From an optimization exercise on the open Yosys and OpenROAD flow, aimed at small area and a short achievable clock period; shortcuts taken in it are not production practice.
At most, simulation tests tie the RTL to the original design; equivalence was not proved.
Some runs may be left out. An edit can pass the tests and still lose a function that they never use.
No functional check of the RTL was part of runs 7 to 10.
No activity file was given, so power comes from the tool's default toggle rates.

==> flow/flow/run.sh <==
#!/bin/bash
# The standard layout (standard.sh) with these changes:
#  - timing repair aimed well below the clock period (SETUP_SLACK_MARGIN);
#  - larger clock-tree sink clusters; port buffers of type buf_2.
bash standard.sh ADDER_MAP_FILE= SETUP_SLACK_MARGIN=9.2 CTS_CLUSTER_SIZE=30 CTS_CLUSTER_DIAMETER=100 \
  "BUFFER_PORTS_ARGS=-buffer_cell sky130_fd_sc_hd__buf_2" finish > standard.log 2>&1
==> flow/standard.sh <==
#!/bin/bash
# synth_recipe.tcl (not shown) runs the flow's synth.tcl, then flattens the netlist and writes it again
# the make line also repeats each setting of config.mk as NAME=value (left out here)
make -C /OpenROAD-flow-scripts/flow DESIGN_CONFIG=/design/flow/config.mk WORK_HOME=/design/flow/orfs CLKGATE_MAP_FILE= SYNTH_SCRIPT=/design/flow/synth_recipe.tcl "${@:-finish}"
==> flow/config.mk <==
export PLATFORM = sky130hd
export DESIGN_NAME = fp_add
export DESIGN_NICKNAME = fp_add
export VERILOG_FILES = /design/flow/design.v
export SDC_FILE = /design/flow/constraint.sdc
export NUM_CORES = 8
export LEC_CHECK = 0
export ABC_AREA = 1
export CAP_MARGIN = 20
export CORE_MARGIN = 2
export CORE_UTILIZATION = 50
export SLEW_MARGIN = 20
==> flow/constraint.sdc <==
create_clock -name core_clock -period 12.5 [get_ports {clk}]
set_input_delay 2.5000 -clock core_clock [delete_from_list [all_inputs] [get_ports {clk}]]
set_output_delay 2.5000 -clock core_clock [all_outputs]
set_load 0.01 [all_outputs]
==> flow/design.v <==
module fp_add #(
    parameter pDATA_WIDTH = 64,
    parameter pEXP_WIDTH  = 11,
    parameter pFRAC_WIDTH = 52
) (
    input  [(pDATA_WIDTH-1):0] in_A,
    input  [(pDATA_WIDTH-1):0] in_B,
    input                      clk,
    input                      rst_n,
    input                      in_valid,
    output [(pDATA_WIDTH-1):0] result,
    output                     out_valid
);
    wire [10:0] ea_s0 = in_A[62:52];
    wire [10:0] eb_s0 = in_B[62:52];
    wire xa_s0 = &ea_s0;
    wire xb_s0 = &eb_s0;
    wire mza_s0 = ~|in_A[51:0];
    wire mzb_s0 = ~|in_B[51:0];
    wire nan_s0 = (xa_s0 & ~mza_s0) | (xb_s0 & ~mzb_s0) | (xa_s0 & xb_s0 & (in_A[63] ^ in_B[63]));
    wire spec_s0 = xa_s0 | xb_s0;
    wire isg_s0 = xa_s0 ? in_A[63] : in_B[63];
    wire [5:0] dab_s0;
    wire [5:0] dba_s0;
    fpa_add #(.N(6)) u_dab_0 (.a(ea_s0[5:0]), .b(~eb_s0[5:0]), .ci(1'b1), .s(dab_s0));
    fpa_add #(.N(6)) u_dba_0 (.a(eb_s0[5:0]), .b(~ea_s0[5:0]), .ci(1'b1), .s(dba_s0));
    wire elt_s0;
    fpa_lt #(.N(11)) u_elt_0 (.a(ea_s0), .b(eb_s0), .lt(elt_s0));
    reg v_al;
    always @(posedge clk or negedge rst_n)
        if (!rst_n) v_al <= 1'b0;
        else v_al <= in_valid;
    reg [63:0] A_al;
    always @(posedge clk) A_al <= in_A;
    reg [63:0] B_al;
    always @(posedge clk) B_al <= in_B;
    reg [5:0] dab_al;
    always @(posedge clk) dab_al <= dab_s0;
    reg [5:0] dba_al;
    always @(posedge clk) dba_al <= dba_s0;
    reg elt_al;
    always @(posedge clk) elt_al <= elt_s0;
    reg isg_al;
    always @(posedge clk) isg_al <= isg_s0;
    reg nan_al;
    always @(posedge clk) nan_al <= nan_s0;
    reg spec_al;
    always @(posedge clk) spec_al <= spec_s0;
    wire [5:0] sh_s1 = elt_al ? dba_al : dab_al;
    wire [5:0] hab_s1;
    wire [5:0] hba_s1;
    fpa_add #(.N(6)) u_hab_1 (.a({1'b0, A_al[62:58]}), .b({1'b1, ~B_al[62:58]}), .ci(A_al[57:52] >= B_al[57:52]), .s(hab_s1));
    fpa_add #(.N(6)) u_hba_1 (.a({1'b0, B_al[62:58]}), .b({1'b1, ~A_al[62:58]}), .ci(B_al[57:52] >= A_al[57:52]), .s(hba_s1));
    wire sat_s1 = (~hab_s1[5] & |hab_s1[4:0]) | (~hba_s1[5] & |hba_s1[4:0]);
    wire eeq_s1 = (A_al[62:52] == B_al[62:52]);
    wire ha_s1 = |A_al[62:52];
    wire hb_s1 = |B_al[62:52];
    wire [52:0] bm_s1 = elt_al ? {hb_s1, B_al[51:0]} : {ha_s1, A_al[51:0]};
    wire [52:0] sm_s1 = elt_al ? {ha_s1, A_al[51:0]} : {hb_s1, B_al[51:0]};
    wire [10:0] be_s1 = elt_al ? B_al[62:52] : A_al[62:52];
    wire mlt_s1;
    fpa_lt #(.N(52)) u_mlt_1 (.a(A_al[51:0]), .b(B_al[51:0]), .lt(mlt_s1));
    wire swap_s1 = elt_al | (eeq_s1 & mlt_s1);
    wire swm_s1 = eeq_s1 & mlt_s1;
    wire sgn_s1 = spec_al ? isg_al : (swap_s1 ? B_al[63] : A_al[63]);
    wire sub_s1 = A_al[63] ^ B_al[63];
    wire [55:0] al0_s1 = {sm_s1, 3'b000} >> sh_s1;
    wire [52:0] stkv_s1;
    genvar gi_1;
    for (gi_1 = 0; gi_1 < 53; gi_1 = gi_1 + 1) begin : g_stk_1
        assign stkv_s1[gi_1] = sm_s1[gi_1] & (sh_s1 >= gi_1 + 3);
    end
    wire [55:0] al_s1 = sat_s1 ? {55'd0, |sm_s1} : {al0_s1[55:1], |stkv_s1};
    wire [10:0] be1_s1;
    fpa_inc #(.N(11)) u_be1_1 (.a(be_s1), .ci(1'b1), .s(be1_s1), .co());
    reg v_add;
    always @(posedge clk or negedge rst_n)
        if (!rst_n) v_add <= 1'b0;
        else v_add <= v_al;
    reg [55:0] al_add;
    always @(posedge clk) al_add <= al_s1;
    reg [10:0] be1_add;
    always @(posedge clk) be1_add <= be1_s1;
    reg [52:0] bm_add;
    always @(posedge clk) bm_add <= bm_s1;
    reg nan_add;
    always @(posedge clk) nan_add <= nan_al;
    reg sgn_add;
    always @(posedge clk) sgn_add <= sgn_s1;
    reg spec_add;
    always @(posedge clk) spec_add <= spec_al;
    reg sub_add;
    always @(posedge clk) sub_add <= sub_s1;
    reg swm_add;
    always @(posedge clk) swm_add <= swm_s1;
    wire ib_s2 = sub_add & swm_add;
    wire ia_s2 = sub_add & ~swm_add;
    wire [56:0] sum_s2;
    fpa_add #(.N(57)) u_add_2 (.a({1'b0, bm_add, 3'b000} ^ {57{ib_s2}}), .b({1'b0, al_add} ^ {57{ia_s2}}), .ci(sub_add), .s(sum_s2));
    reg v_n1;
    always @(posedge clk or negedge rst_n)
        if (!rst_n) v_n1 <= 1'b0;
        else v_n1 <= v_add;
    reg [10:0] be1_n1;
    always @(posedge clk) be1_n1 <= be1_add;
    reg nan_n1;
    always @(posedge clk) nan_n1 <= nan_add;
    reg sgn_n1;
    always @(posedge clk) sgn_n1 <= sgn_add;
    reg spec_n1;
    always @(posedge clk) spec_n1 <= spec_add;
    reg [56:0] sum_n1;
    always @(posedge clk) sum_n1 <= sum_s2;
    wire z5_s3 = ~|sum_n1[56:25];
    wire [56:0] n1_s3 = z5_s3 ? {sum_n1[24:0], 32'd0} : sum_n1;
    wire z4_s3 = ~|n1_s3[56:41];
    wire [56:0] n2_s3 = z4_s3 ? {n1_s3[40:0], 16'd0} : n1_s3;
    wire [10:0] eh_s3;
    fpa_add #(.N(11)) u_eh_3 (.a(be1_n1), .b({5'b11111, ~z5_s3, ~z4_s3, 4'b1111}), .ci(1'b1), .s(eh_s3));
    wire z3_s4 = ~|n2_s3[56:49];
    wire [56:0] n3_s4 = z3_s4 ? {n2_s3[48:0], 8'd0} : n2_s3;
    wire z2_s5 = ~|n3_s4[56:53];
    wire [56:0] n4_s5 = z2_s5 ? {n3_s4[52:0], 4'd0} : n3_s4;
    reg v_n4;
    always @(posedge clk or negedge rst_n)
        if (!rst_n) v_n4 <= 1'b0;
        else v_n4 <= v_n1;
    reg [10:0] eh_n4;
    always @(posedge clk) eh_n4 <= eh_s3;
    reg [56:0] n4_n4;
    always @(posedge clk) n4_n4 <= n4_s5;
    reg nan_n4;
    always @(posedge clk) nan_n4 <= nan_n1;
    reg sgn_n4;
    always @(posedge clk) sgn_n4 <= sgn_n1;
    reg spec_n4;
    always @(posedge clk) spec_n4 <= spec_n1;
    reg z2_n4;
    always @(posedge clk) z2_n4 <= z2_s5;
    reg z3_n4;
    always @(posedge clk) z3_n4 <= z3_s4;
    wire z1_s6 = ~|n4_n4[56:55];
    wire [56:0] n5_s6 = z1_s6 ? {n4_n4[54:0], 2'd0} : n4_n4;
    wire z0_s6 = ~n5_s6[56];
    wire [56:0] n6_s6 = z0_s6 ? {n5_s6[55:0], 1'd0} : n5_s6;
    wire zero_s6 = ~n6_s6[56];
    wire [10:0] e1_s6;
    fpa_add #(.N(11)) u_e1_6 (.a(eh_n4), .b({7'b1111111, ~z3_n4, ~z2_n4, ~z1_s6, ~z0_s6}), .ci(1'b1), .s(e1_s6));
    wire rup_s6 = n6_s6[3] & (n6_s6[4] | |n6_s6[2:0]);
    wire [51:0] fm_s6 = nan_n4 ? 52'd1 : (spec_n4 ? 52'd0 : n6_s6[55:4]);
    wire [10:0] fe_s6 = spec_n4 ? 11'h7FF : (zero_s6 ? 11'd0 : e1_s6);
    wire fs_s6 = sgn_n4 & ~nan_n4 & (spec_n4 | ~zero_s6);
    wire fr_s6 = rup_s6 & ~spec_n4;
    wire [51:0] mr_s7;
    wire mc_s7;
    fpa_inc #(.N(52)) u_inc_7 (.a(fm_s6), .ci(fr_s6), .s(mr_s7), .co(mc_s7));
    wire [10:0] fe1_s7;
    fpa_inc #(.N(11)) u_einc_7 (.a(fe_s6), .ci(1'b1), .s(fe1_s7), .co());
    wire [63:0] res_s7 = {fs_s6, (mc_s7 ? fe1_s7 : fe_s6), mr_s7};
    reg v_o;
    always @(posedge clk or negedge rst_n)
        if (!rst_n) v_o <= 1'b0;
        else v_o <= v_n4;
    reg [63:0] res_o;
    always @(posedge clk) res_o <= res_s7;
    assign result = res_o;
    assign out_valid = v_o;
endmodule
module fpa_add #(parameter N = 8) (
    input  [N-1:0] a,
    input  [N-1:0] b,
    input          ci,
    output [N-1:0] s
);
    localparam M = N + 1;
    localparam L = (M <= 2) ? 1 : (M <= 4) ? 2 : (M <= 8) ? 3 : (M <= 16) ? 4 : (M <= 32) ? 5 : (M <= 64) ? 6 : 7;
    wire [M-1:0] g0 = {a & b, ci};
    wire [M-1:0] p0 = {a ^ b, 1'b0};
    wire [(L+1)*M-1:0] G, P;
    assign G[M-1:0] = g0;
    assign P[M-1:0] = p0;
    genvar l, i;
    generate
        for (l = 0; l < L; l = l + 1) begin : lv
            for (i = 0; i < M; i = i + 1) begin : bt
                if ((i >> l) & 1) begin : c
                    assign G[(l+1)*M+i] = G[l*M+i] | (P[l*M+i] & G[l*M+((i>>l)<<l)-1]);
                    assign P[(l+1)*M+i] = P[l*M+i] & P[l*M+((i>>l)<<l)-1];
                end else begin : w
                    assign G[(l+1)*M+i] = G[l*M+i];
                    assign P[(l+1)*M+i] = P[l*M+i];
                end
            end
        end
    endgenerate
    assign s = p0[M-1:1] ^ G[L*M +: N];
endmodule
module fpa_inc #(parameter N = 8) (
    input  [N-1:0] a,
    input          ci,
    output [N-1:0] s,
    output         co
);
    localparam M = N + 1;
    localparam L = (M <= 2) ? 1 : (M <= 4) ? 2 : (M <= 8) ? 3 : (M <= 16) ? 4 : (M <= 32) ? 5 : (M <= 64) ? 6 : 7;
    wire [(L+1)*M-1:0] P;
    assign P[M-1:0] = {a, ci};
    genvar l, i;
    generate
        for (l = 0; l < L; l = l + 1) begin : lv
            for (i = 0; i < M; i = i + 1) begin : bt
                if ((i >> l) & 1) begin : c
                    assign P[(l+1)*M+i] = P[l*M+i] & P[l*M+((i>>l)<<l)-1];
                end else begin : w
                    assign P[(l+1)*M+i] = P[l*M+i];
                end
            end
        end
    endgenerate
    assign s = a ^ P[L*M +: N];
    assign co = P[L*M+N];
endmodule
module fpa_lt #(parameter N = 8) (
    input  [N-1:0] a,
    input  [N-1:0] b,
    output         lt
);
    localparam L = (N <= 2) ? 1 : (N <= 4) ? 2 : (N <= 8) ? 3 : (N <= 16) ? 4 : (N <= 32) ? 5 : (N <= 64) ? 6 : 7;
    localparam W = 1 << L;
    wire [W-1:0] g0 = {{(W-N){1'b0}}, ~a & b};
    wire [W-1:0] e0 = {{(W-N){1'b1}}, ~(a ^ b)};
    wire [2*W-1:0] G, E;
    assign G[W +: W] = g0;
    assign E[W +: W] = e0;
    genvar i;
    generate
        for (i = 1; i < W; i = i + 1) begin : nd
            assign G[i] = G[2*i+1] | (E[2*i+1] & G[2*i]);
            assign E[i] = E[2*i+1] & E[2*i];
        end
    endgenerate
    assign lt = G[1];
endmodule
Fig. 1: run 1, sequential cells grouped by signal name
Other sequential cells in the stronger grey, the rest of the logic in the fainter grey.
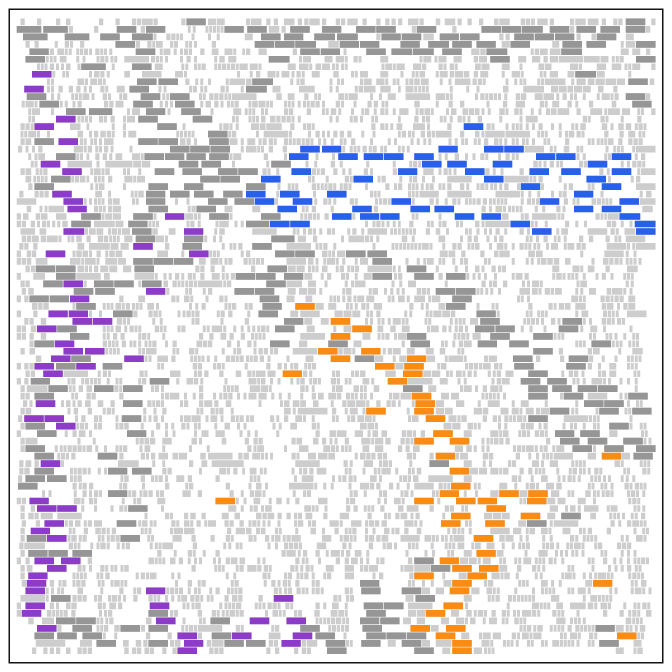
colour	netlist name	sequential cells
purple	A_al	64
orange	al_add	56
blue	n4_n4	57
not coloured	304

Fig. 2: run 1, worst path highlighted
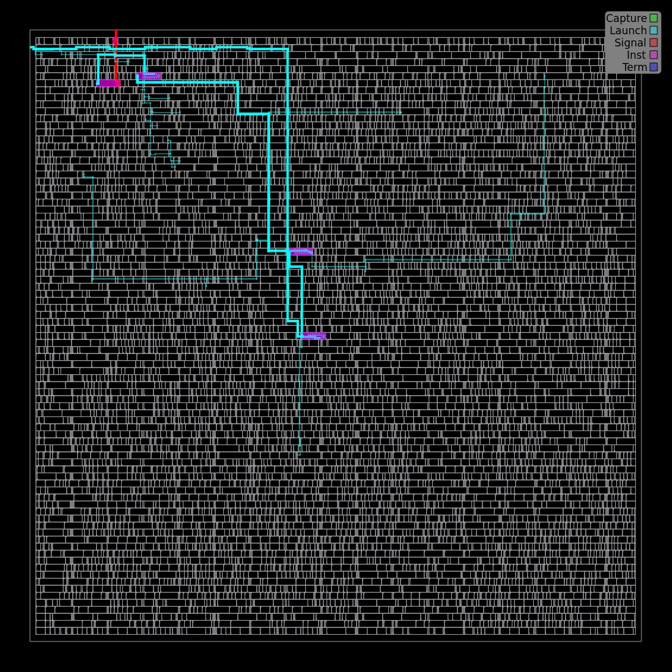
post-route setup slack: 8.91 ns
Util after Layout: 56.9%
non-filler cells in the finished layout: 4955
TNS Setup: 0 ns

Fig. 3: run 1, signal metal coverage by tile
The die is cut into 24 by 24 equal tiles; dark purple is low, yellow is high, scaled to the fullest tile. Values are wire area over tile area, all layers added.
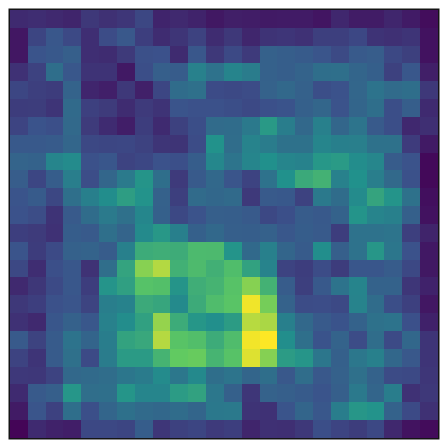
densest ninth of the die	south
mean over tiles	0.26
fullest tile	0.81
emptiest ninth of the die	north-west
tiles over half the peak	14%
nearly empty tiles	0.20%

==> impl_metrics.json, run 1 <==
{
  "fp-row-count": 85,
  "worst_pin_slew_ns": 1.12,
  "hold_class": "flop to flop",
  "r2r_setup_slack_ns": 9.15,
  "core_mm2": 0.0537,
  "path_depth": 1,
  "synthCells": 4094,
  "period_share_pct": 28.8,
  "p_leak_nw": 14.8,
  "final.fill_count": 5417,
  "synth_top_area_share_pct": 35.1,
  "slew_headroom_pct": 24.3,
  "grt_pass1_wl_mm": 132,
  "slew_violations": 0,
  "seq_area_mm2": 0.00969,
  "synth-main-ff-cell": "dfxtp_1",
  "dp_hpwl_mm": 65.5,
  "final_common_cell": "nand2_1",
  "die_w_um": 237,
  "peakVddDrop_mv": 0.152,
  "yosys_warnings": 1,
  "crit_chain": "buf_2",
  "final_nets": 4375,
  "synth_cell_types": 74,
  "required_ns": 10.00,
  "grt_use_total_pct": 29.8,
  "worstReg2RegEnd": "al_add[0]",
  "drc": 0,
  "hold_slack_ns": 0.333,
  "root_buffer": "clkbuf_16",
  "dr.first_iter.drc_count": 2646,
  "clk_pin_slew_ns": 0.10,
  "cap_violations": 0,
  "finalHoldViolCount": 0,
  "worst-r2r-cell-count": 19,
  "grt_overflow": 0,
  "yosysSeqAreaShare_pct": 35.6,
  "wl_mm": 87.6,
  "r2r_start": "elt_al",
  "die_h_um": 237,
  "crit_fanout": 1,
  "clk_latency_ns": 0.60,
  "multi_input_area_mm2": 0.0155,
  "cts_buffers": 24,
  "vias_per_cell": 5.34,
  "drive_above_1_share_pct": 12.6,
  "rsz0062_at_grt": "yes",
  "syn_area_per_cell_um2": 6.62,
  "die_area_mm2": 0.0561,
  "yosys.area.top_type": "dfxtp_1",
  "cp-startpoint": "v_o",
  "grt_pass1_vias": 23900,
  "fmax_mhz": 278,
  "syn-num-nets": 4225,
  "synthTopCellsByCount": "1264 x nand2_1, 476 x dfxtp_1, 404 x o21ai_0, 403 x inv_1, 374 x nor2_1",
  "antenna_left": 0,
  "routedWlPerCell_um": 17.7,
  "yosysMostFrequentCell": "nand2_1",
  "crit_slowest_cell": "dfrtp_1",
  "final.min_clock_period_ns": 3.59,
  "cts_sinks": 481,
  "start_util_pct": 50.5,
  "start_kind": "flop",
  "crit_end": "out_valid",
  "syn_to_final_growth_pct": 12.7,
  "arrival_ns": 1.09,
  "place_congestion": 1.00,
  "place_area_mm2": 0.0283,
  "synth_area_mm2": 0.0271,
  "cts_tree": "done",
  "clk_path_buf_depth": 3,
  "ys_top_cells_by_area": "dfxtp_1 35%, nand2_1 18%, o21ai_0 7.5%",
  "layout_common_cells": "1256 x nand2_1, 456 x dfxtp_1, 395 x inv_1",
  "status": "finished clean",
  "setup_violations": 0,
  "critPathKind": "flop to primary output",
  "synth-seq-cells": 481,
  "grt_max_degree": 83,
  "io_pins": 196,
  "fin_area_mm2": 0.0306,
  "synth_edf_count": 0,
  "cp_top_family": "flip-flops",
  "io_buffers": 195,
  "slowest_delay_ns": 0.38,
  "path_buf_inv": 1,
  "vias": 26500,
  "h-tree-depth": 1,
  "antenna_found_initial": 5,
  "power_density_mw_per_mm2": 205,
  "synthArstFlopShare_pct": 1.04,
  "cp-end-kind": "primary output",
  "firstDrtPassIters": 7,
  "finClkSkew_ns": 0.0294
}
[run 1: final cells by class]
| type | count | area share (%) |
|---|---|---|
| Clock buffer | 27 | 2.07 |
| Clock inverter | 13 | 0.610 |
| Timing Repair Buffer | 278 | 6.61 |
| Tap cell | 696 | 2.85 |
| Inverter | 432 | 5.54 |
| Sequential cell | 481 | 31.7 |
| Timing Repair inverter | 1 | 0.0164 |
| Multi-Input combinational cell | 3026 | 50.6 |
| Antenna cell | 1 | 0.00819 |
[run 1: flip-flops by register name, summed over array words and instances, names as in the netlist, 6 cells and up]
| signal | cells |
|---|---|
| A_al | 64 |
| B_al | 64 |
| res_o | 64 |
| n4_n4 | 57 |
| sum_n1 | 57 |
| al_add | 56 |
| bm_add | 53 |
| be1_add | 11 |
| be1_n1 | 11 |
| eh_n4 | 11 |
| dab_al | 6 |
[run 1: worst min-delay path by stage]
stage                startpoint    endpoint  cells after the start
finish                 spec_add     spec_n1                      0
global route             sgn_n1      sgn_n4                      0
CTS                  be1_add[6]   be1_n1[6]                      0
detailed placement   be1_add[6]   be1_n1[6]                      0
global placement    be1_add[10]  be1_n1[10]                      0
floorplan            be1_add[0]   be1_n1[0]                      0
[run 1: per-stage QoR]
stage          power [mW]  util, %  std cells  worst slack, ns
6_report             6.25     56.9       4955             8.91
5_1_grt              6.72     56.9       4954             8.85
4_1_cts              6.05     55.0       4899             8.87
3_5_place_dp         5.04     52.7       4844             7.96
3_3_place_gp         5.05     52.7       4843             7.86
2_1_floorplan        4.25        -       4094             8.81
[run 1: cells by family after synthesis]
kind of cell | share of synthesized area (%)
AOI/OAI and AO/OA | 14.7
xor gates and xnor gates | 7.23
buffers and inverters | 9.38
DFF | 35.6
muxes | 1.03
and+or+nand+nor | 32.1
[run 1: metal layers]
metal	GRT usage, %	routed length [um]
met5	0	0
met4	7.04	2140
met3	5.69	7900
met2	46.0	36800
met1	42.7	40800
[run 1: timing repair]
item / 4_1_cts / 5_1_grt
cloned: 6 / 14
hold buffers: 0 / 0
setup buffers: 9 / 41
pin swaps: 11 / 26
gates resized for setup: 70 / 115
endpoints found under the setup margin: 279 / 244
[run 1: power breakdown]
group	leakage (nW)	internal (mW)	switching, mW
clock network	0.399	0.395	0.558
registers	4.06	1.95	0.241
logic	10.3	1.08	2.03
total	14.8	3.43	2.82
## Run 2: what changed since run 1
==> flow/flow/run.sh (replaced) <==
#!/bin/bash
bash standard.sh ADDER_MAP_FILE= SETUP_SLACK_MARGIN=9.2 \
  "CTS_ARGS=-sink_clustering_enable -repair_clock_nets -sink_clustering_size 24 -sink_clustering_max_diameter 80 -dont_use_dummy_load" \
  "BUFFER_PORTS_ARGS=-buffer_cell sky130_fd_sc_hd__buf_2" finish > standard.log 2>&1
Fig. 4: run 2, sequential cells grouped by signal name
Other sequential cells in the stronger grey, the rest of the logic in the fainter grey.
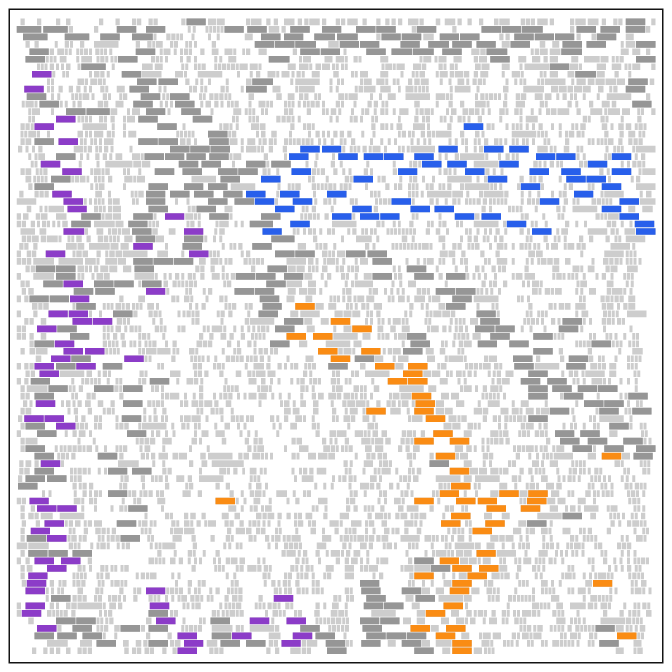
colour	netlist name	sequential cells
orange	al_add	56
blue	n4_n4	57
purple	A_al	64
not coloured	304

Fig. 5: run 2, worst path highlighted
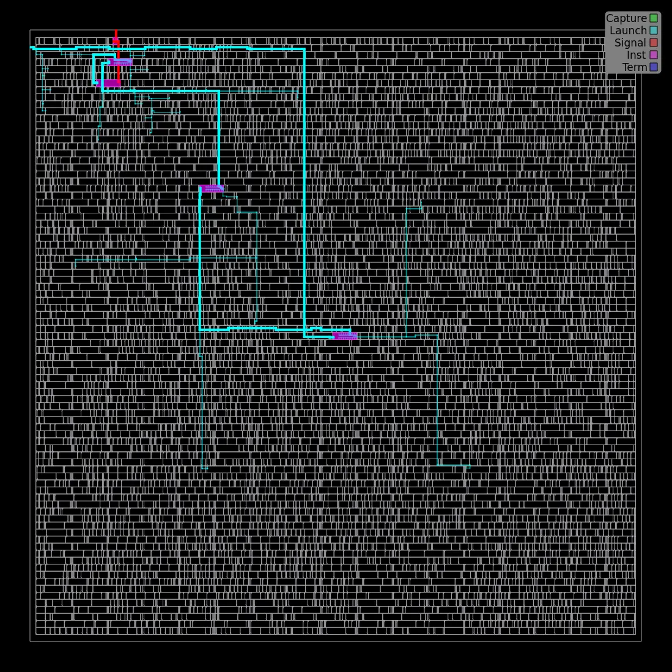
post-route setup slack: 8.92 ns
non-filler cells in the finished layout: 4949

Fig. 6: run 2, signal metal coverage by tile
The die is cut into 24 by 24 equal tiles; dark purple is low, yellow is high, scaled to the fullest tile. Values are wire area over tile area, all layers added.
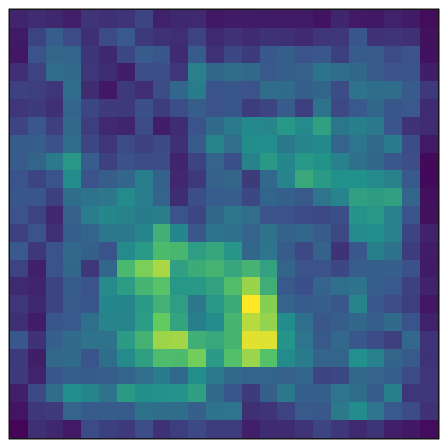
emptiest ninth of the die	north-west
nearly empty tiles	0.20%
mean over tiles	0.26
tiles over half the peak	13%
fullest tile	0.83
Total Routed Length: 88.4 mm
vias: 26600
WL per Instance: 17.9 um
total global-route track usage: 30.1%

==> impl_metrics.json, run 2 <==
{
  "syn-num-nets": 4225,
  "final.fill_count": 5435,
  "synth-main-ff-cell": "dfxtp_1",
  "finalHoldViolCount": 0,
  "grt_overflow": 0,
  "placedCellCount": 4844,
  "arrival_ns": 1.08,
  "grt_max_degree": 83,
  "cap_violations": 0,
  "dp_hpwl_mm": 65.5,
  "p_leak_nw": 14.8,
  "final_common_cell": "nand2_1",
  "cp-startpoint": "v_o",
  "final.min_clock_period_ns": 3.58,
  "io_pins": 196,
  "place_congestion": 1.00,
  "yosys.area.top_type": "dfxtp_1",
  "grt_pass1_vias": 24000,
  "die_area_mm2": 0.0561,
  "final_nets": 4386,
  "cts_tree": "done",
  "synthCells": 4094,
  "clk_path_buf_depth": 3,
  "reg_top3": "A_al x64, B_al x64, res_o x64",
  "dr.first_iter.drc_count": 2522,
  "drive_above_1_share_pct": 12.6,
  "crit_slowest_cell": "dfrtp_1",
  "status": "finished clean",
  "syn_area_per_cell_um2": 6.62,
  "die_w_um": 237,
  "path_buf_inv": 1,
  "r2r_start": "elt_al",
  "core_mm2": 0.0537,
  "n_antenna_cell": 0,
  "setup_violations": 0,
  "fp-row-count": 85,
  "yosysSeqAreaShare_pct": 35.6,
  "ys_top_cells_by_area": "dfxtp_1 35%, nand2_1 18%, o21ai_0 7.5%",
  "slew_violations": 0,
  "drc": 0,
  "period_share_pct": 28.6,
  "grt_pass1_wl_mm": 133,
  "antenna_found_initial": 1,
  "root_buffer": "clkbuf_16",
  "p_int_mw": 3.51,
  "clk_pin_slew_ns": 0.08,
  "cts_sinks": 481,
  "cts_hold_repair.buffers": 0,
  "cp-end-kind": "primary output",
  "h-tree-depth": 2,
  "vias_per_cell": 5.38,
  "cts_buffers": 34,
  "yosys_warnings": 1,
  "firstDrtPassIters": 6,
  "crit_chain": "buf_2",
  "netSwitchingPower_mw": 2.79,
  "slew_headroom_pct": 20.4,
  "p_seq_share_pct": 34.8,
  "die_h_um": 237,
  "start_kind": "flop",
  "fmax_mhz": 279,
  "place_area_mm2": 0.0283,
  "synth-seq-cells": 481,
  "rsz0062_at_grt": "yes",
  "layout_common_cells": "1256 x nand2_1, 458 x dfxtp_1, 395 x inv_1",
  "hp-start": "be1_add[3]",
  "clk_latency_ns": 0.57,
  "slowest_delay_ns": 0.37,
  "swShare_pct": 44.3,
  "finClkSkew_ns": 0.0566,
  "yosysMostFrequentCell": "nand2_1",
  "syn_to_final_growth_pct": 13.3,
  "synth_top_area_share_pct": 35.1,
  "antenna_left": 0,
  "worst_pin_slew_ns": 1.18,
  "crit_fanout": 1,
  "io_buffers": 195,
  "power_density_mw_per_mm2": 205,
  "cp_top_family": "flip-flops",
  "synth_edf_count": 0,
  "synthTopCellsByCount": "1264 x nand2_1, 476 x dfxtp_1, 404 x o21ai_0, 403 x inv_1, 374 x nor2_1",
  "hold_depth": 0,
  "tns_ns": 0,
  "peakVddDrop_mv": 0.104,
  "worst-r2r-cell-count": 18,
  "hold_class": "flop to flop",
  "synth_cell_types": 74
}
run 2: cell counts after synthesis:
No cell type changed its count.
run 2: worst paths after layout:
kind	slack (ns)	to
setup / recovery	8.92	out_valid
hold / removal	0.32	be1_n1[3]
setup reg to reg	9.14	al_add[0]
hold reg to reg	0.32	be1_n1[3]
max in group asynchronous	10.65	v_o
min in group asynchronous	1.72	v_add
run 2: power by group through the flow:
stage / Combinational [mW] / Sequential [mW] / Clock [mW]
floorplan: 2.08 / 2.17 / 0
global placement: 2.83 / 2.22 / 0
detailed placement: 2.83 / 2.21 / 0
CTS: 2.89 / 2.18 / 1.03
global route: 3.47 / 2.23 / 1.08
finish: 3.11 / 2.19 / 1.00
run 2: cells by family (layout without fill, tap and decap cells):
kind of cell | count (synthesis) | count (layout) | share of synthesized area, %
AOI/OAI and AO/OA | 705 | 705 | 14.7
DFF | 481 | 481 | 35.6
xor gates and xnor gates | 223 | 223 | 7.23
muxes | 28 | 28 | 1.03
and+or+nand+nor | 2060 | 2072 | 32.1
buffers and inverters | 597 | 744 | 9.38
run 2: final cells by class:
class	count	area, um2	share of cell area (%)
Multi-Input combinational cell	3028	15500	50.6
Sequential cell	481	9680	31.5
Timing Repair Buffer	278	2060	6.70
Inverter	432	1700	5.53
Tap cell	696	871	2.84
Clock buffer	34	851	2.77
run 2: layer usage:
layer,up-vias,part of all wire [%],track usage (%)
met2,941,42,46.0
met4,0,2.7,8.40
met5,-,0,0
li1,13400,-,-
met3,144,8.4,5.53
met1,12100,47,43.2
run 2: repair_timing:
item	in CTS	in global routing
setup buffers	11	38
endpoints found under the setup margin	280	246
gates resized for setup	84	117
gates cloned	6	16
pin swaps	14	32
run 2: through the flow:
step | utilization (%) | hold slack (ns) | power [mW] | worst slack [ns]
final | 57.2 | 0.321 | 6.31 | 8.92
after global routing | 57.2 | 0.323 | 6.78 | 8.86
after CTS | 55.2 | 0.320 | 6.11 | 8.87
after detailed placement | 52.7 | 0.312 | 5.04 | 7.96
after global placement | 52.7 | 0.310 | 5.05 | 7.86
after floorplan | - | 0.310 | 4.25 | 8.81
Fig. 7: run 2, gate-type map
Scale bar: 50 um.
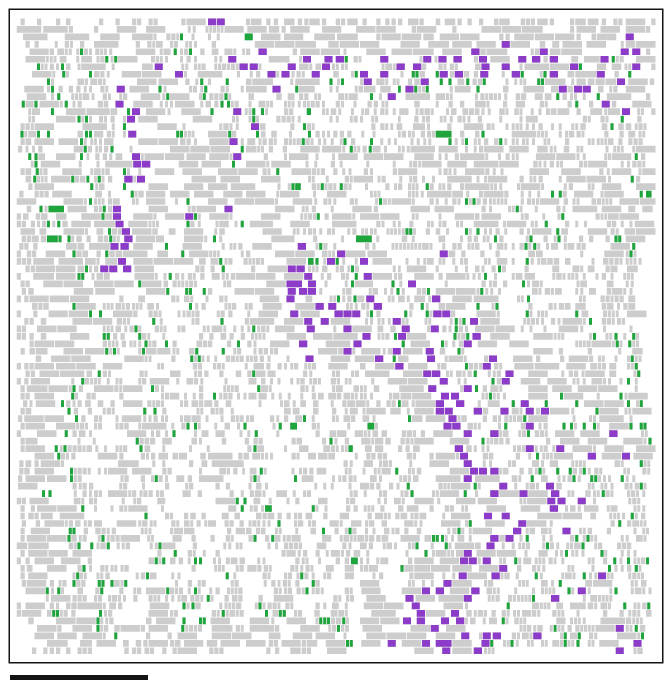

## Run 3: what changed since run 2
==> flow/flow/run.sh (replaced) <==
#!/bin/bash
bash standard.sh ADDER_MAP_FILE= SETUP_SLACK_MARGIN=8.95 \
  "CTS_ARGS=-sink_clustering_enable -repair_clock_nets -sink_clustering_size 24 -sink_clustering_max_diameter 80 -dont_use_dummy_load" \
  "BUFFER_PORTS_ARGS=-buffer_cell sky130_fd_sc_hd__buf_2" finish > standard.log 2>&1
Fig. 8: run 3, gate-type map
Scale bar: 50 um.
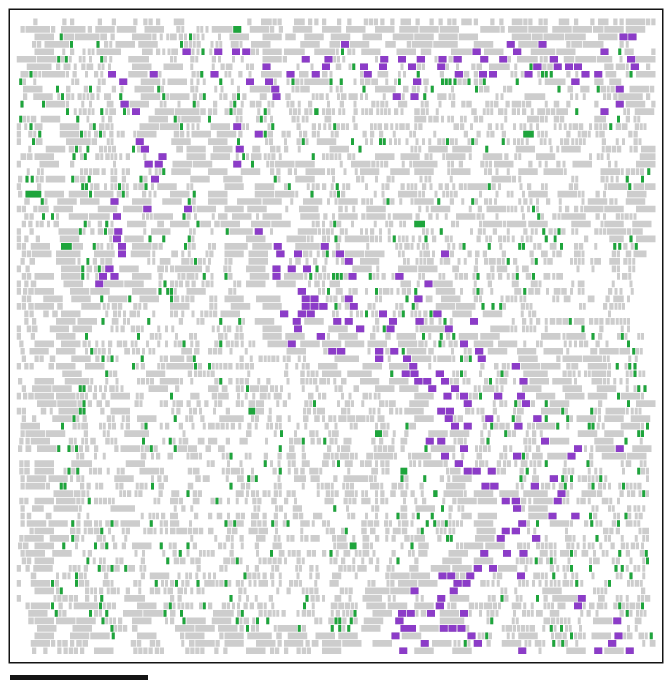
colour	family	cells
purple	XOR/XNOR gates	223
green	inverters	433
most common cell after layout, fill and taps aside: nand2_1
non-filler cells in the finished layout: 4899
multi-input gate share of total cell area: 51.1%

Fig. 9: run 3, routing view
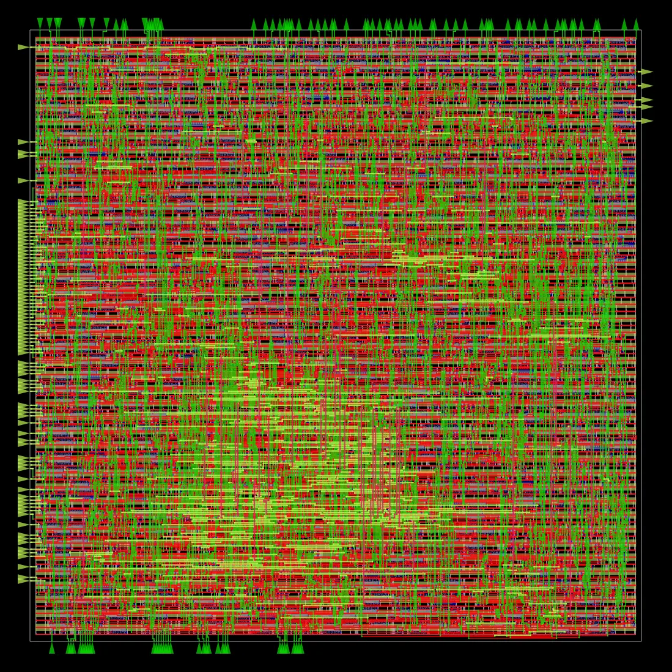
Total Routed Length: 84.2 mm
total global-route track usage: 28.9%
WL per Instance: 17.2 um
Routed met1 length: 39.9 mm
vias: 25900

==> impl_metrics.json, run 3 <==
{
  "synthTopCellsByCount": "1264 x nand2_1, 476 x dfxtp_1, 404 x o21ai_0, 403 x inv_1, 374 x nor2_1",
  "yosysSeqAreaShare_pct": 35.6,
  "reg_top3": "A_al x64, B_al x64, res_o x64",
  "totalPowerFinal_mw": 6.09,
  "synth-seq-cells": 481,
  "core_mm2": 0.0537,
  "grt_max_degree": 89,
  "h-tree-depth": 1,
  "fp-row-count": 85,
  "yosys.area.top_type": "dfxtp_1",
  "yosys.area_share.simple_pct": 32.1,
  "synth_fa_ha_area_share_pct": 0,
  "layout_common_cells": "1261 x nand2_1, 457 x dfxtp_1, 395 x inv_1",
  "clk_path_buf_depth": 3,
  "power_density_mw_per_mm2": 205,
  "synth-xor-area-share_pct": 7.23,
  "crit_slowest_cell": "dfrtp_1",
  "cp-startpoint": "v_o",
  "r2r_start": "elt_al",
  "firstDrtPassIters": 9,
  "rsz0062_at_grt": "yes",
  "ys_top_cells_by_area": "dfxtp_1 35%, nand2_1 18%, o21ai_0 7.5%",
  "worstReg2RegEnd": "al_add[7]",
  "setup_violations": 0,
  "status": "finished clean",
  "arrival_ns": 1.11,
  "final.min_clock_period_ns": 3.61,
  "r2r_setup_slack_ns": 9.03,
  "final_nets": 4336,
  "grt_overflow": 0,
  "min_to": "be1_n1[9]",
  "placedCellCount": 4844,
  "final.setup.worst_slack_ns": 8.89,
  "cts_hold_repair.buffers": 0,
  "hold_slack_ns": 0.327,
  "syn_area_per_cell_um2": 6.62,
  "io_buffers": 195,
  "drive_above_1_share_pct": 10.8,
  "antenna_left": 0,
  "cp_top_family": "flip-flops",
  "yosysMostFrequentCell": "nand2_1",
  "syn-num-nets": 4225,
  "synth_edf_count": 0,
  "fmax_mhz": 277,
  "io_pins": 196,
  "root_buffer": "clkbuf_16",
  "synth_cell_types": 74,
  "clk_latency_ns": 0.63
}
Fig. 10: run 3, cell classes on the final placement
Scale bar: 50 um.
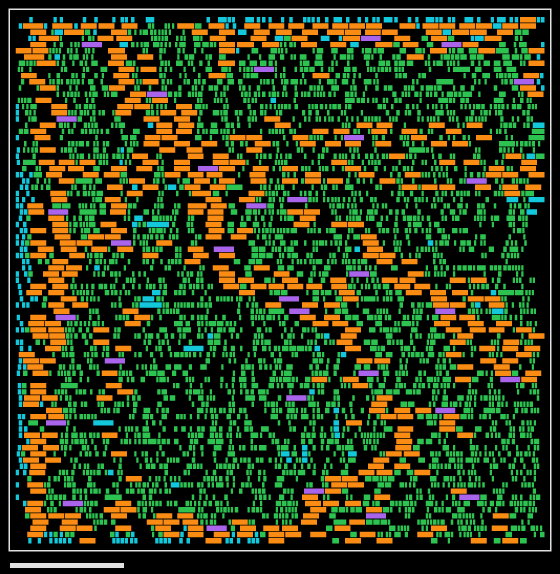
colour	class	cells	share of their area
purple	cells driving clock nets	31	2.7%
green	all other logic	3454	58%
cyan	other buffers and delay cells	237	5.4%
orange	flops	481	34%

==> run 3: cell counts after synthesis <==
Identical to the previous run, type by type.
==> run 3: worst max-delay path by stage <==
stage / end / slack (ns) / depth (start not counted)
after floorplan: elt_al / 8.81 / 12
after global placement: n4_n4[2] / 7.87 / 22
final: out_valid / 8.89 / 1
after global routing: out_valid / 8.84 / 1
after detailed placement: nan_al / 7.90 / 5
after CTS: out_valid / 8.85 / 1
==> run 3: power by group <==
part           internal (mW)  leakage [nW]  total [mW]  switching, mW
Sequential              1.95          4.06        2.20          0.242
Clock                  0.434         0.382       0.935          0.501
Combinational           1.01          9.95        2.96           1.95
Total                   3.40          14.4        6.09           2.69
==> run 3: cell families after synthesis <==
logic type | Yosys count
buf+inv | 597
mux | 28
flops | 481
xor+xnor | 223
simple gates | 2060
compound gates | 705
==> run 3: area by class of cell <==
cell class / count / area, um2
clock buffer: 31 / 776
timing repair inverter: 1 / 5.00
sequential: 481 / 9690
timing repair buffer: 237 / 1550
tap: 696 / 871
multi-input combinational: 3021 / 15200
inverter: 432 / 1680
fill: 5556 / 24000
==> run 3: metal layers <==
layer,up-vias,routed length (um),track usage (%)
met5,-,0,0
met3,123,6540,5.12
met1,11600,39900,42.5
met2,834,35800,43.8
li1,13300,-,-
met4,0,1970,7.02
==> run 3: timing repair <==
| item | CTS | global route |
|---|---|---|
| pin swaps | 4 | 6 |
| gates cloned | 3 | 5 |
| buffers inserted | 1 | 15 |
| gates resized for setup | 53 | 66 |
| endpoints found under the setup margin | 242 | 238 |
## Run 4: what changed since run 3
--- a/flow/config.mk
+++ b/flow/config.mk
@@ -8,5 +8,5 @@
 export ABC_AREA = 1
 export CAP_MARGIN = 20
 export CORE_MARGIN = 2
-export CORE_UTILIZATION = 50
+export CORE_UTILIZATION = 55
 export SLEW_MARGIN = 20
Fig. 11: run 4, sequential cells grouped by signal name
Other sequential cells in the stronger grey, the rest of the logic in the fainter grey.
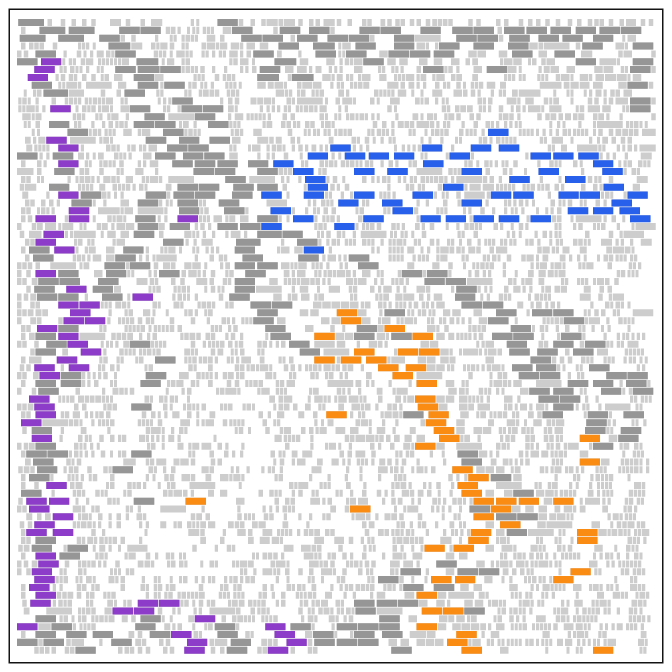
colour	netlist name	sequential cells
purple	A_al	64
orange	al_add	56
blue	n4_n4	57
not coloured	304

Fig. 12: run 4, cell classes on the final placement
Scale bar: 50 um.
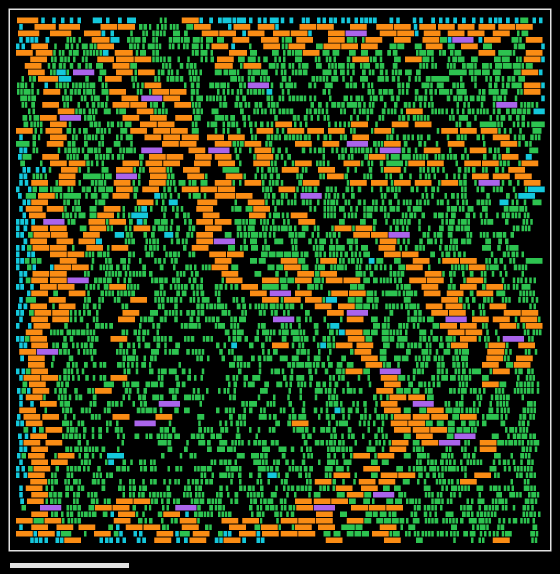
colour	class	cells	share of their area
orange	flops	481	34%
cyan	other buffers and delay cells	222	4.6%
purple	cells driving clock nets	34	3.0%
green	all other logic	3456	59%

Fig. 13: run 4, routing view
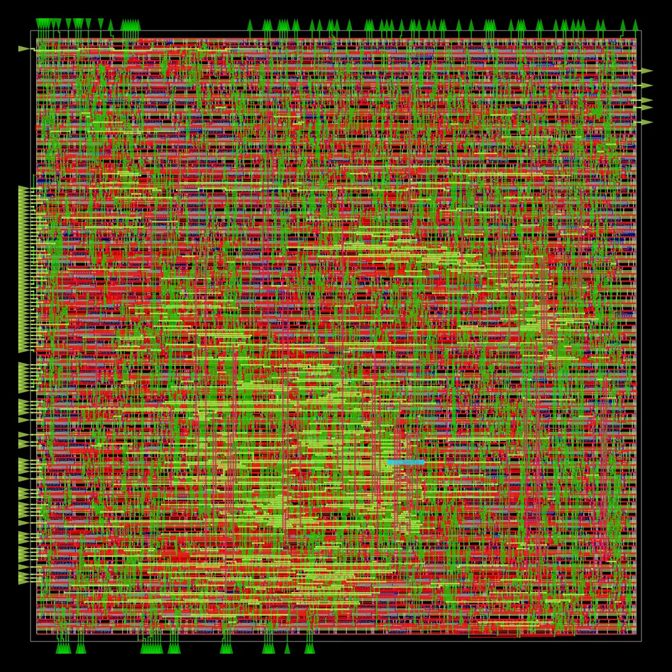
vias: 26100
met2 WL: 33.9 mm
DR WL met3: 7.22 mm

==> impl_metrics.json, run 4 <==
{
  "die_w_um": 226,
  "crit_slowest_cell": "dfrtp_1",
  "yosysSeqAreaShare_pct": 35.6,
  "final_core_util_pct": 60.4,
  "dr.first_iter.drc_count": 2584,
  "r2r_setup_slack_ns": 9.12,
  "synthCells": 4094,
  "drive_above_1_share_pct": 10.3,
  "grt_use_total_pct": 31.3,
  "critPathKind": "flop to primary output",
  "cts_sinks": 481,
  "setup_violations": 0,
  "h-tree-depth": 2,
  "hold_slack_ns": 0.316,
  "ys_top_cells_by_area": "dfxtp_1 35%, nand2_1 18%, o21ai_0 7.5%",
  "synthArstFlopShare_pct": 1.04,
  "p_leak_nw": 14.3,
  "grt_pass1_vias": 23400,
  "place_area_mm2": 0.0282,
  "final.min_clock_period_ns": 3.56,
  "cts_tree": "done",
  "yosysMostFrequentCell": "nand2_1",
  "final_common_cell": "nand2_1",
  "worst-r2r-cell-count": 13,
  "root_buffer": "clkbuf_16",
  "peakVddDrop_mv": 0.125,
  "antenna_found_initial": 3,
  "path_buf_inv": 1,
  "worstReg2RegEnd": "al_add[0]",
  "worst_pin_slew_ns": 1.09,
  "arrival_ns": 1.06,
  "die_area_mm2": 0.0511,
  "syn_area_per_cell_um2": 6.62,
  "seq_area_mm2": 0.00967,
  "grt_max_degree": 82,
  "clk_latency_ns": 0.58,
  "io_buffers": 195,
  "power_density_mw_per_mm2": 207,
  "cp-end-kind": "primary output",
  "routedWlPerCell_um": 16.9,
  "cts_buffers": 34,
  "synth-seq-cells": 481,
  "reg_top3": "A_al x64, B_al x64, res_o x64",
  "synth-main-ff-cell": "dfxtp_1",
  "period_share_pct": 28.5,
  "cp_top_family": "flip-flops",
  "die_h_um": 226,
  "yosys.area.top_type": "dfxtp_1",
  "rsz0062_at_grt": "yes",
  "cap_violations": 0,
  "synth_edf_count": 0,
  "crit_chain": "buf_2",
  "slowest_delay_ns": 0.36,
  "finalHoldViolCount": 0,
  "final_nets": 4326,
  "core_mm2": 0.0488,
  "finClkSkew_ns": 0.0571,
  "status": "finished clean",
  "fin_area_mm2": 0.0295,
  "firstDrtPassIters": 6,
  "start_kind": "flop",
  "slew_violations": 0,
  "dp_hpwl_mm": 63.1,
  "wl_mm": 82.1,
  "drc": 0,
  "synth_top_area_share_pct": 35.1,
  "path_depth": 1,
  "place_congestion": 1.01,
  "clk_path_buf_depth": 3,
  "fp-row-count": 81,
  "tns_ns": 0,
  "syn-num-nets": 4225,
  "grt_pass1_wl_mm": 125,
  "clk_pin_slew_ns": 0.09,
  "syn_to_final_growth_pct": 8.89,
  "r2r_start": "elt_al"
}
[run 4: changes by cell type in the layout (fill, tap and decap cells not counted), sizes merged]
cell / change
inv: +3
buf: -14
nor2: +2
clkinvlp: -4
nand2: +1
clkbuf: +2
[run 4: timing repair]
item | 4_1_cts | 5_1_grt
gates cloned | 2 | 6
resized for setup | 27 | 56
pin swaps | 2 | 7
endpoints found under the setup margin | 181 | 184
setup buffers | 2 | 2
[run 4: how the worst min path moves through the flow]
stage,end,from,slack (ns),depth (start not counted)
after global routing,be1_n1[2],be1_add[2],0.32,0
after floorplan,be1_n1[0],be1_add[0],0.31,0
after detailed placement,be1_n1[7],be1_add[7],0.31,0
after global placement,be1_n1[10],be1_add[10],0.31,0
final,be1_n1[2],be1_add[2],0.32,0
after CTS,be1_n1[2],be1_add[2],0.32,0
[run 4: layout make-up]
type                       instances  area share, %
multi-input combinational       3024           51.4
sequential                       481           32.8
inverter                         432           5.65
timing repair buffer             222           4.45
clock buffer                      34           2.88
tap                              664           2.81
[run 4: cells by family (layout without fill, tap and decap cells)]
| group | count (synthesis) | after routing | share of synthesized area [%] |
|---|---|---|---|
| AO/OA/AOI/OAI | 705 | 705 | 14.7 |
| flip-flops | 481 | 481 | 35.6 |
| XOR/XNOR | 223 | 223 | 7.23 |
| multiplexers | 28 | 28 | 1.03 |
| AND/OR/NAND/NOR | 2060 | 2068 | 32.1 |
| buffers and inverters | 597 | 688 | 9.38 |
[run 4: routing by layer]
layer  GRT usage, %  up-vias  wire (um)
met5              0        -         11
met3           6.31      157       7220
met4           9.85        2       2650
met1           44.7    11700      38200
li1               -    13300          -
met2           47.2      945      33900
[run 4: power breakdown]
| group | internal, mW | leakage [nW] | switching [mW] | total [mW] |
|---|---|---|---|---|
| Combinational | 0.979 | 9.83 | 1.94 | 2.92 |
| Clock | 0.483 | 0.419 | 0.517 | 1.00 |
| Sequential | 1.95 | 4.05 | 0.234 | 2.18 |
| Total | 3.41 | 14.3 | 2.69 | 6.10 |
## Run 5: what changed since run 4
==> flow/flow/run.sh (replaced) <==
#!/bin/bash
bash standard.sh ADDER_MAP_FILE= SETUP_SLACK_MARGIN=9.2 \
  "CTS_ARGS=-sink_clustering_enable -repair_clock_nets -sink_clustering_size 24 -sink_clustering_max_diameter 80 -sink_clustering_levels 1" \
  "BUFFER_PORTS_ARGS=-buffer_cell sky130_fd_sc_hd__buf_2" finish > standard.log 2>&1
--- a/flow/config.mk
+++ b/flow/config.mk
@@ -8,5 +8,5 @@
 export ABC_AREA = 1
 export CAP_MARGIN = 20
 export CORE_MARGIN = 2
-export CORE_UTILIZATION = 55
+export CORE_UTILIZATION = 50
 export SLEW_MARGIN = 20
==> impl_metrics.json, run 5 <==
{
  "yosys.area.top_type": "dfxtp_1",
  "yosys_warnings": 1,
  "p_leak_nw": 15.0,
  "die_w_um": 237,
  "placedCellCount": 4844,
  "h-tree-depth": 2,
  "layout_common_cells": "1255 x nand2_1, 459 x dfxtp_1, 395 x inv_1",
  "clk_path_buf_depth": 3,
  "start_util_pct": 50.5,
  "required_ns": 10.00,
  "antenna_left": 0,
  "finClkSkew_ns": 0.0228,
  "crit_fanout": 1,
  "status": "finished clean",
  "core_mm2": 0.0537,
  "p_seq_share_pct": 33.5,
  "synth_top_area_share_pct": 35.1,
  "clockPowerShare_pct": 19.1,
  "synthArstFlopShare_pct": 1.04,
  "grt_max_degree": 83,
  "hold_class": "flop to flop",
  "syn_to_final_growth_pct": 14.2,
  "synth_cell_types": 74,
  "grt_pass1_vias": 24000,
  "n_antenna_cell": 0,
  "worst_pin_slew_ns": 1.17,
  "clk_pin_slew_ns": 0.09,
  "swShare_pct": 44.1,
  "critPathKind": "flop to primary output",
  "die_area_mm2": 0.0561,
  "peakVddDrop_mv": 0.106,
  "yosysMostFrequentCell": "nand2_1",
  "vias_per_cell": 5.36,
  "multi_input_area_mm2": 0.0155,
  "reg_top3": "A_al x64, B_al x64, res_o x64",
  "cap_violations": 0,
  "start_kind": "flop",
  "root_buffer": "clkbuf_16",
  "crit_chain": "buf_2",
  "final_cells": 4964,
  "syn_area_per_cell_um2": 6.62,
  "seq_area_mm2": 0.00968,
  "cts_tree": "done",
  "tns_ns": 0,
  "cp_top_family": "flip-flops",
  "final_nets": 4377,
  "synth_edf_count": 0,
  "die_h_um": 237,
  "netSwitchingPower_mw": 2.89,
  "drive_above_1_share_pct": 12.9,
  "dp_hpwl_mm": 65.5,
  "period_share_pct": 28.7,
  "synthCells": 4094,
  "firstDrtPassIters": 9,
  "grt_overflow": 0,
  "cts_buffers": 34,
  "crit_slowest_cell": "dfrtp_1",
  "ys_top_cells_by_area": "dfxtp_1 35%, nand2_1 18%, o21ai_0 7.5%",
  "synth-main-ff-cell": "dfxtp_1",
  "path_buf_inv": 1,
  "synth-seq-cells": 481,
  "syn-num-nets": 4225,
  "io_buffers": 195,
  "rsz0062_at_grt": "yes",
  "final.min_clock_period_ns": 3.59,
  "grt_pass1_wl_mm": 133,
  "place_congestion": 1.00,
  "synth_area_mm2": 0.0271,
  "final_common_cell": "nand2_1",
  "antenna_found_initial": 1,
  "yosysSeqAreaShare_pct": 35.6,
  "slew_headroom_pct": 21.2,
  "slowest_delay_ns": 0.38,
  "clk_latency_ns": 0.58,
  "slew_violations": 0,
  "cts_sinks": 481,
  "setup_violations": 0,
  "cts_hold_repair.buffers": 0,
  "combPwrFrac_pct": 47.5,
  "dr.first_iter.drc_count": 2560,
  "io_pins": 196,
  "fmax_mhz": 279,
  "p_int_mw": 3.66,
  "arrival_ns": 1.09,
  "drc": 0,
  "power_density_mw_per_mm2": 211,
  "finalHoldViolCount": 0,
  "synthTopCellsByCount": "1264 x nand2_1, 476 x dfxtp_1, 404 x o21ai_0, 403 x inv_1, 374 x nor2_1",
  "cp-end-kind": "primary output",
  "final.fill_count": 5405
}
## run 5: cell counts after synthesis
Identical to the previous run, type by type.
## run 5: cell families after synthesis
group	count (synthesis)	synth area share, %
mux	28	1.03
flops	481	35.6
xor+xnor	223	7.23
compound gates	705	14.7
buf+inv	597	9.38
simple gates	2060	32.1
## run 5: through the flow
stage / hold slack [ns] / setup slack (ns) / power, mW / area (um2)
2_1_floorplan: 0.310 / 8.81 / 4.25 / 27200
3_3_place_gp: 0.310 / 7.86 / 5.05 / 28300
3_5_place_dp: 0.312 / 7.96 / 5.04 / 28300
4_1_cts: 0.333 / 8.87 / 6.35 / 30000
5_1_grt: 0.335 / 8.86 / 7.02 / 31000
6_report: 0.332 / 8.91 / 6.55 / 31000
## run 5: worst paths after layout
| path | depth (start not counted) | slack (ns) | endpoint | start |
|---|---|---|---|---|
| setup / recovery | 1 | 8.91 | out_valid | v_o |
| hold / removal | 0 | 0.33 | be1_n1[10] | be1_add[10] |
| setup reg to reg | 18 | 9.12 | al_add[0] | elt_al |
| hold reg to reg | 0 | 0.33 | be1_n1[10] | be1_add[10] |
| max in group asynchronous | 1 | 10.65 | v_o | rst_n |
| min in group asynchronous | 1 | 1.72 | v_add | rst_n |
## run 5: final cells by class
class	count	share of cell area [%]
Multi-Input combinational cell	3027	50.0
Clock buffer	37	2.88
Clock inverter	21	1.09
Timing Repair Buffer	270	6.45
Sequential cell	481	31.3
Tap cell	696	2.81
Inverter	432	5.47
## run 5: per-layer routing
| metal | up-vias | share of wire, % | wire length [um] | global-route usage (%) |
|---|---|---|---|---|
| li1 | 13400 | - | - | - |
| met1 | 12100 | 47 | 41600 | 43.4 |
| met2 | 946 | 42 | 36800 | 46.3 |
| met3 | 135 | 8.6 | 7580 | 5.35 |
| met4 | 0 | 2.6 | 2290 | 7.86 |
| met5 | - | 0 | 0 | 0 |
## run 5: power by group through the flow
stage	clock network, mW	registers (mW)	logic, mW
after global routing	1.33	2.23	3.46
final	1.25	2.19	3.11
after detailed placement	0	2.21	2.83
after global placement	0	2.22	2.83
after floorplan	0	2.17	2.08
after CTS	1.28	2.18	2.89
## run 5: repair_timing
| item | 4_1_cts | 5_1_grt |
|---|---|---|
| endpoints found under the setup margin | 279 | 246 |
| pin swaps | 11 | 34 |
| cloned | 6 | 14 |
| gates resized for setup | 74 | 117 |
| setup buffers | 9 | 33 |
Fig. 14: run 5, cell classes on the final placement
Scale bar: 50 um.
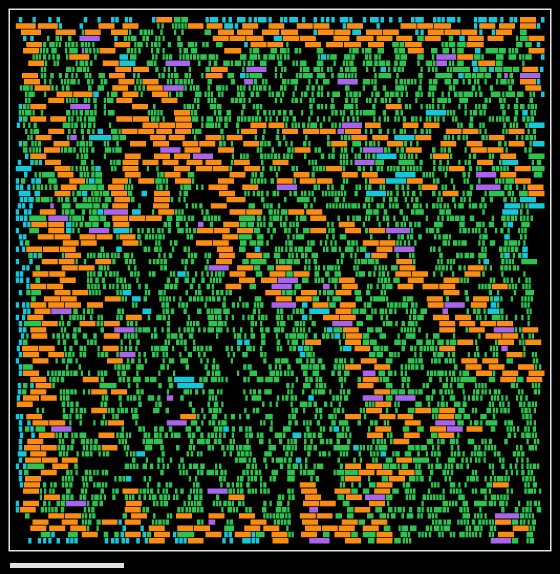
colour	class	cells	share of their area
green	all other logic	3459	57%
cyan	other buffers and delay cells	270	6.6%
purple	clock drivers and dummy loads	58	4.1%
orange	flops	481	32%
# rows: 85
Util after Layout: 57.7%
cell area after layout: 0.0310 mm2

Fig. 15: run 5, signal metal coverage by tile
The die is cut into 24 by 24 equal tiles; dark purple is low, yellow is high, scaled to the fullest tile. Values are wire area over tile area, all layers added.
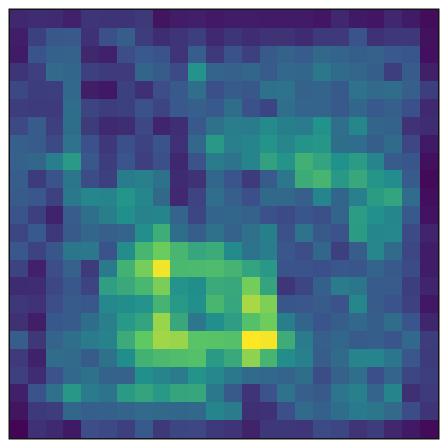
fullest tile	0.80
tiles over half the peak	15%
mean over tiles	0.26
nearly empty tiles	0.20%
emptiest ninth of the die	north-west
Total Routed Length: 88.2 mm
WL per Instance: 17.8 um
vias: 26600
total global-route track usage: 30.1%

Fig. 16: run 5, sequential cells grouped by signal name
Other sequential cells in the stronger grey, the rest of the logic in the fainter grey.
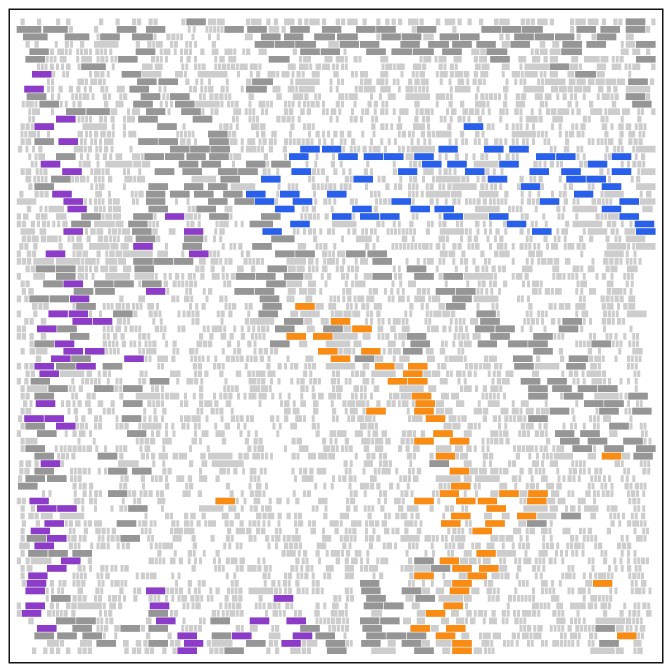
colour	netlist name	sequential cells
purple	A_al	64
orange	al_add	56
blue	n4_n4	57
not coloured	304

## Run 6: what changed since run 5
==> flow/flow/run.sh (replaced) <==
#!/bin/bash
bash standard.sh ADDER_MAP_FILE= SETUP_SLACK_MARGIN=8.9 \
  "CTS_ARGS=-sink_clustering_enable -repair_clock_nets -sink_clustering_size 16 -sink_clustering_max_diameter 60 -dont_use_dummy_load -buf_list sky130_fd_sc_hd__clkbuf_8 -root_buf sky130_fd_sc_hd__clkbuf_16" \
  "BUFFER_PORTS_ARGS=-buffer_cell sky130_fd_sc_hd__buf_2" finish > standard.log 2>&1
--- a/flow/config.mk
+++ b/flow/config.mk
@@ -8,5 +8,5 @@
 export ABC_AREA = 1
 export CAP_MARGIN = 20
 export CORE_MARGIN = 2
-export CORE_UTILIZATION = 50
+export CORE_UTILIZATION = 60
 export SLEW_MARGIN = 20
Fig. 17: run 6, cell classes on the final placement
Scale bar: 50 um.
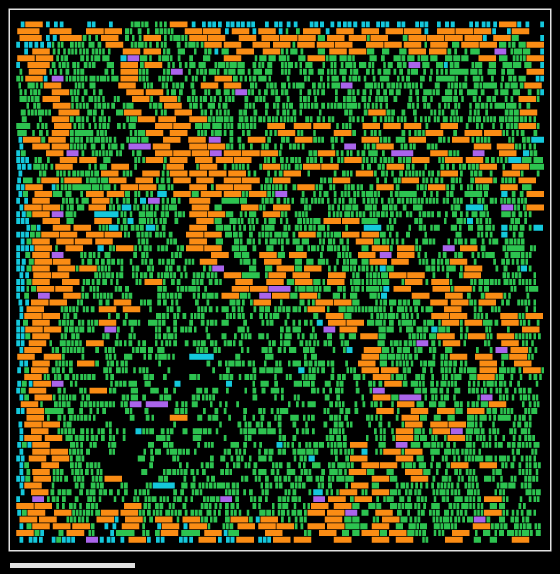
colour	class	cells	share of their area
green	all other logic	3459	59%
cyan	other buffers and delay cells	231	4.8%
purple	cells driving clock nets	43	2.3%
orange	flops	481	34%
# rows: 77
Util after Layout: 66.0%

Fig. 18: run 6, gate-type map
Scale bar: 50 um.
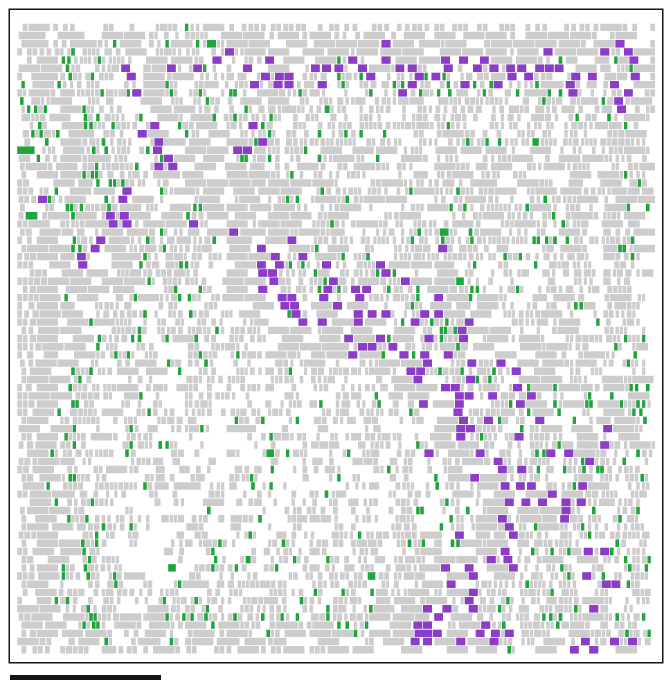
colour	family	cells
green	inverters	433
purple	XOR/XNOR gates	223
non-filler cells in the finished layout: 4807
multi-input gate share of total cell area: 51.9%

==> impl_metrics.json, run 6 <==
{
  "r2r_setup_slack_ns": 8.98,
  "clk_latency_ns": 0.57,
  "grt_max_degree": 107,
  "firstDrtPassIters": 6,
  "routedWlPerCell_um": 16.9,
  "syn-num-nets": 4225,
  "final.fill_count": 4215,
  "finalHoldViolCount": 0,
  "final_common_cell": "nand2_1",
  "root_buffer": "clkbuf_16",
  "yosysMostFrequentCell": "nand2_1",
  "pre_cts_ws_ns": 7.35,
  "slowest_delay_ns": 0.38,
  "grt_overflow": 0,
  "cp_top_family": "flip-flops",
  "h-tree-depth": 2,
  "multi_input_area_mm2": 0.0152,
  "yosysSeqAreaShare_pct": 35.6,
  "cap_violations": 0,
  "worst_pin_slew_ns": 1.12,
  "cts_tree": "done",
  "synth_edf_count": 0,
  "synth-main-ff-cell": "dfxtp_1",
  "antenna_left": 0,
  "synth_cell_types": 74,
  "start_util_pct": 61.0,
  "yosys_warnings": 1,
  "status": "finished clean",
  "slew_headroom_pct": 24.6,
  "ys_top_cells_by_area": "dfxtp_1 35%, nand2_1 18%, o21ai_0 7.5%",
  "clk_pin_slew_ns": 0.09,
  "vias_per_cell": 5.51,
  "rsz0062_at_grt": "yes",
  "dr.first_iter.drc_count": 2503,
  "io_buffers": 195,
  "tns_ns": 0,
  "hold_slack_ns": 0.317,
  "grt_pass1_vias": 23700,
  "met1_length_mm": 36.4,
  "finClkSkew_ns": 0.0650,
  "final.setup.worst_slack_ns": 8.93,
  "crit_chain": "buf_2",
  "slew_violations": 0,
  "critPathKind": "flop to primary output",
  "dr.max_layer_used": "met4",
  "cts_sinks": 481,
  "peakVddDrop_mv": 0.266,
  "core_mm2": 0.0444,
  "drive_above_1_share_pct": 10.6,
  "p_leak_nw": 14.3,
  "syn_area_per_cell_um2": 6.62,
  "met2_length_mm": 34.2,
  "final.min_clock_period_ns": 3.57,
  "yosys.area.top_type": "dfxtp_1",
  "synth_area_mm2": 0.0271,
  "period_share_pct": 28.6,
  "hold_class": "flop to flop",
  "antenna_found_initial": 4,
  "synthTopCellsByCount": "1264 x nand2_1, 476 x dfxtp_1, 404 x o21ai_0, 403 x inv_1, 374 x nor2_1",
  "die_area_mm2": 0.0469,
  "grt_pass1_wl_mm": 124,
  "place_congestion": 1.03
}
Fig. 19: run 6, sequential cells grouped by signal name
Other sequential cells in the stronger grey, the rest of the logic in the fainter grey.
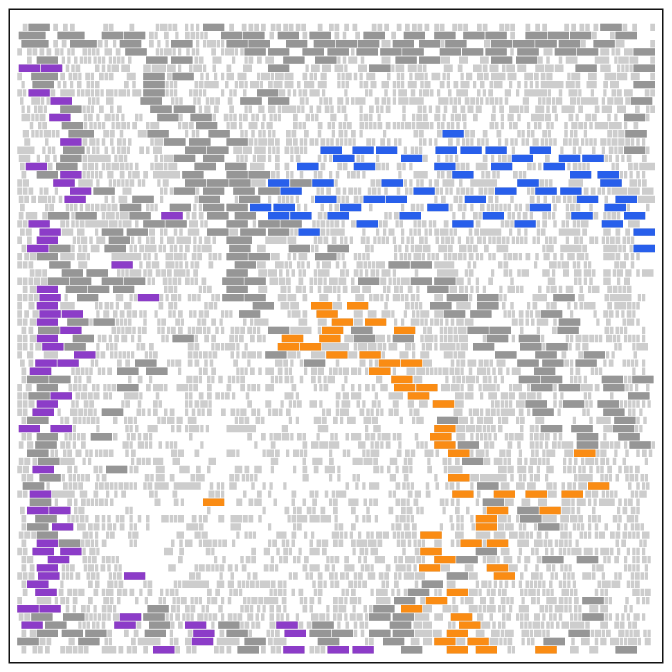
colour	netlist name	sequential cells
orange	al_add	56
purple	A_al	64
blue	n4_n4	57
seq pwr: 2.17 mW
register area: 0.00967 mm2
sequential cell area share: 33.0%

-- run 6: cell counts after synthesis --
No cell type changed its count.
-- run 6: area by class of cell --
cell class,instances,area share (%)
Tap cell,592,2.53
Sequential cell,481,33.0
Inverter,432,5.70
Multi-Input combinational cell,3026,51.9
Clock buffer,43,2.21
Timing Repair inverter,1,0.0171
Antenna cell,1,0.00853
Timing Repair Buffer,231,4.66
-- run 6: path summary, 6_finish.rpt --
| check | from | endpoint | cells past startpoint |
|---|---|---|---|
| setup / recovery | v_o | out_valid | 1 |
| hold / removal | be1_n1[1] | eh_n4[1] | 0 |
| setup reg to reg | elt_al | al_add[10] | 11 |
| hold reg to reg | be1_n1[1] | eh_n4[1] | 0 |
| max in group asynchronous | rst_n | v_n1 | 1 |
| min in group asynchronous | rst_n | v_o | 1 |
-- run 6: power by group --
part	total, mW	internal [mW]	leakage (nW)	switching, mW
combinational	2.95	0.989	9.87	1.96
clock	0.848	0.345	0.335	0.503
sequential	2.17	1.95	4.05	0.227
-- run 6: layer usage --
metal,vias to the layer above,GRT usage (%)
met5,-,0
met4,0,11.4
met3,174,7.12
met2,1123,51.2
met1,11800,46.7
li1,13300,-
-- run 6: logic make-up after synthesis --
| family | count (synthesis) | share of synthesized area [%] |
|---|---|---|
| compound gates | 705 | 14.7 |
| xor+xnor | 223 | 7.23 |
| buf+inv | 597 | 9.38 |
| flops | 481 | 35.6 |
| mux | 28 | 1.03 |
| simple gates | 2060 | 32.1 |
-- run 6: per-stage QoR --
stage / total power, mW / cell area, um2
2_1_floorplan: 4.25 / 27200
3_3_place_gp: 4.98 / 28100
3_5_place_dp: 4.99 / 28100
4_1_cts: 5.86 / 29000
5_1_grt: 6.41 / 29300
6_report: 5.97 / 29300
-- run 6: repair_timing --
action | CTS | global route
endpoints found under the setup margin | 191 | 168
setup buffers | 1 | 13
gates resized for setup | 32 | 36
pin swaps | 3 | 11
cloned | 4 | 8
## Run 7: what changed since run 6
--- a/flow/design.v
+++ b/flow/design.v
@@ -20,12 +20,13 @@
     wire nan_s0 = (xa_s0 & ~mza_s0) | (xb_s0 & ~mzb_s0) | (xa_s0 & xb_s0 & (in_A[63] ^ in_B[63]));
     wire spec_s0 = xa_s0 | xb_s0;
     wire isg_s0 = xa_s0 ? in_A[63] : in_B[63];
-    wire [5:0] dab_s0;
-    wire [5:0] dba_s0;
-    fpa_add #(.N(6)) u_dab_0 (.a(ea_s0[5:0]), .b(~eb_s0[5:0]), .ci(1'b1), .s(dab_s0));
-    fpa_add #(.N(6)) u_dba_0 (.a(eb_s0[5:0]), .b(~ea_s0[5:0]), .ci(1'b1), .s(dba_s0));
-    wire elt_s0;
-    fpa_lt #(.N(11)) u_elt_0 (.a(ea_s0), .b(eb_s0), .lt(elt_s0));
+    wire [11:0] dab_s0;
+    wire [10:0] dba_s0;
+    fpa_add #(.N(12)) u_dab_0 (.a({1'b0, ea_s0}), .b({1'b1, ~eb_s0}), .ci(1'b1), .s(dab_s0));
+    fpa_add #(.N(11)) u_dba_0 (.a(eb_s0), .b(~ea_s0), .ci(1'b1), .s(dba_s0));
+    wire elt_s0 = dab_s0[11];
+    wire [5:0] cab_s0 = (|dab_s0[10:6]) ? 6'd63 : dab_s0[5:0];
+    wire [5:0] cba_s0 = (|dba_s0[10:6]) ? 6'd63 : dba_s0[5:0];
     reg v_al;
     always @(posedge clk or negedge rst_n)
         if (!rst_n) v_al <= 1'b0;
@@ -34,10 +35,10 @@
     always @(posedge clk) A_al <= in_A;
     reg [63:0] B_al;
     always @(posedge clk) B_al <= in_B;
-    reg [5:0] dab_al;
-    always @(posedge clk) dab_al <= dab_s0;
-    reg [5:0] dba_al;
-    always @(posedge clk) dba_al <= dba_s0;
+    reg [5:0] cab_al;
+    always @(posedge clk) cab_al <= cab_s0;
+    reg [5:0] cba_al;
+    always @(posedge clk) cba_al <= cba_s0;
     reg elt_al;
     always @(posedge clk) elt_al <= elt_s0;
     reg isg_al;
@@ -46,13 +47,8 @@
     always @(posedge clk) nan_al <= nan_s0;
     reg spec_al;
     always @(posedge clk) spec_al <= spec_s0;
-    wire [5:0] sh_s1 = elt_al ? dba_al : dab_al;
-    wire [5:0] hab_s1;
-    wire [5:0] hba_s1;
-    fpa_add #(.N(6)) u_hab_1 (.a({1'b0, A_al[62:58]}), .b({1'b1, ~B_al[62:58]}), .ci(A_al[57:52] >= B_al[57:52]), .s(hab_s1));
-    fpa_add #(.N(6)) u_hba_1 (.a({1'b0, B_al[62:58]}), .b({1'b1, ~A_al[62:58]}), .ci(B_al[57:52] >= A_al[57:52]), .s(hba_s1));
-    wire sat_s1 = (~hab_s1[5] & |hab_s1[4:0]) | (~hba_s1[5] & |hba_s1[4:0]);
-    wire eeq_s1 = (A_al[62:52] == B_al[62:52]);
+    wire [5:0] sh_s1 = elt_al ? cba_al : cab_al;
+    wire eeq_s1 = ~|cab_al;
     wire ha_s1 = |A_al[62:52];
     wire hb_s1 = |B_al[62:52];
     wire [52:0] bm_s1 = elt_al ? {hb_s1, B_al[51:0]} : {ha_s1, A_al[51:0]};
@@ -61,7 +57,7 @@
     wire mlt_s1;
     fpa_lt #(.N(52)) u_mlt_1 (.a(A_al[51:0]), .b(B_al[51:0]), .lt(mlt_s1));
     wire swap_s1 = elt_al | (eeq_s1 & mlt_s1);
-    wire swm_s1 = eeq_s1 & mlt_s1;
+    wire swm_s1 = eeq_s1 & (mlt_s1 ^ elt_al);
     wire sgn_s1 = spec_al ? isg_al : (swap_s1 ? B_al[63] : A_al[63]);
     wire sub_s1 = A_al[63] ^ B_al[63];
     wire [55:0] al0_s1 = {sm_s1, 3'b000} >> sh_s1;
@@ -70,7 +66,7 @@
     for (gi_1 = 0; gi_1 < 53; gi_1 = gi_1 + 1) begin : g_stk_1
         assign stkv_s1[gi_1] = sm_s1[gi_1] & (sh_s1 >= gi_1 + 3);
     end
-    wire [55:0] al_s1 = sat_s1 ? {55'd0, |sm_s1} : {al0_s1[55:1], |stkv_s1};
+    wire [55:0] al_s1 = {al0_s1[55:1], |stkv_s1};
     wire [10:0] be1_s1;
     fpa_inc #(.N(11)) u_be1_1 (.a(be_s1), .ci(1'b1), .s(be1_s1), .co());
     reg v_add;
@@ -173,7 +169,7 @@
     output [N-1:0] s
 );
     localparam M = N + 1;
-    localparam L = (M <= 2) ? 1 : (M <= 4) ? 2 : (M <= 8) ? 3 : (M <= 16) ? 4 : (M <= 32) ? 5 : (M <= 64) ? 6 : 7;
+    localparam L = $clog2(M);
     wire [M-1:0] g0 = {a & b, ci};
     wire [M-1:0] p0 = {a ^ b, 1'b0};
     wire [(L+1)*M-1:0] G, P;
@@ -202,7 +198,7 @@
     output         co
 );
     localparam M = N + 1;
-    localparam L = (M <= 2) ? 1 : (M <= 4) ? 2 : (M <= 8) ? 3 : (M <= 16) ? 4 : (M <= 32) ? 5 : (M <= 64) ? 6 : 7;
+    localparam L = $clog2(M);
     wire [(L+1)*M-1:0] P;
     assign P[M-1:0] = {a, ci};
     genvar l, i;
@@ -225,7 +221,7 @@
     input  [N-1:0] b,
     output         lt
 );
-    localparam L = (N <= 2) ? 1 : (N <= 4) ? 2 : (N <= 8) ? 3 : (N <= 16) ? 4 : (N <= 32) ? 5 : (N <= 64) ? 6 : 7;
+    localparam L = $clog2(N);
     localparam W = 1 << L;
     wire [W-1:0] g0 = {{(W-N){1'b0}}, ~a & b};
     wire [W-1:0] e0 = {{(W-N){1'b1}}, ~(a ^ b)};
==> flow/flow/run.sh (replaced) <==
#!/bin/bash
# The standard layout (standard.sh) with these changes:
#  - timing repair aimed well below the clock period (SETUP_SLACK_MARGIN);
#  - larger clock-tree sink clusters; port buffers of type buf_2; higher utilization.
bash standard.sh ADDER_MAP_FILE= SETUP_SLACK_MARGIN=9.2 CTS_CLUSTER_SIZE=30 CTS_CLUSTER_DIAMETER=100 \
  "BUFFER_PORTS_ARGS=-buffer_cell sky130_fd_sc_hd__buf_2" CORE_UTILIZATION=65 finish > standard.log 2>&1
--- a/flow/config.mk
+++ b/flow/config.mk
@@ -8,5 +8,5 @@
 export ABC_AREA = 1
 export CAP_MARGIN = 20
 export CORE_MARGIN = 2
-export CORE_UTILIZATION = 60
+export CORE_UTILIZATION = 40
 export SLEW_MARGIN = 20
Fig. 20: run 7, routing view
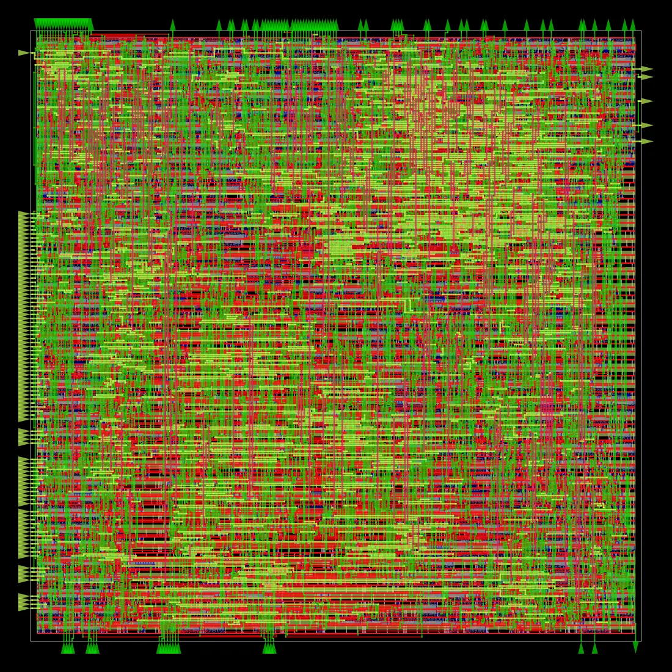
DR top layer: met4
total global-route track usage: 42.0%
met2 WL: 42.5 mm
DR WL met3: 12.1 mm
Routed met1 length: 37.0 mm

Fig. 21: run 7, signal metal coverage by tile
The die is cut into 21 by 21 equal tiles; dark purple is low, yellow is high, scaled to the fullest tile. Values are wire area over tile area, all layers added.
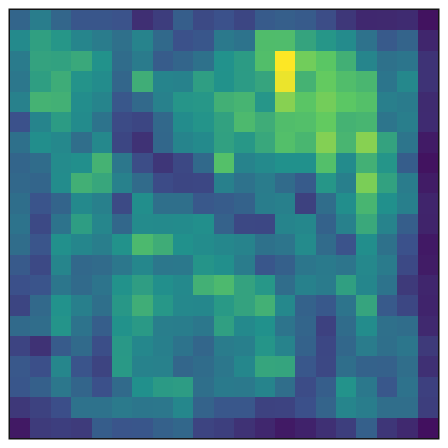
mean over tiles	0.40
emptiest ninth of the die	south-east
tiles over half the peak	24%
fullest tile	1.0

==> impl_metrics.json, run 7 <==
{
  "status": "finished clean",
  "io_pins": 196,
  "finalHoldViolCount": 0,
  "cts_sinks": 482,
  "grt_pass1_vias": 26300,
  "firstDrtPassIters": 14,
  "h-tree-depth": 1,
  "fp-row-count": 74,
  "syn-num-nets": 4090,
  "yosysSeqAreaShare_pct": 36.3,
  "cts_hold_repair.buffers": 0,
  "dr.first_iter.drc_count": 3679,
  "hold_class": "flop to flop",
  "crit_chain": "buf_12, inv_12, nor2_4, nor2_4, buf_4, nand2_4, a31oi_4, nand2_1, nand2_2, a21oi_2, o21ai_2, nand2_2, nand2_4, a21oi_1, xor2_1, inv_2, nand4_1",
  "drc": 0,
  "clk_pin_slew_ns": 0.12,
  "arrival_ns": 4.46,
  "clk_latency_ns": 0.60,
  "vias": 28700,
  "synth-seq-cells": 482,
  "antenna_left": 0,
  "synthTopCellsByCount": "1176 x nand2_1, 477 x dfxtp_1, 406 x o21ai_0, 381 x inv_1, 364 x nor2_1",
  "die_h_um": 206,
  "final_common_cell": "nand2_1",
  "crit_fanout": 6,
  "root_buffer": "clkbuf_16",
  "pre_cts_ws_ns": 7.59,
  "grt_max_degree": 123,
  "yosys.area.top_type": "dfxtp_1",
  "start_util_pct": 65.5,
  "antenna_found_initial": 4,
  "power_density_mw_per_mm2": 208,
  "crit_slowest_cell": "a21oi_1",
  "final.min_clock_period_ns": 3.98,
  "cts_tree": "done",
  "hold_slack_ns": 0.338,
  "finClkSkew_ns": 0.0456,
  "slew_violations": 0,
  "yosysMostFrequentCell": "nand2_1",
  "required_ns": 12.98,
  "drive_above_1_share_pct": 14.5,
  "vias_per_cell": 6.18,
  "grt_pass1_wl_mm": 140,
  "worst-r2r-cell-count": 15,
  "synth_area_mm2": 0.0266,
  "setup_violations": 0,
  "final_nets": 4246,
  "period_share_pct": 31.8,
  "cap_violations": 0,
  "synth_edf_count": 0
}
Fig. 22: run 7, sequential cells grouped by signal name
Other sequential cells in the stronger grey, the rest of the logic in the fainter grey.
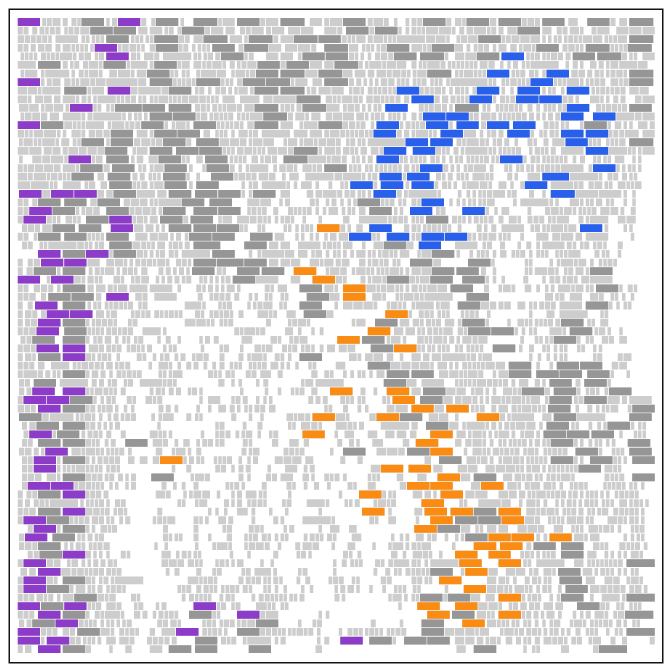
colour	netlist name	sequential cells
orange	al_add	56
blue	n4_n4	57
purple	A_al	64

[run 7: layout make-up]
type / instances / area share, %
Multi-Input combinational cell: 2922 / 50.8
Timing Repair inverter: 3 / 0.0584
Inverter: 409 / 5.37
Sequential cell: 482 / 32.4
Clock buffer: 23 / 1.74
Timing Repair Buffer: 277 / 7.21
Clock inverter: 4 / 0.175
Tap cell: 532 / 2.22
[run 7: per-stage QoR]
stage          util, %  area [um2]  power, mW
6_report          73.8       30000       6.25
5_1_grt           73.8       30000       6.55
4_1_cts           71.7       29100       5.82
3_5_place_dp      67.9       27600       4.83
3_3_place_gp      67.9       27600       4.74
2_1_floorplan        -       26700       4.13
[run 7: power by group]
group | total (mW) | switching (mW) | internal (mW)
clock | 0.814 | 0.506 | 0.308
combinational | 3.24 | 2.15 | 1.09
sequential | 2.20 | 0.258 | 1.94
total | 6.25 | 2.91 | 3.34
[run 7: worst max-delay path, delay by kind of cell]
| kind | cells | cell delay (ns) |
|---|---|---|
| compound gates | 4 | 0.58 |
| xor+xnor | 1 | 0.14 |
| buf+inv | 4 | 0.40 |
| simple gates | 8 | 0.83 |
[run 7: logic make-up (layout without fill, tap and decap cells)]
group | Yosys count | after routing | share of synthesized area, %
flops | 482 | 482 | 36.3
fa+ha+maj | 1 | 1 | 0.0376
simple gates | 1965 | 1978 | 31.6
mux | 17 | 17 | 0.639
compound gates | 699 | 699 | 14.8
xor+xnor | 227 | 227 | 7.46
buf+inv | 568 | 716 | 9.23
[run 7: timing repair]
item	in CTS	in global routing
hold endpoints to repair	0	0
cloned	13	9
endpoints found under the setup margin	295	241
setup buffers	30	30
gates resized for setup	147	134
pin swaps	44	38
[run 7: layer usage]
metal  up-vias  GRT usage [%]
met2      2014           67.2
met4         0           17.8
met5         -              0
met3       509           10.7
li1      13000              -
met1     13200           53.8
[run 7: final timing paths]
path                              to  slack, ns  startpoint
setup / recovery           cab_al[1]       8.52    in_B[53]
hold / removal             be1_n1[3]       0.34  be1_add[3]
setup reg to reg           res_o[46]       9.23   n4_n4[55]
hold reg to reg            be1_n1[3]       0.34  be1_add[3]
max in group asynchronous       v_n1      10.66       rst_n
min in group asynchronous       v_al       1.72       rst_n
## Run 8: files that changed since run 7, shown whole
==> flow/design.v <==
module fp_add #(
    parameter pDATA_WIDTH = 64,
    parameter pEXP_WIDTH  = 11,
    parameter pFRAC_WIDTH = 52
) (
    input  [(pDATA_WIDTH-1):0] in_A,
    input  [(pDATA_WIDTH-1):0] in_B,
    input                      clk,
    input                      rst_n,
    input                      in_valid,
    output [(pDATA_WIDTH-1):0] result,
    output                     out_valid
);
    wire [10:0] ea_s0 = in_A[62:52];
    wire [10:0] eb_s0 = in_B[62:52];
    wire xa_s0 = &ea_s0;
    wire xb_s0 = &eb_s0;
    wire mza_s0 = ~|in_A[51:0];
    wire mzb_s0 = ~|in_B[51:0];
    wire nan_s0 = (xa_s0 & ~mza_s0) | (xb_s0 & ~mzb_s0) | (xa_s0 & xb_s0 & (in_A[63] ^ in_B[63]));
    wire spec_s0 = xa_s0 | xb_s0;
    wire isg_s0 = xa_s0 ? in_A[63] : in_B[63];
    wire mlt_s0;
    fpa_lt #(.N(52)) u_mlt_0 (.a(in_A[51:0]), .b(in_B[51:0]), .lt(mlt_s0));
    wire eeq_s0 = (ea_s0 == eb_s0);
    wire [11:0] dab_s0;
    wire [10:0] dba_s0;
    fpa_add #(.N(12)) u_dab_0 (.a({1'b0, ea_s0}), .b({1'b1, ~eb_s0}), .ci(1'b1), .s(dab_s0));
    fpa_add #(.N(11)) u_dba_0 (.a(eb_s0), .b(~ea_s0), .ci(1'b1), .s(dba_s0));
    wire elt_s0 = dab_s0[11];
    wire [5:0] cab_s0 = (|dab_s0[10:6]) ? 6'd63 : dab_s0[5:0];
    wire [5:0] cba_s0 = (|dba_s0[10:6]) ? 6'd63 : dba_s0[5:0];
    reg v_al;
    always @(posedge clk or negedge rst_n)
        if (!rst_n) v_al <= 1'b0;
        else v_al <= in_valid;
    reg [63:0] A_al;
    always @(posedge clk) A_al <= in_A;
    reg [63:0] B_al;
    always @(posedge clk) B_al <= in_B;
    reg [5:0] cab_al;
    always @(posedge clk) cab_al <= cab_s0;
    reg [5:0] cba_al;
    always @(posedge clk) cba_al <= cba_s0;
    reg eeq_al;
    always @(posedge clk) eeq_al <= eeq_s0;
    reg elt_al;
    always @(posedge clk) elt_al <= elt_s0;
    reg isg_al;
    always @(posedge clk) isg_al <= isg_s0;
    reg mlt_al;
    always @(posedge clk) mlt_al <= mlt_s0;
    reg nan_al;
    always @(posedge clk) nan_al <= nan_s0;
    reg spec_al;
    always @(posedge clk) spec_al <= spec_s0;
    wire swap_s1 = elt_al | (eeq_al & mlt_al);
    wire [5:0] sh_s1 = elt_al ? cba_al : cab_al;
    wire ha_s1 = |A_al[62:52];
    wire hb_s1 = |B_al[62:52];
    wire [52:0] bm_s1 = swap_s1 ? {hb_s1, B_al[51:0]} : {ha_s1, A_al[51:0]};
    wire [52:0] sm_s1 = swap_s1 ? {ha_s1, A_al[51:0]} : {hb_s1, B_al[51:0]};
    wire [10:0] be_s1 = swap_s1 ? B_al[62:52] : A_al[62:52];
    wire sgn_s1 = spec_al ? isg_al : (swap_s1 ? B_al[63] : A_al[63]);
    wire sub_s1 = A_al[63] ^ B_al[63];
    wire [55:0] al0_s1 = {sm_s1, 3'b000} >> sh_s1;
    wire [52:0] stkv_s1;
    genvar gi_1;
    for (gi_1 = 0; gi_1 < 53; gi_1 = gi_1 + 1) begin : g_stk_1
        assign stkv_s1[gi_1] = sm_s1[gi_1] & (sh_s1 >= gi_1 + 3);
    end
    wire [56:0] alx_s1 = {1'b0, al0_s1[55:1], |stkv_s1} ^ {57{sub_s1}};
    reg v_add;
    always @(posedge clk or negedge rst_n)
        if (!rst_n) v_add <= 1'b0;
        else v_add <= v_al;
    reg [56:0] alx_add;
    always @(posedge clk) alx_add <= alx_s1;
    reg [10:0] be_add;
    always @(posedge clk) be_add <= be_s1;
    reg [52:0] bm_add;
    always @(posedge clk) bm_add <= bm_s1;
    reg nan_add;
    always @(posedge clk) nan_add <= nan_al;
    reg sgn_add;
    always @(posedge clk) sgn_add <= sgn_s1;
    reg spec_add;
    always @(posedge clk) spec_add <= spec_al;
    reg sub_add;
    always @(posedge clk) sub_add <= sub_s1;
    wire [56:0] sum_s2;
    fpa_add #(.N(57)) u_add_2 (.a({1'b0, bm_add, 3'b000}), .b(alx_add), .ci(sub_add), .s(sum_s2));
    reg v_n1;
    always @(posedge clk or negedge rst_n)
        if (!rst_n) v_n1 <= 1'b0;
        else v_n1 <= v_add;
    reg [10:0] be_n1;
    always @(posedge clk) be_n1 <= be_add;
    reg nan_n1;
    always @(posedge clk) nan_n1 <= nan_add;
    reg sgn_n1;
    always @(posedge clk) sgn_n1 <= sgn_add;
    reg spec_n1;
    always @(posedge clk) spec_n1 <= spec_add;
    reg [56:0] sum_n1;
    always @(posedge clk) sum_n1 <= sum_s2;
    wire z5_s3 = ~|sum_n1[56:25];
    wire [56:0] n1_s3 = z5_s3 ? {sum_n1[24:0], 32'd0} : sum_n1;
    wire z4_s3 = ~|n1_s3[56:41];
    wire [56:0] n2_s3 = z4_s3 ? {n1_s3[40:0], 16'd0} : n1_s3;
    wire z3_s4 = ~|n2_s3[56:49];
    wire [56:0] n3_s4 = z3_s4 ? {n2_s3[48:0], 8'd0} : n2_s3;
    reg v_n3;
    always @(posedge clk or negedge rst_n)
        if (!rst_n) v_n3 <= 1'b0;
        else v_n3 <= v_n1;
    reg [10:0] be_n3;
    always @(posedge clk) be_n3 <= be_n1;
    reg [56:0] n3_n3;
    always @(posedge clk) n3_n3 <= n3_s4;
    reg nan_n3;
    always @(posedge clk) nan_n3 <= nan_n1;
    reg sgn_n3;
    always @(posedge clk) sgn_n3 <= sgn_n1;
    reg spec_n3;
    always @(posedge clk) spec_n3 <= spec_n1;
    reg z3_n3;
    always @(posedge clk) z3_n3 <= z3_s4;
    reg z4_n3;
    always @(posedge clk) z4_n3 <= z4_s3;
    reg z5_n3;
    always @(posedge clk) z5_n3 <= z5_s3;
    wire z2_s5 = ~|n3_n3[56:53];
    wire [56:0] n4_s5 = z2_s5 ? {n3_n3[52:0], 4'd0} : n3_n3;
    wire z1_s6 = ~|n4_s5[56:55];
    wire [56:0] n5_s6 = z1_s6 ? {n4_s5[54:0], 2'd0} : n4_s5;
    wire z0_s6 = ~n5_s6[56];
    wire [56:0] n6_s6 = z0_s6 ? {n5_s6[55:0], 1'd0} : n5_s6;
    wire [5:0] lz_s6 = {z5_n3, z4_n3, z3_n3, z2_s5, z1_s6, z0_s6};
    wire zero_s6 = ~n6_s6[56];
    wire [10:0] e1_s6;
    fpa_add #(.N(11)) u_e1_6 (.a(be_n3), .b({5'b11111, ~lz_s6}), .ci(1'b1), .s(e1_s6));
    wire [52:0] mant_s6 = n6_s6[56:4];
    wire rup_s6 = n6_s6[3] & (n6_s6[4] | |n6_s6[2:0]);
    reg v_r;
    always @(posedge clk or negedge rst_n)
        if (!rst_n) v_r <= 1'b0;
        else v_r <= v_n3;
    reg [10:0] e1_r;
    always @(posedge clk) e1_r <= e1_s6;
    reg [52:0] mant_r;
    always @(posedge clk) mant_r <= mant_s6;
    reg nan_r;
    always @(posedge clk) nan_r <= nan_n3;
    reg rup_r;
    always @(posedge clk) rup_r <= rup_s6;
    reg sgn_r;
    always @(posedge clk) sgn_r <= sgn_n3;
    reg spec_r;
    always @(posedge clk) spec_r <= spec_n3;
    reg zero_r;
    always @(posedge clk) zero_r <= zero_s6;
    wire [52:0] mr_s7;
    wire mc_s7;
    fpa_inc #(.N(53)) u_inc_7 (.a(mant_r), .ci(rup_r), .s(mr_s7), .co(mc_s7));
    wire [10:0] e2_s7;
    fpa_add #(.N(11)) u_einc_7 (.a(e1_r), .b({10'd0, mc_s7}), .ci(1'b1), .s(e2_s7));
    wire [63:0] res_s7 = nan_r ? 64'h7FF0000000000001 :
                       spec_r ? {sgn_r, 11'h7FF, 52'd0} :
                       zero_r ? 64'd0 : {sgn_r, e2_s7, mr_s7[51:0]};
    reg v_o;
    always @(posedge clk or negedge rst_n)
        if (!rst_n) v_o <= 1'b0;
        else v_o <= v_r;
    reg [63:0] res_o;
    always @(posedge clk) res_o <= res_s7;
    assign result = res_o;
    assign out_valid = v_o;
endmodule
module fpa_add #(parameter N = 8) (
    input  [N-1:0] a,
    input  [N-1:0] b,
    input          ci,
    output [N-1:0] s
);
    localparam M = N + 1;
    localparam L = $clog2(M);
    wire [M-1:0] g0 = {a & b, ci};
    wire [M-1:0] p0 = {a ^ b, 1'b0};
    wire [(L+1)*M-1:0] G, P;
    assign G[M-1:0] = g0;
    assign P[M-1:0] = p0;
    genvar l, i;
    generate
        for (l = 0; l < L; l = l + 1) begin : lv
            for (i = 0; i < M; i = i + 1) begin : bt
                if ((i >> l) & 1) begin : c
                    assign G[(l+1)*M+i] = G[l*M+i] | (P[l*M+i] & G[l*M+((i>>l)<<l)-1]);
                    assign P[(l+1)*M+i] = P[l*M+i] & P[l*M+((i>>l)<<l)-1];
                end else begin : w
                    assign G[(l+1)*M+i] = G[l*M+i];
                    assign P[(l+1)*M+i] = P[l*M+i];
                end
            end
        end
    endgenerate
    assign s = p0[M-1:1] ^ G[L*M +: N];
endmodule
module fpa_inc #(parameter N = 8) (
    input  [N-1:0] a,
    input          ci,
    output [N-1:0] s,
    output         co
);
    localparam M = N + 1;
    localparam L = $clog2(M);
    wire [(L+1)*M-1:0] P;
    assign P[M-1:0] = {a, ci};
    genvar l, i;
    generate
        for (l = 0; l < L; l = l + 1) begin : lv
            for (i = 0; i < M; i = i + 1) begin : bt
                if ((i >> l) & 1) begin : c
                    assign P[(l+1)*M+i] = P[l*M+i] & P[l*M+((i>>l)<<l)-1];
                end else begin : w
                    assign P[(l+1)*M+i] = P[l*M+i];
                end
            end
        end
    endgenerate
    assign s = a ^ P[L*M +: N];
    assign co = P[L*M+N];
endmodule
module fpa_lt #(parameter N = 8) (
    input  [N-1:0] a,
    input  [N-1:0] b,
    output         lt
);
    localparam L = $clog2(N);
    localparam W = 1 << L;
    wire [W-1:0] g0 = {{(W-N){1'b0}}, ~a & b};
    wire [W-1:0] e0 = {{(W-N){1'b1}}, ~(a ^ b)};
    wire [2*W-1:0] G, E;
    assign G[W +: W] = g0;
    assign E[W +: W] = e0;
    genvar i;
    generate
        for (i = 1; i < W; i = i + 1) begin : nd
            assign G[i] = G[2*i+1] | (E[2*i+1] & G[2*i]);
            assign E[i] = E[2*i+1] & E[2*i];
        end
    endgenerate
    assign lt = G[1];
endmodule
==> flow/flow/run.sh <==
#!/bin/bash
# The standard layout (standard.sh), with timing repair aimed 9.0 ns above the required slack.
bash standard.sh SETUP_SLACK_MARGIN=9.0 finish > standard.log 2>&1
==> flow/config.mk <==
export PLATFORM = sky130hd
export DESIGN_NAME = fp_add
export DESIGN_NICKNAME = fp_add
export VERILOG_FILES = /design/flow/design.v
export SDC_FILE = /design/flow/constraint.sdc
export NUM_CORES = 8
export LEC_CHECK = 0
export CAP_MARGIN = 20
export CORE_MARGIN = 2
export CORE_UTILIZATION = 40
export SLEW_MARGIN = 20
==> impl_metrics.json, run 8 <==
{
  "synth_edf_count": 0,
  "slew_violations": 0,
  "synth_compound_area_share_pct": 11.2,
  "clockPowerShare_pct": 27.5,
  "arrival_ns": 4.57,
  "grt_max_degree": 74,
  "setup_violations": 0,
  "synth_area_mm2": 0.0286,
  "grt_overflow": 0,
  "power_density_mw_per_mm2": 184,
  "crit_fanout": 6,
  "final.min_clock_period_ns": 4.06,
  "io_buffers": 195,
  "p_int_mw": 4.15,
  "clk_latency_ns": 0.65,
  "antenna_left": 0,
  "cts_buffers": 58,
  "vias_per_cell": 5.56,
  "required_ns": 13.02,
  "synth_top_area_share_pct": 38.3,
  "grt_pass1_wl_mm": 135,
  "syn-num-nets": 3341,
  "p_leak_nw": 14.4,
  "place_area_mm2": 0.0315,
  "place_congestion": 0.964,
  "yosys.area_share.simple_pct": 16.6,
  "h-tree-depth": 2,
  "hold_slack_ns": 0.317,
  "die_h_um": 271,
  "synthArstFlopShare_pct": 1.08,
  "final_core_util_pct": 48.7,
  "yosysSeqAreaShare_pct": 38.9,
  "dr.first_iter.drc_count": 2022,
  "io_pins": 196,
  "yosys_warnings": 1,
  "clk_pin_slew_ns": 0.07,
  "hold_depth": 0,
  "pre_cts_ws_ns": 6.97,
  "layout_common_cells": "529 x dfxtp_1, 507 x nand2_1, 215 x mux2i_1",
  "dp_hpwl_mm": 65.8,
  "die_w_um": 271,
  "cts_sinks": 554,
  "firstDrtPassIters": 6,
  "drive_above_1_share_pct": 17.7,
  "clk_path_buf_depth": 3,
  "yosysMostFrequentCell": "dfxtp_1",
  "fin_area_mm2": 0.0346,
  "start_kind": "input port",
  "synth-seq-cells": 554,
  "synth-main-ff-cell": "dfxtp_1",
  "yosys.area.top_type": "dfxtp_1",
  "synth_cell_types": 91,
  "slew_headroom_pct": 32.2,
  "synth_fa_ha_area_share_pct": 7.13,
  "synth_mux_area_share_pct": 17.1,
  "hold_class": "flop to flop",
  "worst_pin_slew_ns": 0.991,
  "synthTopCellsByCount": "548 x dfxtp_1, 509 x nand2_1, 246 x mux2i_1, 179 x nor2_1, 144 x ha_1",
  "status": "finished clean",
  "combPwrFrac_pct": 30.6,
  "finClkSkew_ns": 0.0290,
  "tns_ns": 0,
  "p_seq_share_pct": 41.9,
  "fmax_mhz": 246,
  "critPathKind": "input port to flop",
  "reg_top3": "A_al x64, B_al x64, res_o x64",
  "routedWlPerCell_um": 21.1,
  "peakVddDrop_mv": 0.128,
  "ys_top_cells_by_area": "dfxtp_1 38%, mux2i_1 8.6%, mux4_2 7.2%",
  "cp-end-kind": "flop",
  "core_mm2": 0.0711,
  "worst-r2r-cell-count": 18,
  "rsz0062_at_grt": "yes",
  "start_util_pct": 40.2,
  "final.setup.worst_slack_ns": 8.44,
  "swShare_pct": 34.7,
  "syn_to_final_growth_pct": 21.0,
  "final_nets": 3518,
  "finalHoldViolCount": 0,
  "synth-xor-area-share_pct": 4.96,
  "netSwitchingPower_mw": 2.21,
  "period_share_pct": 32.5,
  "drc": 0,
  "totalPowerFinal_mw": 6.36,
  "synth_top_family_by_area": "multiplexers",
  "die_area_mm2": 0.0737,
  "cts_tree": "done",
  "grt_pass1_vias": 22300,
  "cap_violations": 0,
  "antenna_found_initial": 3,
  "final_common_cell": "dfxtp_1",
  "synthCells": 3054,
  "placedCellCount": 4079,
  "syn_area_per_cell_um2": 9.37,
  "root_buffer": "clkbuf_16"
}
run 8: changes by cell type after synthesis, sizes merged, moves of 43 or more:
cell   before  now
o21ai     461  122
nand2    1192  509
a21oi      80  123
mux4        0   95
ha          0  144
nor2      386  179
nand3     163   69
mux2i      17  248
or2        67    7
xor2      169   48
dfxtp     477  548
inv       404  122
xnor2      58  114
run 8: power groups by stage:
stage | Clock [mW] | Combinational (mW) | Sequential [mW]
finish | 1.75 | 1.95 | 2.67
global route | 1.87 | 2.17 | 2.71
CTS | 1.79 | 1.90 | 2.65
detailed placement | 0 | 1.91 | 2.68
global placement | 0 | 1.90 | 2.68
floorplan | 0 | 1.25 | 2.57
run 8: worst paths after layout:
| path | startpoint | to | slack [ns] |
|---|---|---|---|
| max in group asynchronous | rst_n | v_o | 10.17 |
| min | sgn_add | sgn_n1 | 0.32 |
| min in group asynchronous | rst_n | v_add | 2.12 |
| min reg2reg | sgn_add | sgn_n1 | 0.32 |
| max | in_A[53] | cba_al[3] | 8.44 |
| max reg2reg | mant_r[0] | res_o[62] | 9.02 |
run 8: what timing repair did:
action	CTS	global route
setup endpoints to repair	245	141
gates resized for setup	593	154
gates cloned	7	2
pin swaps	64	36
hold buffers	0	0
buffers inserted	26	7
run 8: per-layer routing:
metal | GRT usage (%) | part of all wire, % | wire (um) | vias up
met2 | 38.5 | 46 | 41000 | 978
met1 | 29.8 | 41 | 36800 | 11000
met5 | 0 | 0.010 | 9 | -
met4 | 12.0 | 6.4 | 5730 | 2
met3 | 3.37 | 6.2 | 5550 | 277
li1 | - | - | - | 11300
run 8: final cells by class:
class,count,area [um2]
antenna,1,2.50
clock buffer,82,1690
clock inverter,26,300
fill,6712,36500
inverter,123,494
multi-input combinational,2230,17300
sequential,554,11100
tap,950,1190
timing repair buffer,264,2480
run 8: kinds of logic (layout without fill, tap and decap cells):
group,count (synthesis),after routing
buffers and inverters,270,495
muxes,365,365
xor gates and xnor gates,162,162
and+or+nand+nor,1049,1049
DFF,554,554
adders and majority gates,156,156
AOI/OAI and AO/OA,498,498
other,0,1
run 8: worst max-delay path: stages:
cell      delay [ns]
buf_12          0.09
inv_12          0.03
ha_4            0.25
nor2b_4         0.14
o21ai_2         0.07
a21o_1          0.18
a211oi_2        0.29
nor2_2          0.08
fa_2            0.36
xor2_1          0.15
o211ai_1        0.15
a21oi_4         0.21
nand2b_1        0.08
Fig. 23: run 8, signal metal coverage by tile
The die is cut into 27 by 27 equal tiles; dark purple is low, yellow is high, scaled to the fullest tile. Values are wire area over tile area, all layers added.
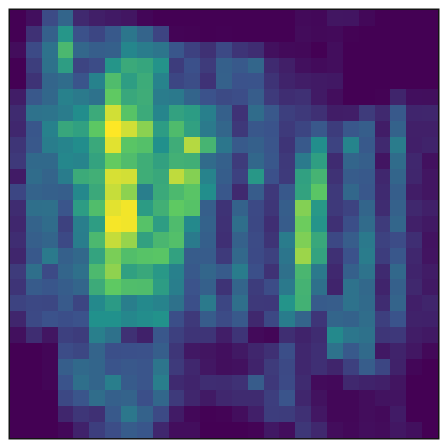
densest ninth of the die	west
mean over tiles	0.20
nearly empty tiles	13%
tiles over half the peak	15%
total global-route track usage: 23.4%
Total Routed Length: 89.1 mm
vias: 23500

Fig. 24: run 8, cell classes on the final placement
Scale bar: 100 um.
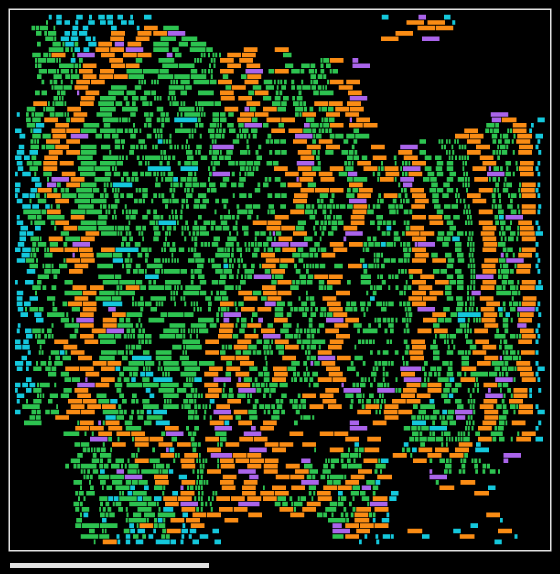
colour	class	cells	share of their area
purple	clock drivers and dummy loads	108	6.0%
green	all other logic	2353	53%
orange	flops	554	33%
cyan	other buffers and delay cells	264	7.4%
# rows: 98
sequential cell area share: 32.2%

Fig. 25: run 8, gate-type map
Scale bar: 100 um.
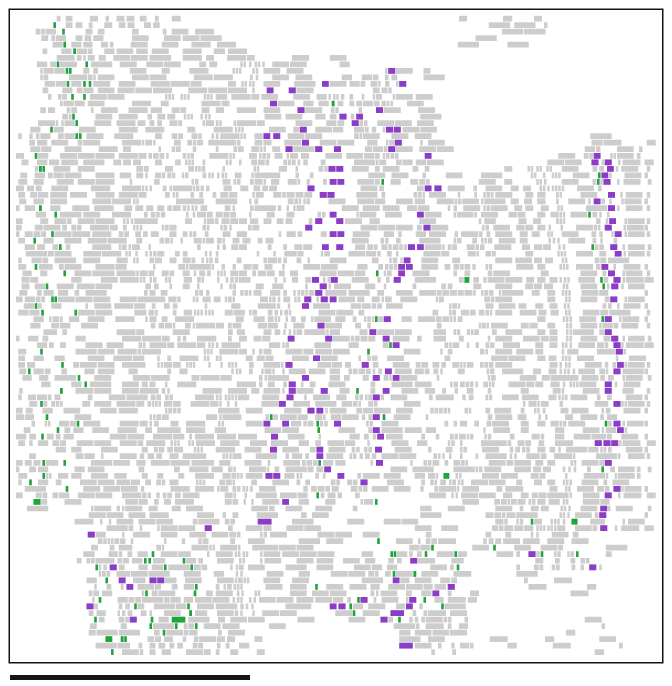
colour	family	cells
green	inverters	123
purple	XOR/XNOR gates	162
multi-input gate share of total cell area: 50.0%
non-filler cells in the finished layout: 4230

## Run 9: what changed since run 8
--- a/flow/design.v
+++ b/flow/design.v
@@ -11,17 +11,25 @@
     output [(pDATA_WIDTH-1):0] result,
     output                     out_valid
 );
-    wire [10:0] ea_s0 = in_A[62:52];
-    wire [10:0] eb_s0 = in_B[62:52];
+    reg v_pre;
+    always @(posedge clk or negedge rst_n)
+        if (!rst_n) v_pre <= 1'b0;
+        else v_pre <= in_valid;
+    reg [63:0] A_pre;
+    always @(posedge clk) A_pre <= in_A;
+    reg [63:0] B_pre;
+    always @(posedge clk) B_pre <= in_B;
+    wire [10:0] ea_s0 = A_pre[62:52];
+    wire [10:0] eb_s0 = B_pre[62:52];
     wire xa_s0 = &ea_s0;
     wire xb_s0 = &eb_s0;
-    wire mza_s0 = ~|in_A[51:0];
-    wire mzb_s0 = ~|in_B[51:0];
-    wire nan_s0 = (xa_s0 & ~mza_s0) | (xb_s0 & ~mzb_s0) | (xa_s0 & xb_s0 & (in_A[63] ^ in_B[63]));
+    wire mza_s0 = ~|A_pre[51:0];
+    wire mzb_s0 = ~|B_pre[51:0];
+    wire nan_s0 = (xa_s0 & ~mza_s0) | (xb_s0 & ~mzb_s0) | (xa_s0 & xb_s0 & (A_pre[63] ^ B_pre[63]));
     wire spec_s0 = xa_s0 | xb_s0;
-    wire isg_s0 = xa_s0 ? in_A[63] : in_B[63];
+    wire isg_s0 = xa_s0 ? A_pre[63] : B_pre[63];
     wire mlt_s0;
-    fpa_lt #(.N(52)) u_mlt_0 (.a(in_A[51:0]), .b(in_B[51:0]), .lt(mlt_s0));
+    fpa_lt #(.N(52)) u_mlt_0 (.a(A_pre[51:0]), .b(B_pre[51:0]), .lt(mlt_s0));
     wire eeq_s0 = (ea_s0 == eb_s0);
     wire [11:0] dab_s0;
     wire [10:0] dba_s0;
@@ -33,11 +41,11 @@
     reg v_al;
     always @(posedge clk or negedge rst_n)
         if (!rst_n) v_al <= 1'b0;
-        else v_al <= in_valid;
+        else v_al <= v_pre;
     reg [63:0] A_al;
-    always @(posedge clk) A_al <= in_A;
+    always @(posedge clk) A_al <= A_pre;
     reg [63:0] B_al;
-    always @(posedge clk) B_al <= in_B;
+    always @(posedge clk) B_al <= B_pre;
     reg [5:0] cab_al;
     always @(posedge clk) cab_al <= cab_s0;
     reg [5:0] cba_al;
==> impl_metrics.json, run 9 <==
{
  "status": "finished clean",
  "synthArstFlopShare_pct": 1.02,
  "arrival_ns": 1.09,
  "syn_area_per_cell_um2": 9.80,
  "rsz0062_at_grt": "yes",
  "finalHoldViolCount": 0,
  "wl_mm": 94.2,
  "clockPowerShare_pct": 30.3,
  "crit_end": "out_valid",
  "path_buf_inv": 1,
  "grt_max_degree": 74,
  "r2r_setup_slack_ns": 9.06,
  "cts_buffers": 73,
  "synth_top_area_share_pct": 43.4,
  "worst-r2r-cell-count": 10,
  "clk_path_buf_depth": 3,
  "tns_ns": 0,
  "ys_top_cells_by_area": "dfxtp_1 43%, mux2i_1 7.9%, mux4_2 6.6%",
  "core_mm2": 0.0773,
  "place_congestion": 0.963,
  "cp_top_family": "flip-flops",
  "finClkSkew_ns": 0.0341,
  "final_common_cell": "dfxtp_1",
  "p_int_mw": 4.97,
  "cp-startpoint": "v_o",
  "clk_latency_ns": 0.63,
  "yosysSeqAreaShare_pct": 43.9,
  "vias": 24300,
  "fp-row-count": 102,
  "antenna_left": 0,
  "drive_above_1_share_pct": 14.3,
  "cts_tree": "done",
  "worst_pin_slew_ns": 1.01,
  "cap_violations": 0,
  "crit_slowest_cell": "dfrtp_1",
  "hold_slack_ns": 0.324,
  "routedWlPerCell_um": 21.1,
  "dr.first_iter.drc_count": 2113,
  "die_w_um": 283,
  "p_leak_nw": 15.4,
  "n_antenna_cell": 0,
  "met1_length_mm": 37.6,
  "clk_pin_slew_ns": 0.06,
  "antenna_found_initial": 0,
  "firstDrtPassIters": 6,
  "synth_cell_types": 91,
  "yosysMostFrequentCell": "dfxtp_1",
  "p_seq_share_pct": 42.8,
  "netSwitchingPower_mw": 2.42,
  "critPathKind": "flop to primary output",
  "vias_per_cell": 5.46,
  "synth-seq-cells": 683,
  "io_pins": 196,
  "synth_edf_count": 0,
  "synth_area_mm2": 0.0312,
  "crit_chain": "buf_2",
  "setup_violations": 0,
  "yosys.area.top_type": "dfxtp_1",
  "die_h_um": 283,
  "syn_to_final_growth_pct": 20.0,
  "synthTopCellsByCount": "676 x dfxtp_1, 509 x nand2_1, 246 x mux2i_1, 179 x nor2_1, 144 x ha_1",
  "io_buffers": 195,
  "slew_violations": 0,
  "combPwrFrac_pct": 26.9,
  "power_density_mw_per_mm2": 197,
  "cp-end-kind": "primary output",
  "yosys_warnings": 1,
  "die_area_mm2": 0.0803,
  "worstReg2RegEnd": "n3_n3[24]",
  "grt_use_total_pct": 22.9,
  "drc": 0,
  "cts_sinks": 683,
  "final_nets": 3649,
  "grt_pass1_vias": 23800,
  "hold_class": "flop to flop",
  "root_buffer": "clkbuf_16",
  "start_util_pct": 40.4,
  "dp_hpwl_mm": 68.6,
  "crit_fanout": 1,
  "swShare_pct": 32.7,
  "met2_length_mm": 44.6,
  "slew_headroom_pct": 32.8,
  "fmax_mhz": 279,
  "slowest_delay_ns": 0.35,
  "met3_length_mm": 6.48,
  "required_ns": 10.00,
  "synth-main-ff-cell": "dfxtp_1",
  "grt_pass1_wl_mm": 144,
  "start_kind": "flop",
  "path_depth": 1,
  "period_share_pct": 28.7,
  "syn-num-nets": 3470,
  "r2r_start": "sum_n1[41]",
  "grt_overflow": 0,
  "dr.max_layer_used": "met4",
  "placedCellCount": 4297,
  "layout_common_cells": "636 x dfxtp_1, 508 x nand2_1, 224 x mux2i_1",
  "h-tree-depth": 3,
  "peakVddDrop_mv": 0.108,
  "synthCells": 3183
}
run 9: repair_timing:
| action | 4_1_cts | 5_1_grt |
|---|---|---|
| gates cloned | 9 | 2 |
| hold endpoints to repair | 0 | 0 |
| hold buffers | 0 | 0 |
| gates resized for setup | 354 | 94 |
| endpoints found under the setup margin | 184 | 128 |
| pin swaps | 12 | 11 |
| setup buffers | 7 | 12 |
run 9: power groups by stage:
stage / Combinational [mW] / Sequential, mW / Clock (mW)
6_report: 1.99 / 3.17 / 2.24
2_1_floorplan: 1.25 / 3.02 / 0
4_1_cts: 1.90 / 3.13 / 2.29
5_1_grt: 2.20 / 3.22 / 2.38
3_3_place_gp: 1.88 / 3.15 / 0
3_5_place_dp: 1.89 / 3.16 / 0
run 9: cell type report:
cell class	count	area [um2]
clock inverter	36	457
inverter	123	474
timing repair buffer	250	2610
clock buffer	98	2080
fill	7273	39900
tap	1040	1300
sequential	683	13800
multi-input combinational	2231	16800
run 9: metrics by stage:
| stage | worst slack, ns | util (%) | total power, mW | area, um2 |
|---|---|---|---|---|
| final | 8.91 | 48.4 | 7.39 | 37500 |
| after global routing | 8.85 | 48.4 | 7.80 | 37500 |
| after CTS | 8.87 | 47.8 | 7.33 | 37000 |
| after detailed placement | 7.83 | 44.0 | 5.05 | 34100 |
| after global placement | 7.90 | 44.0 | 5.03 | 34100 |
| after floorplan | 9.07 | - | 4.27 | 31200 |
run 9: worst min-delay path by stage:
stage | startpoint | end | slack (ns) | cells past startpoint
final | be_n1[4] | be_n3[4] | 0.32 | 0
after global routing | be_n1[4] | be_n3[4] | 0.33 | 0
after CTS | sgn_n3 | sgn_r | 0.33 | 0
after detailed placement | be_add[6] | be_n1[6] | 0.31 | 0
after global placement | nan_add | nan_n1 | 0.31 | 0
after floorplan | be_add[0] | be_n1[0] | 0.31 | 0
run 9: metal layers:
metal  vias to the layer above  track usage, %
li1                      11700               -
met1                     11300            28.3
met2                      1084            38.1
met3                       305            4.13
met4                         0            12.2
met5                         -               0
run 9: logic make-up (layout without fill, tap and decap cells):
logic type | Yosys count | in the layout | synth area share (%)
mux | 365 | 365 | 15.7
xor+xnor | 162 | 162 | 4.55
flops | 683 | 683 | 43.9
simple gates | 1049 | 1050 | 15.3
fa+ha+maj | 156 | 156 | 6.54
compound gates | 498 | 498 | 10.3
buf+inv | 270 | 507 | 3.77
Fig. 26: run 9, cell classes on the final placement
Scale bar: 100 um.
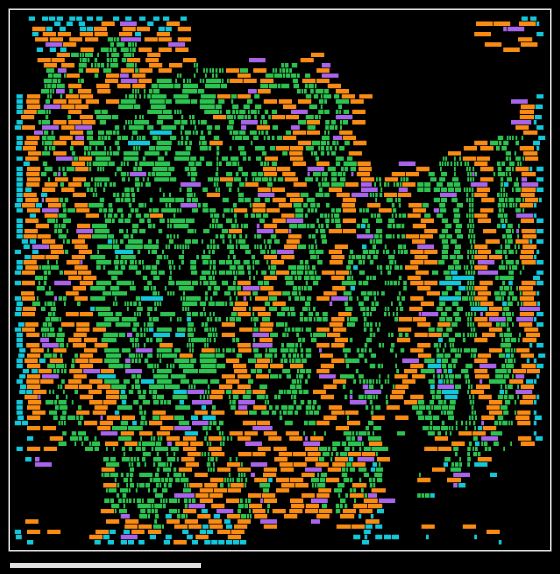
colour	class	cells	share of their area
purple	clock drivers and dummy loads	134	7.0%
cyan	other buffers and delay cells	250	7.2%
green	all other logic	2354	48%
orange	flops	683	38%

Fig. 27: run 9, worst path highlighted
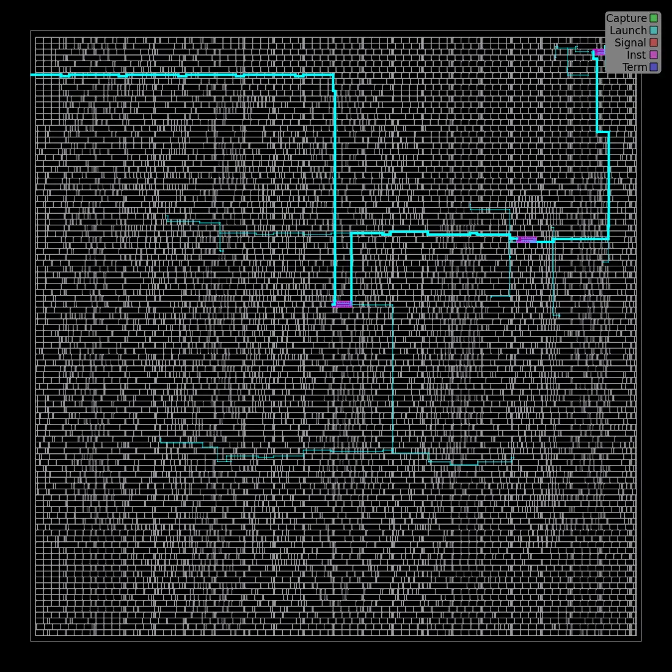
post-route setup slack: 8.91 ns
Util after Layout: 48.4%
non-filler cells in the finished layout: 4461
crit path time final: 3.59 ns

Fig. 28: run 9, signal metal coverage by tile
The die is cut into 28 by 28 equal tiles; dark purple is low, yellow is high, scaled to the fullest tile. Values are wire area over tile area, all layers added.
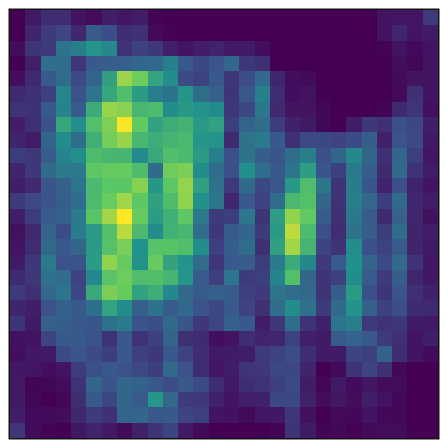
nearly empty tiles	12%
fullest tile	0.76
emptiest ninth of the die	north-east
mean over tiles	0.20
tiles over half the peak	16%

Fig. 29: run 9, sequential cells grouped by signal name
Other sequential cells in the stronger grey, the rest of the logic in the fainter grey.
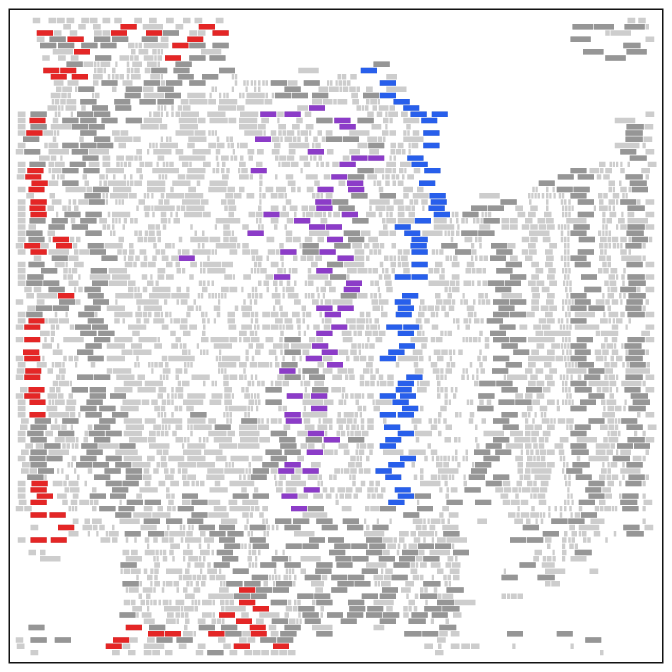

==> run 10: too many edits to list; what changed since run 9 <==
flow/design.v: 262 -> 143 lines; modules unchanged: 0
  fp_add: edited, 187 -> 143 lines
  removed: fpa_add, fpa_inc, fpa_lt
==> flow/run.sh (new file) <==
#!/bin/bash
# synth_recipe.tcl (not shown) runs the flow's synth.tcl, then flattens the netlist and writes it again
# the make line also repeats each setting of config.mk as NAME=value (left out here)
make -C /OpenROAD-flow-scripts/flow DESIGN_CONFIG=/design/flow/config.mk WORK_HOME=/design/flow/orfs CLKGATE_MAP_FILE= SYNTH_SCRIPT=/design/flow/synth_recipe.tcl finish
removed: flow/flow/run.sh
removed: flow/standard.sh
Fig. 30: run 10, sequential cells grouped by signal name
Other sequential cells in the stronger grey, the rest of the logic in the fainter grey.
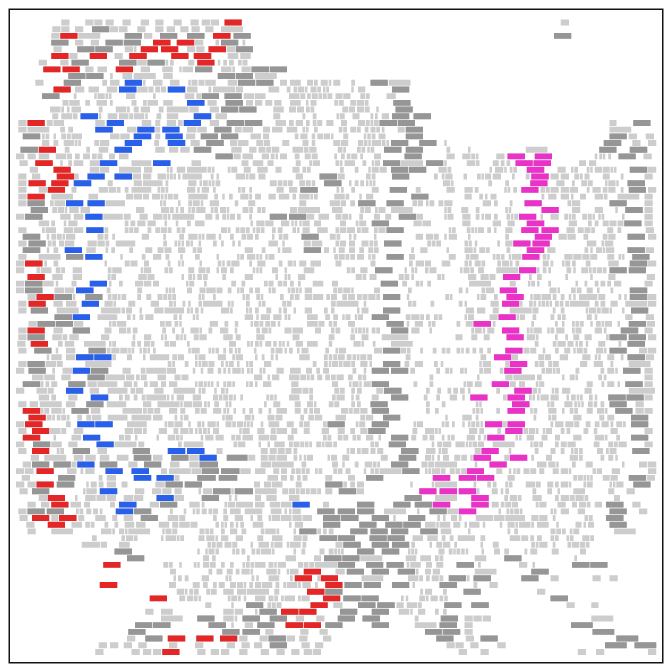
colour	netlist name	sequential cells
blue	sm_a	53
magenta	n4_n2	57
red	A_in	64

Fig. 31: run 10, gate-type map
Scale bar: 100 um.
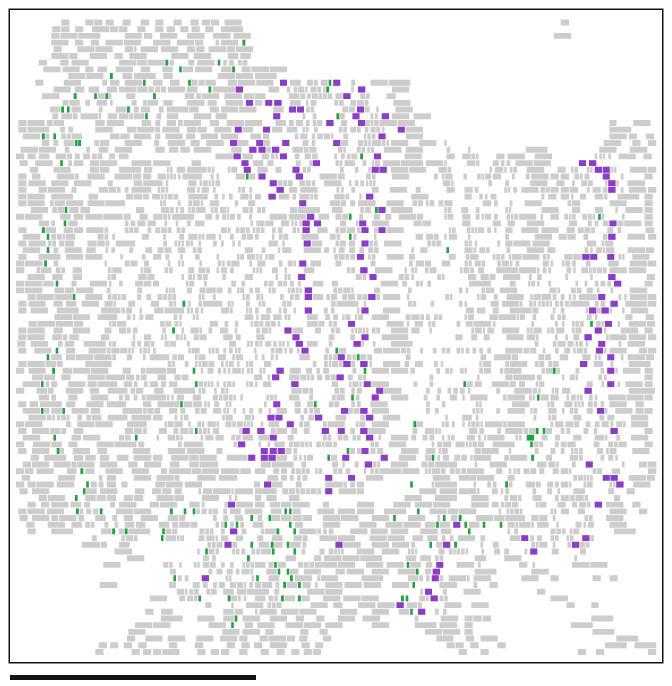
colour	family	cells
purple	XOR/XNOR gates	163
green	inverters	135
most common cell after layout, fill and taps aside: dfxtp_1
multi-input gate share of total cell area: 52.4%
non-filler cells in the finished layout: 4190

Fig. 32: run 10, worst path highlighted
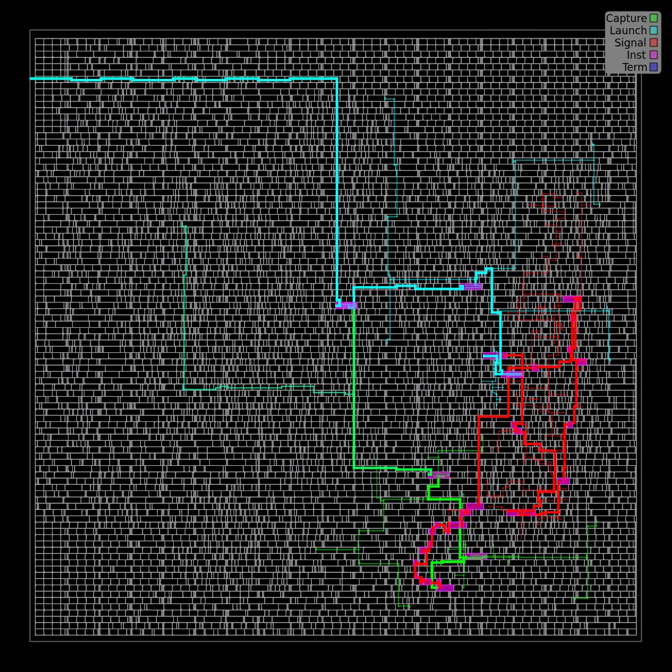
Util after Layout: 46.8%
post-route setup slack: 5.61 ns
crit path time final: 6.89 ns

==> impl_metrics.json, run 10 <==
{
  "status": "finished clean",
  "grtUsageMet2_pct": 40.2,
  "cap_violations": 0,
  "syn-num-nets": 3466,
  "finClkSkew_ns": 0.0306,
  "yosys_warnings": 1,
  "grt_use_total_pct": 23.8,
  "clk_path_buf_depth": 3,
  "fin_area_mm2": 0.0315,
  "totalPowerFinal_mw": 6.21,
  "p_int_mw": 3.83,
  "tns_ns": 0,
  "rsz0062_at_grt": "no",
  "synth_edf_count": 0,
  "grtUsageMet1_pct": 29.6,
  "p_seq_share_pct": 37.1,
  "synthTopCellsByCount": "468 x dfxtp_1, 356 x nand2_1, 263 x a21oi_1, 231 x nor2_1, 191 x o21ai_0",
  "worstReg2RegEnd": "res_o[61]",
  "start_kind": "flop",
  "cts_sinks": 473,
  "layout_common_cells": "462 x dfxtp_1, 356 x nand2_1, 263 x a21oi_1",
  "yosysMostFrequentCell": "dfxtp_1",
  "ys_top_cells_by_area": "dfxtp_1 34%, ha_1 6.6%, mux2_2 5.6%",
  "fp-row-count": 95,
  "synth_area_mm2": 0.0272,
  "drc": 0,
  "drive_above_1_share_pct": 9.53,
  "period_share_pct": 55.1,
  "die_h_um": 265,
  "hold_class": "flop to flop",
  "clockPowerShare_pct": 24.5,
  "yosysSeqAreaShare_pct": 34.9,
  "peakVddDrop_mv": 0.120,
  "syn_to_final_growth_pct": 15.7,
  "synth_top_area_share_pct": 34.4,
  "cts_resized": 0,
  "cp-end-kind": "flop"
}
run 10: changes by cell type in the layout (fill, tap and decap cells not counted), sizes merged, moves of 35 or more:
cell	delta
mux2	+113
o21ai	+78
clkdlybuf4s50	+65
buf	-80
dfxtp	-208
mux2i	-103
mux4	-68
a21oi	+140
a21o	+35
nor2	+54
nand2	-153
clkbuf	-36
run 10: layout make-up:
cell class                      instances  area (um2)  area share [%]
Clock buffer                           65        1430            4.55
Clock inverter                         27         270           0.858
Inverter                              135         512            1.63
Multi-Input combinational cell       2391       16500            52.4
Sequential cell                       473        9500            30.2
Tap cell                              873        1090            3.47
Timing Repair Buffer                  226        2180            6.94
run 10: logic make-up after synthesis:
| logic type | count (synthesis) | share of synthesized area (%) |
|---|---|---|
| compound gates | 824 | 18.9 |
| fa+ha+maj | 147 | 6.87 |
| simple gates | 950 | 16.3 |
| xor+xnor | 163 | 5.25 |
| buf+inv | 324 | 4.57 |
| mux | 307 | 13.2 |
| flops | 473 | 34.9 |
run 10: worst max-delay path by stage:
stage                      endpoint  slack, ns
after global placement    res_o[61]       5.63
final                     res_o[61]       5.61
after floorplan           sum_c[48]       7.04
after detailed placement  res_o[61]       5.53
after CTS                 res_o[61]       5.51
after global routing      res_o[61]       5.12
run 10: routing by layer:
layer	wire length [um]	part of all wire, %	up-vias
li1	-	-	11600
met1	36400	42	11100
met2	40800	47	851
met4	4280	5.0	0
met5	0	0	-
met3	4820	5.6	222

## Gallery

Routing view.
shot_01.png
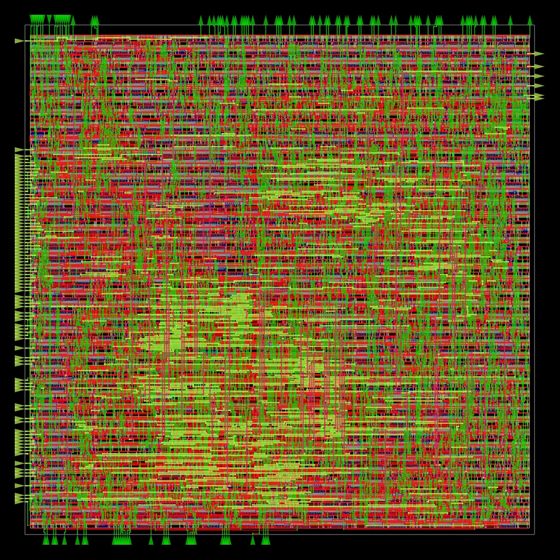
shot_02.png
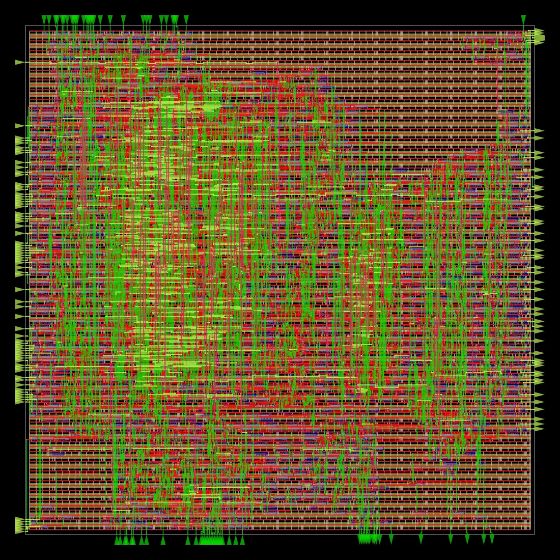
shot_03.png
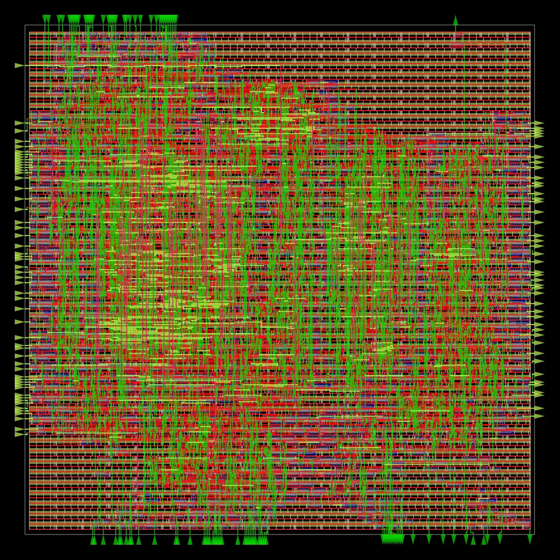
- highest track usage: shot_01.png
For run 6, see shot_01.png.
For run 9, see shot_02.png.
For run 10, see shot_03.png.


==> screenshots <==
Routing view.
image #1
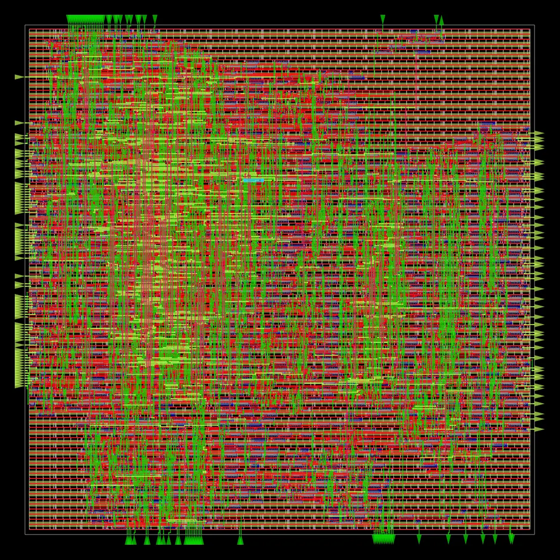
image #2
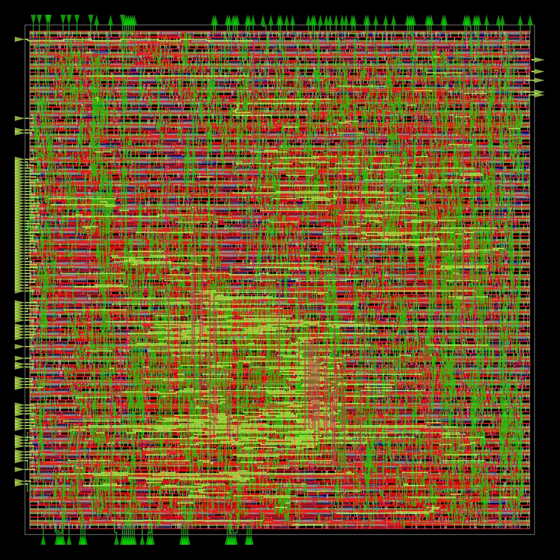
image #2 -> run 2
image #1 -> run 8
Of these, highest track usage: image #2
Of these, most wire per cell: image #1

==> afterwards: timing with drivers on the ports <==
The flow's constraints put no driver on any port. The routed layouts listed below were extracted and timed again, unchanged, in two steps.
Step 1: set_driving_cell puts a clkbuf_16 on clk and a buf_2 on each other input, an assumption about the parent block.
Step 2 adds t to the input delays and takes it off the output delays; t is the mean of the earliest and latest rising clock arrival at the registers after step 1. Input paths then give back, and output paths get back, about the clock's delay inside the block.
Slacks: no drivers / after step 1 / after step 2; pairs: no drivers / after step 1.
run | t, ns | setup WS [ns] | latest minus earliest clock arrival (ns) | slew at the worst register clock pin (ns)
run 1 | 0.645 | 8.906 / 8.846 / 8.479 | 0.029 / 0.029 | 0.12 / 0.12
run 2 | 0.609 | 8.921 / 8.862 / 8.467 | 0.064 / 0.063 | 0.09 / 0.09
run 3 | 0.668 | 8.888 / 8.823 / 8.410 | 0.058 / 0.058 | 0.09 / 0.09
run 4 | 0.611 | 8.941 / 8.880 / 8.441 | 0.058 / 0.057 | 0.09 / 0.09
run 5 | 0.631 | 8.911 / 8.850 / 8.477 | 0.024 / 0.024 | 0.09 / 0.09
run 6 | 0.592 | 8.931 / 8.874 / 8.415 | 0.065 / 0.065 | 0.11 / 0.11
run 7 | 0.645 | 8.523 / 8.522 / 7.876 | 0.049 / 0.049 | 0.12 / 0.12
run 8 | 0.691 | 8.442 / 8.445 / 7.754 | 0.034 / 0.034 | 0.07 / 0.07
run 9 | 0.674 | 8.912 / 8.849 / 9.056 | 0.034 / 0.035 | 0.07 / 0.07
run 10 | 0.654 | 5.612 / 5.612 / 5.612 | 0.032 / 0.032 | 0.07 / 0.07
After both steps setup and hold are still met in every run listed. The setup slack of run 8, which loses most, moves by +0.003 ns with the drivers and by -0.688 ns with both steps.
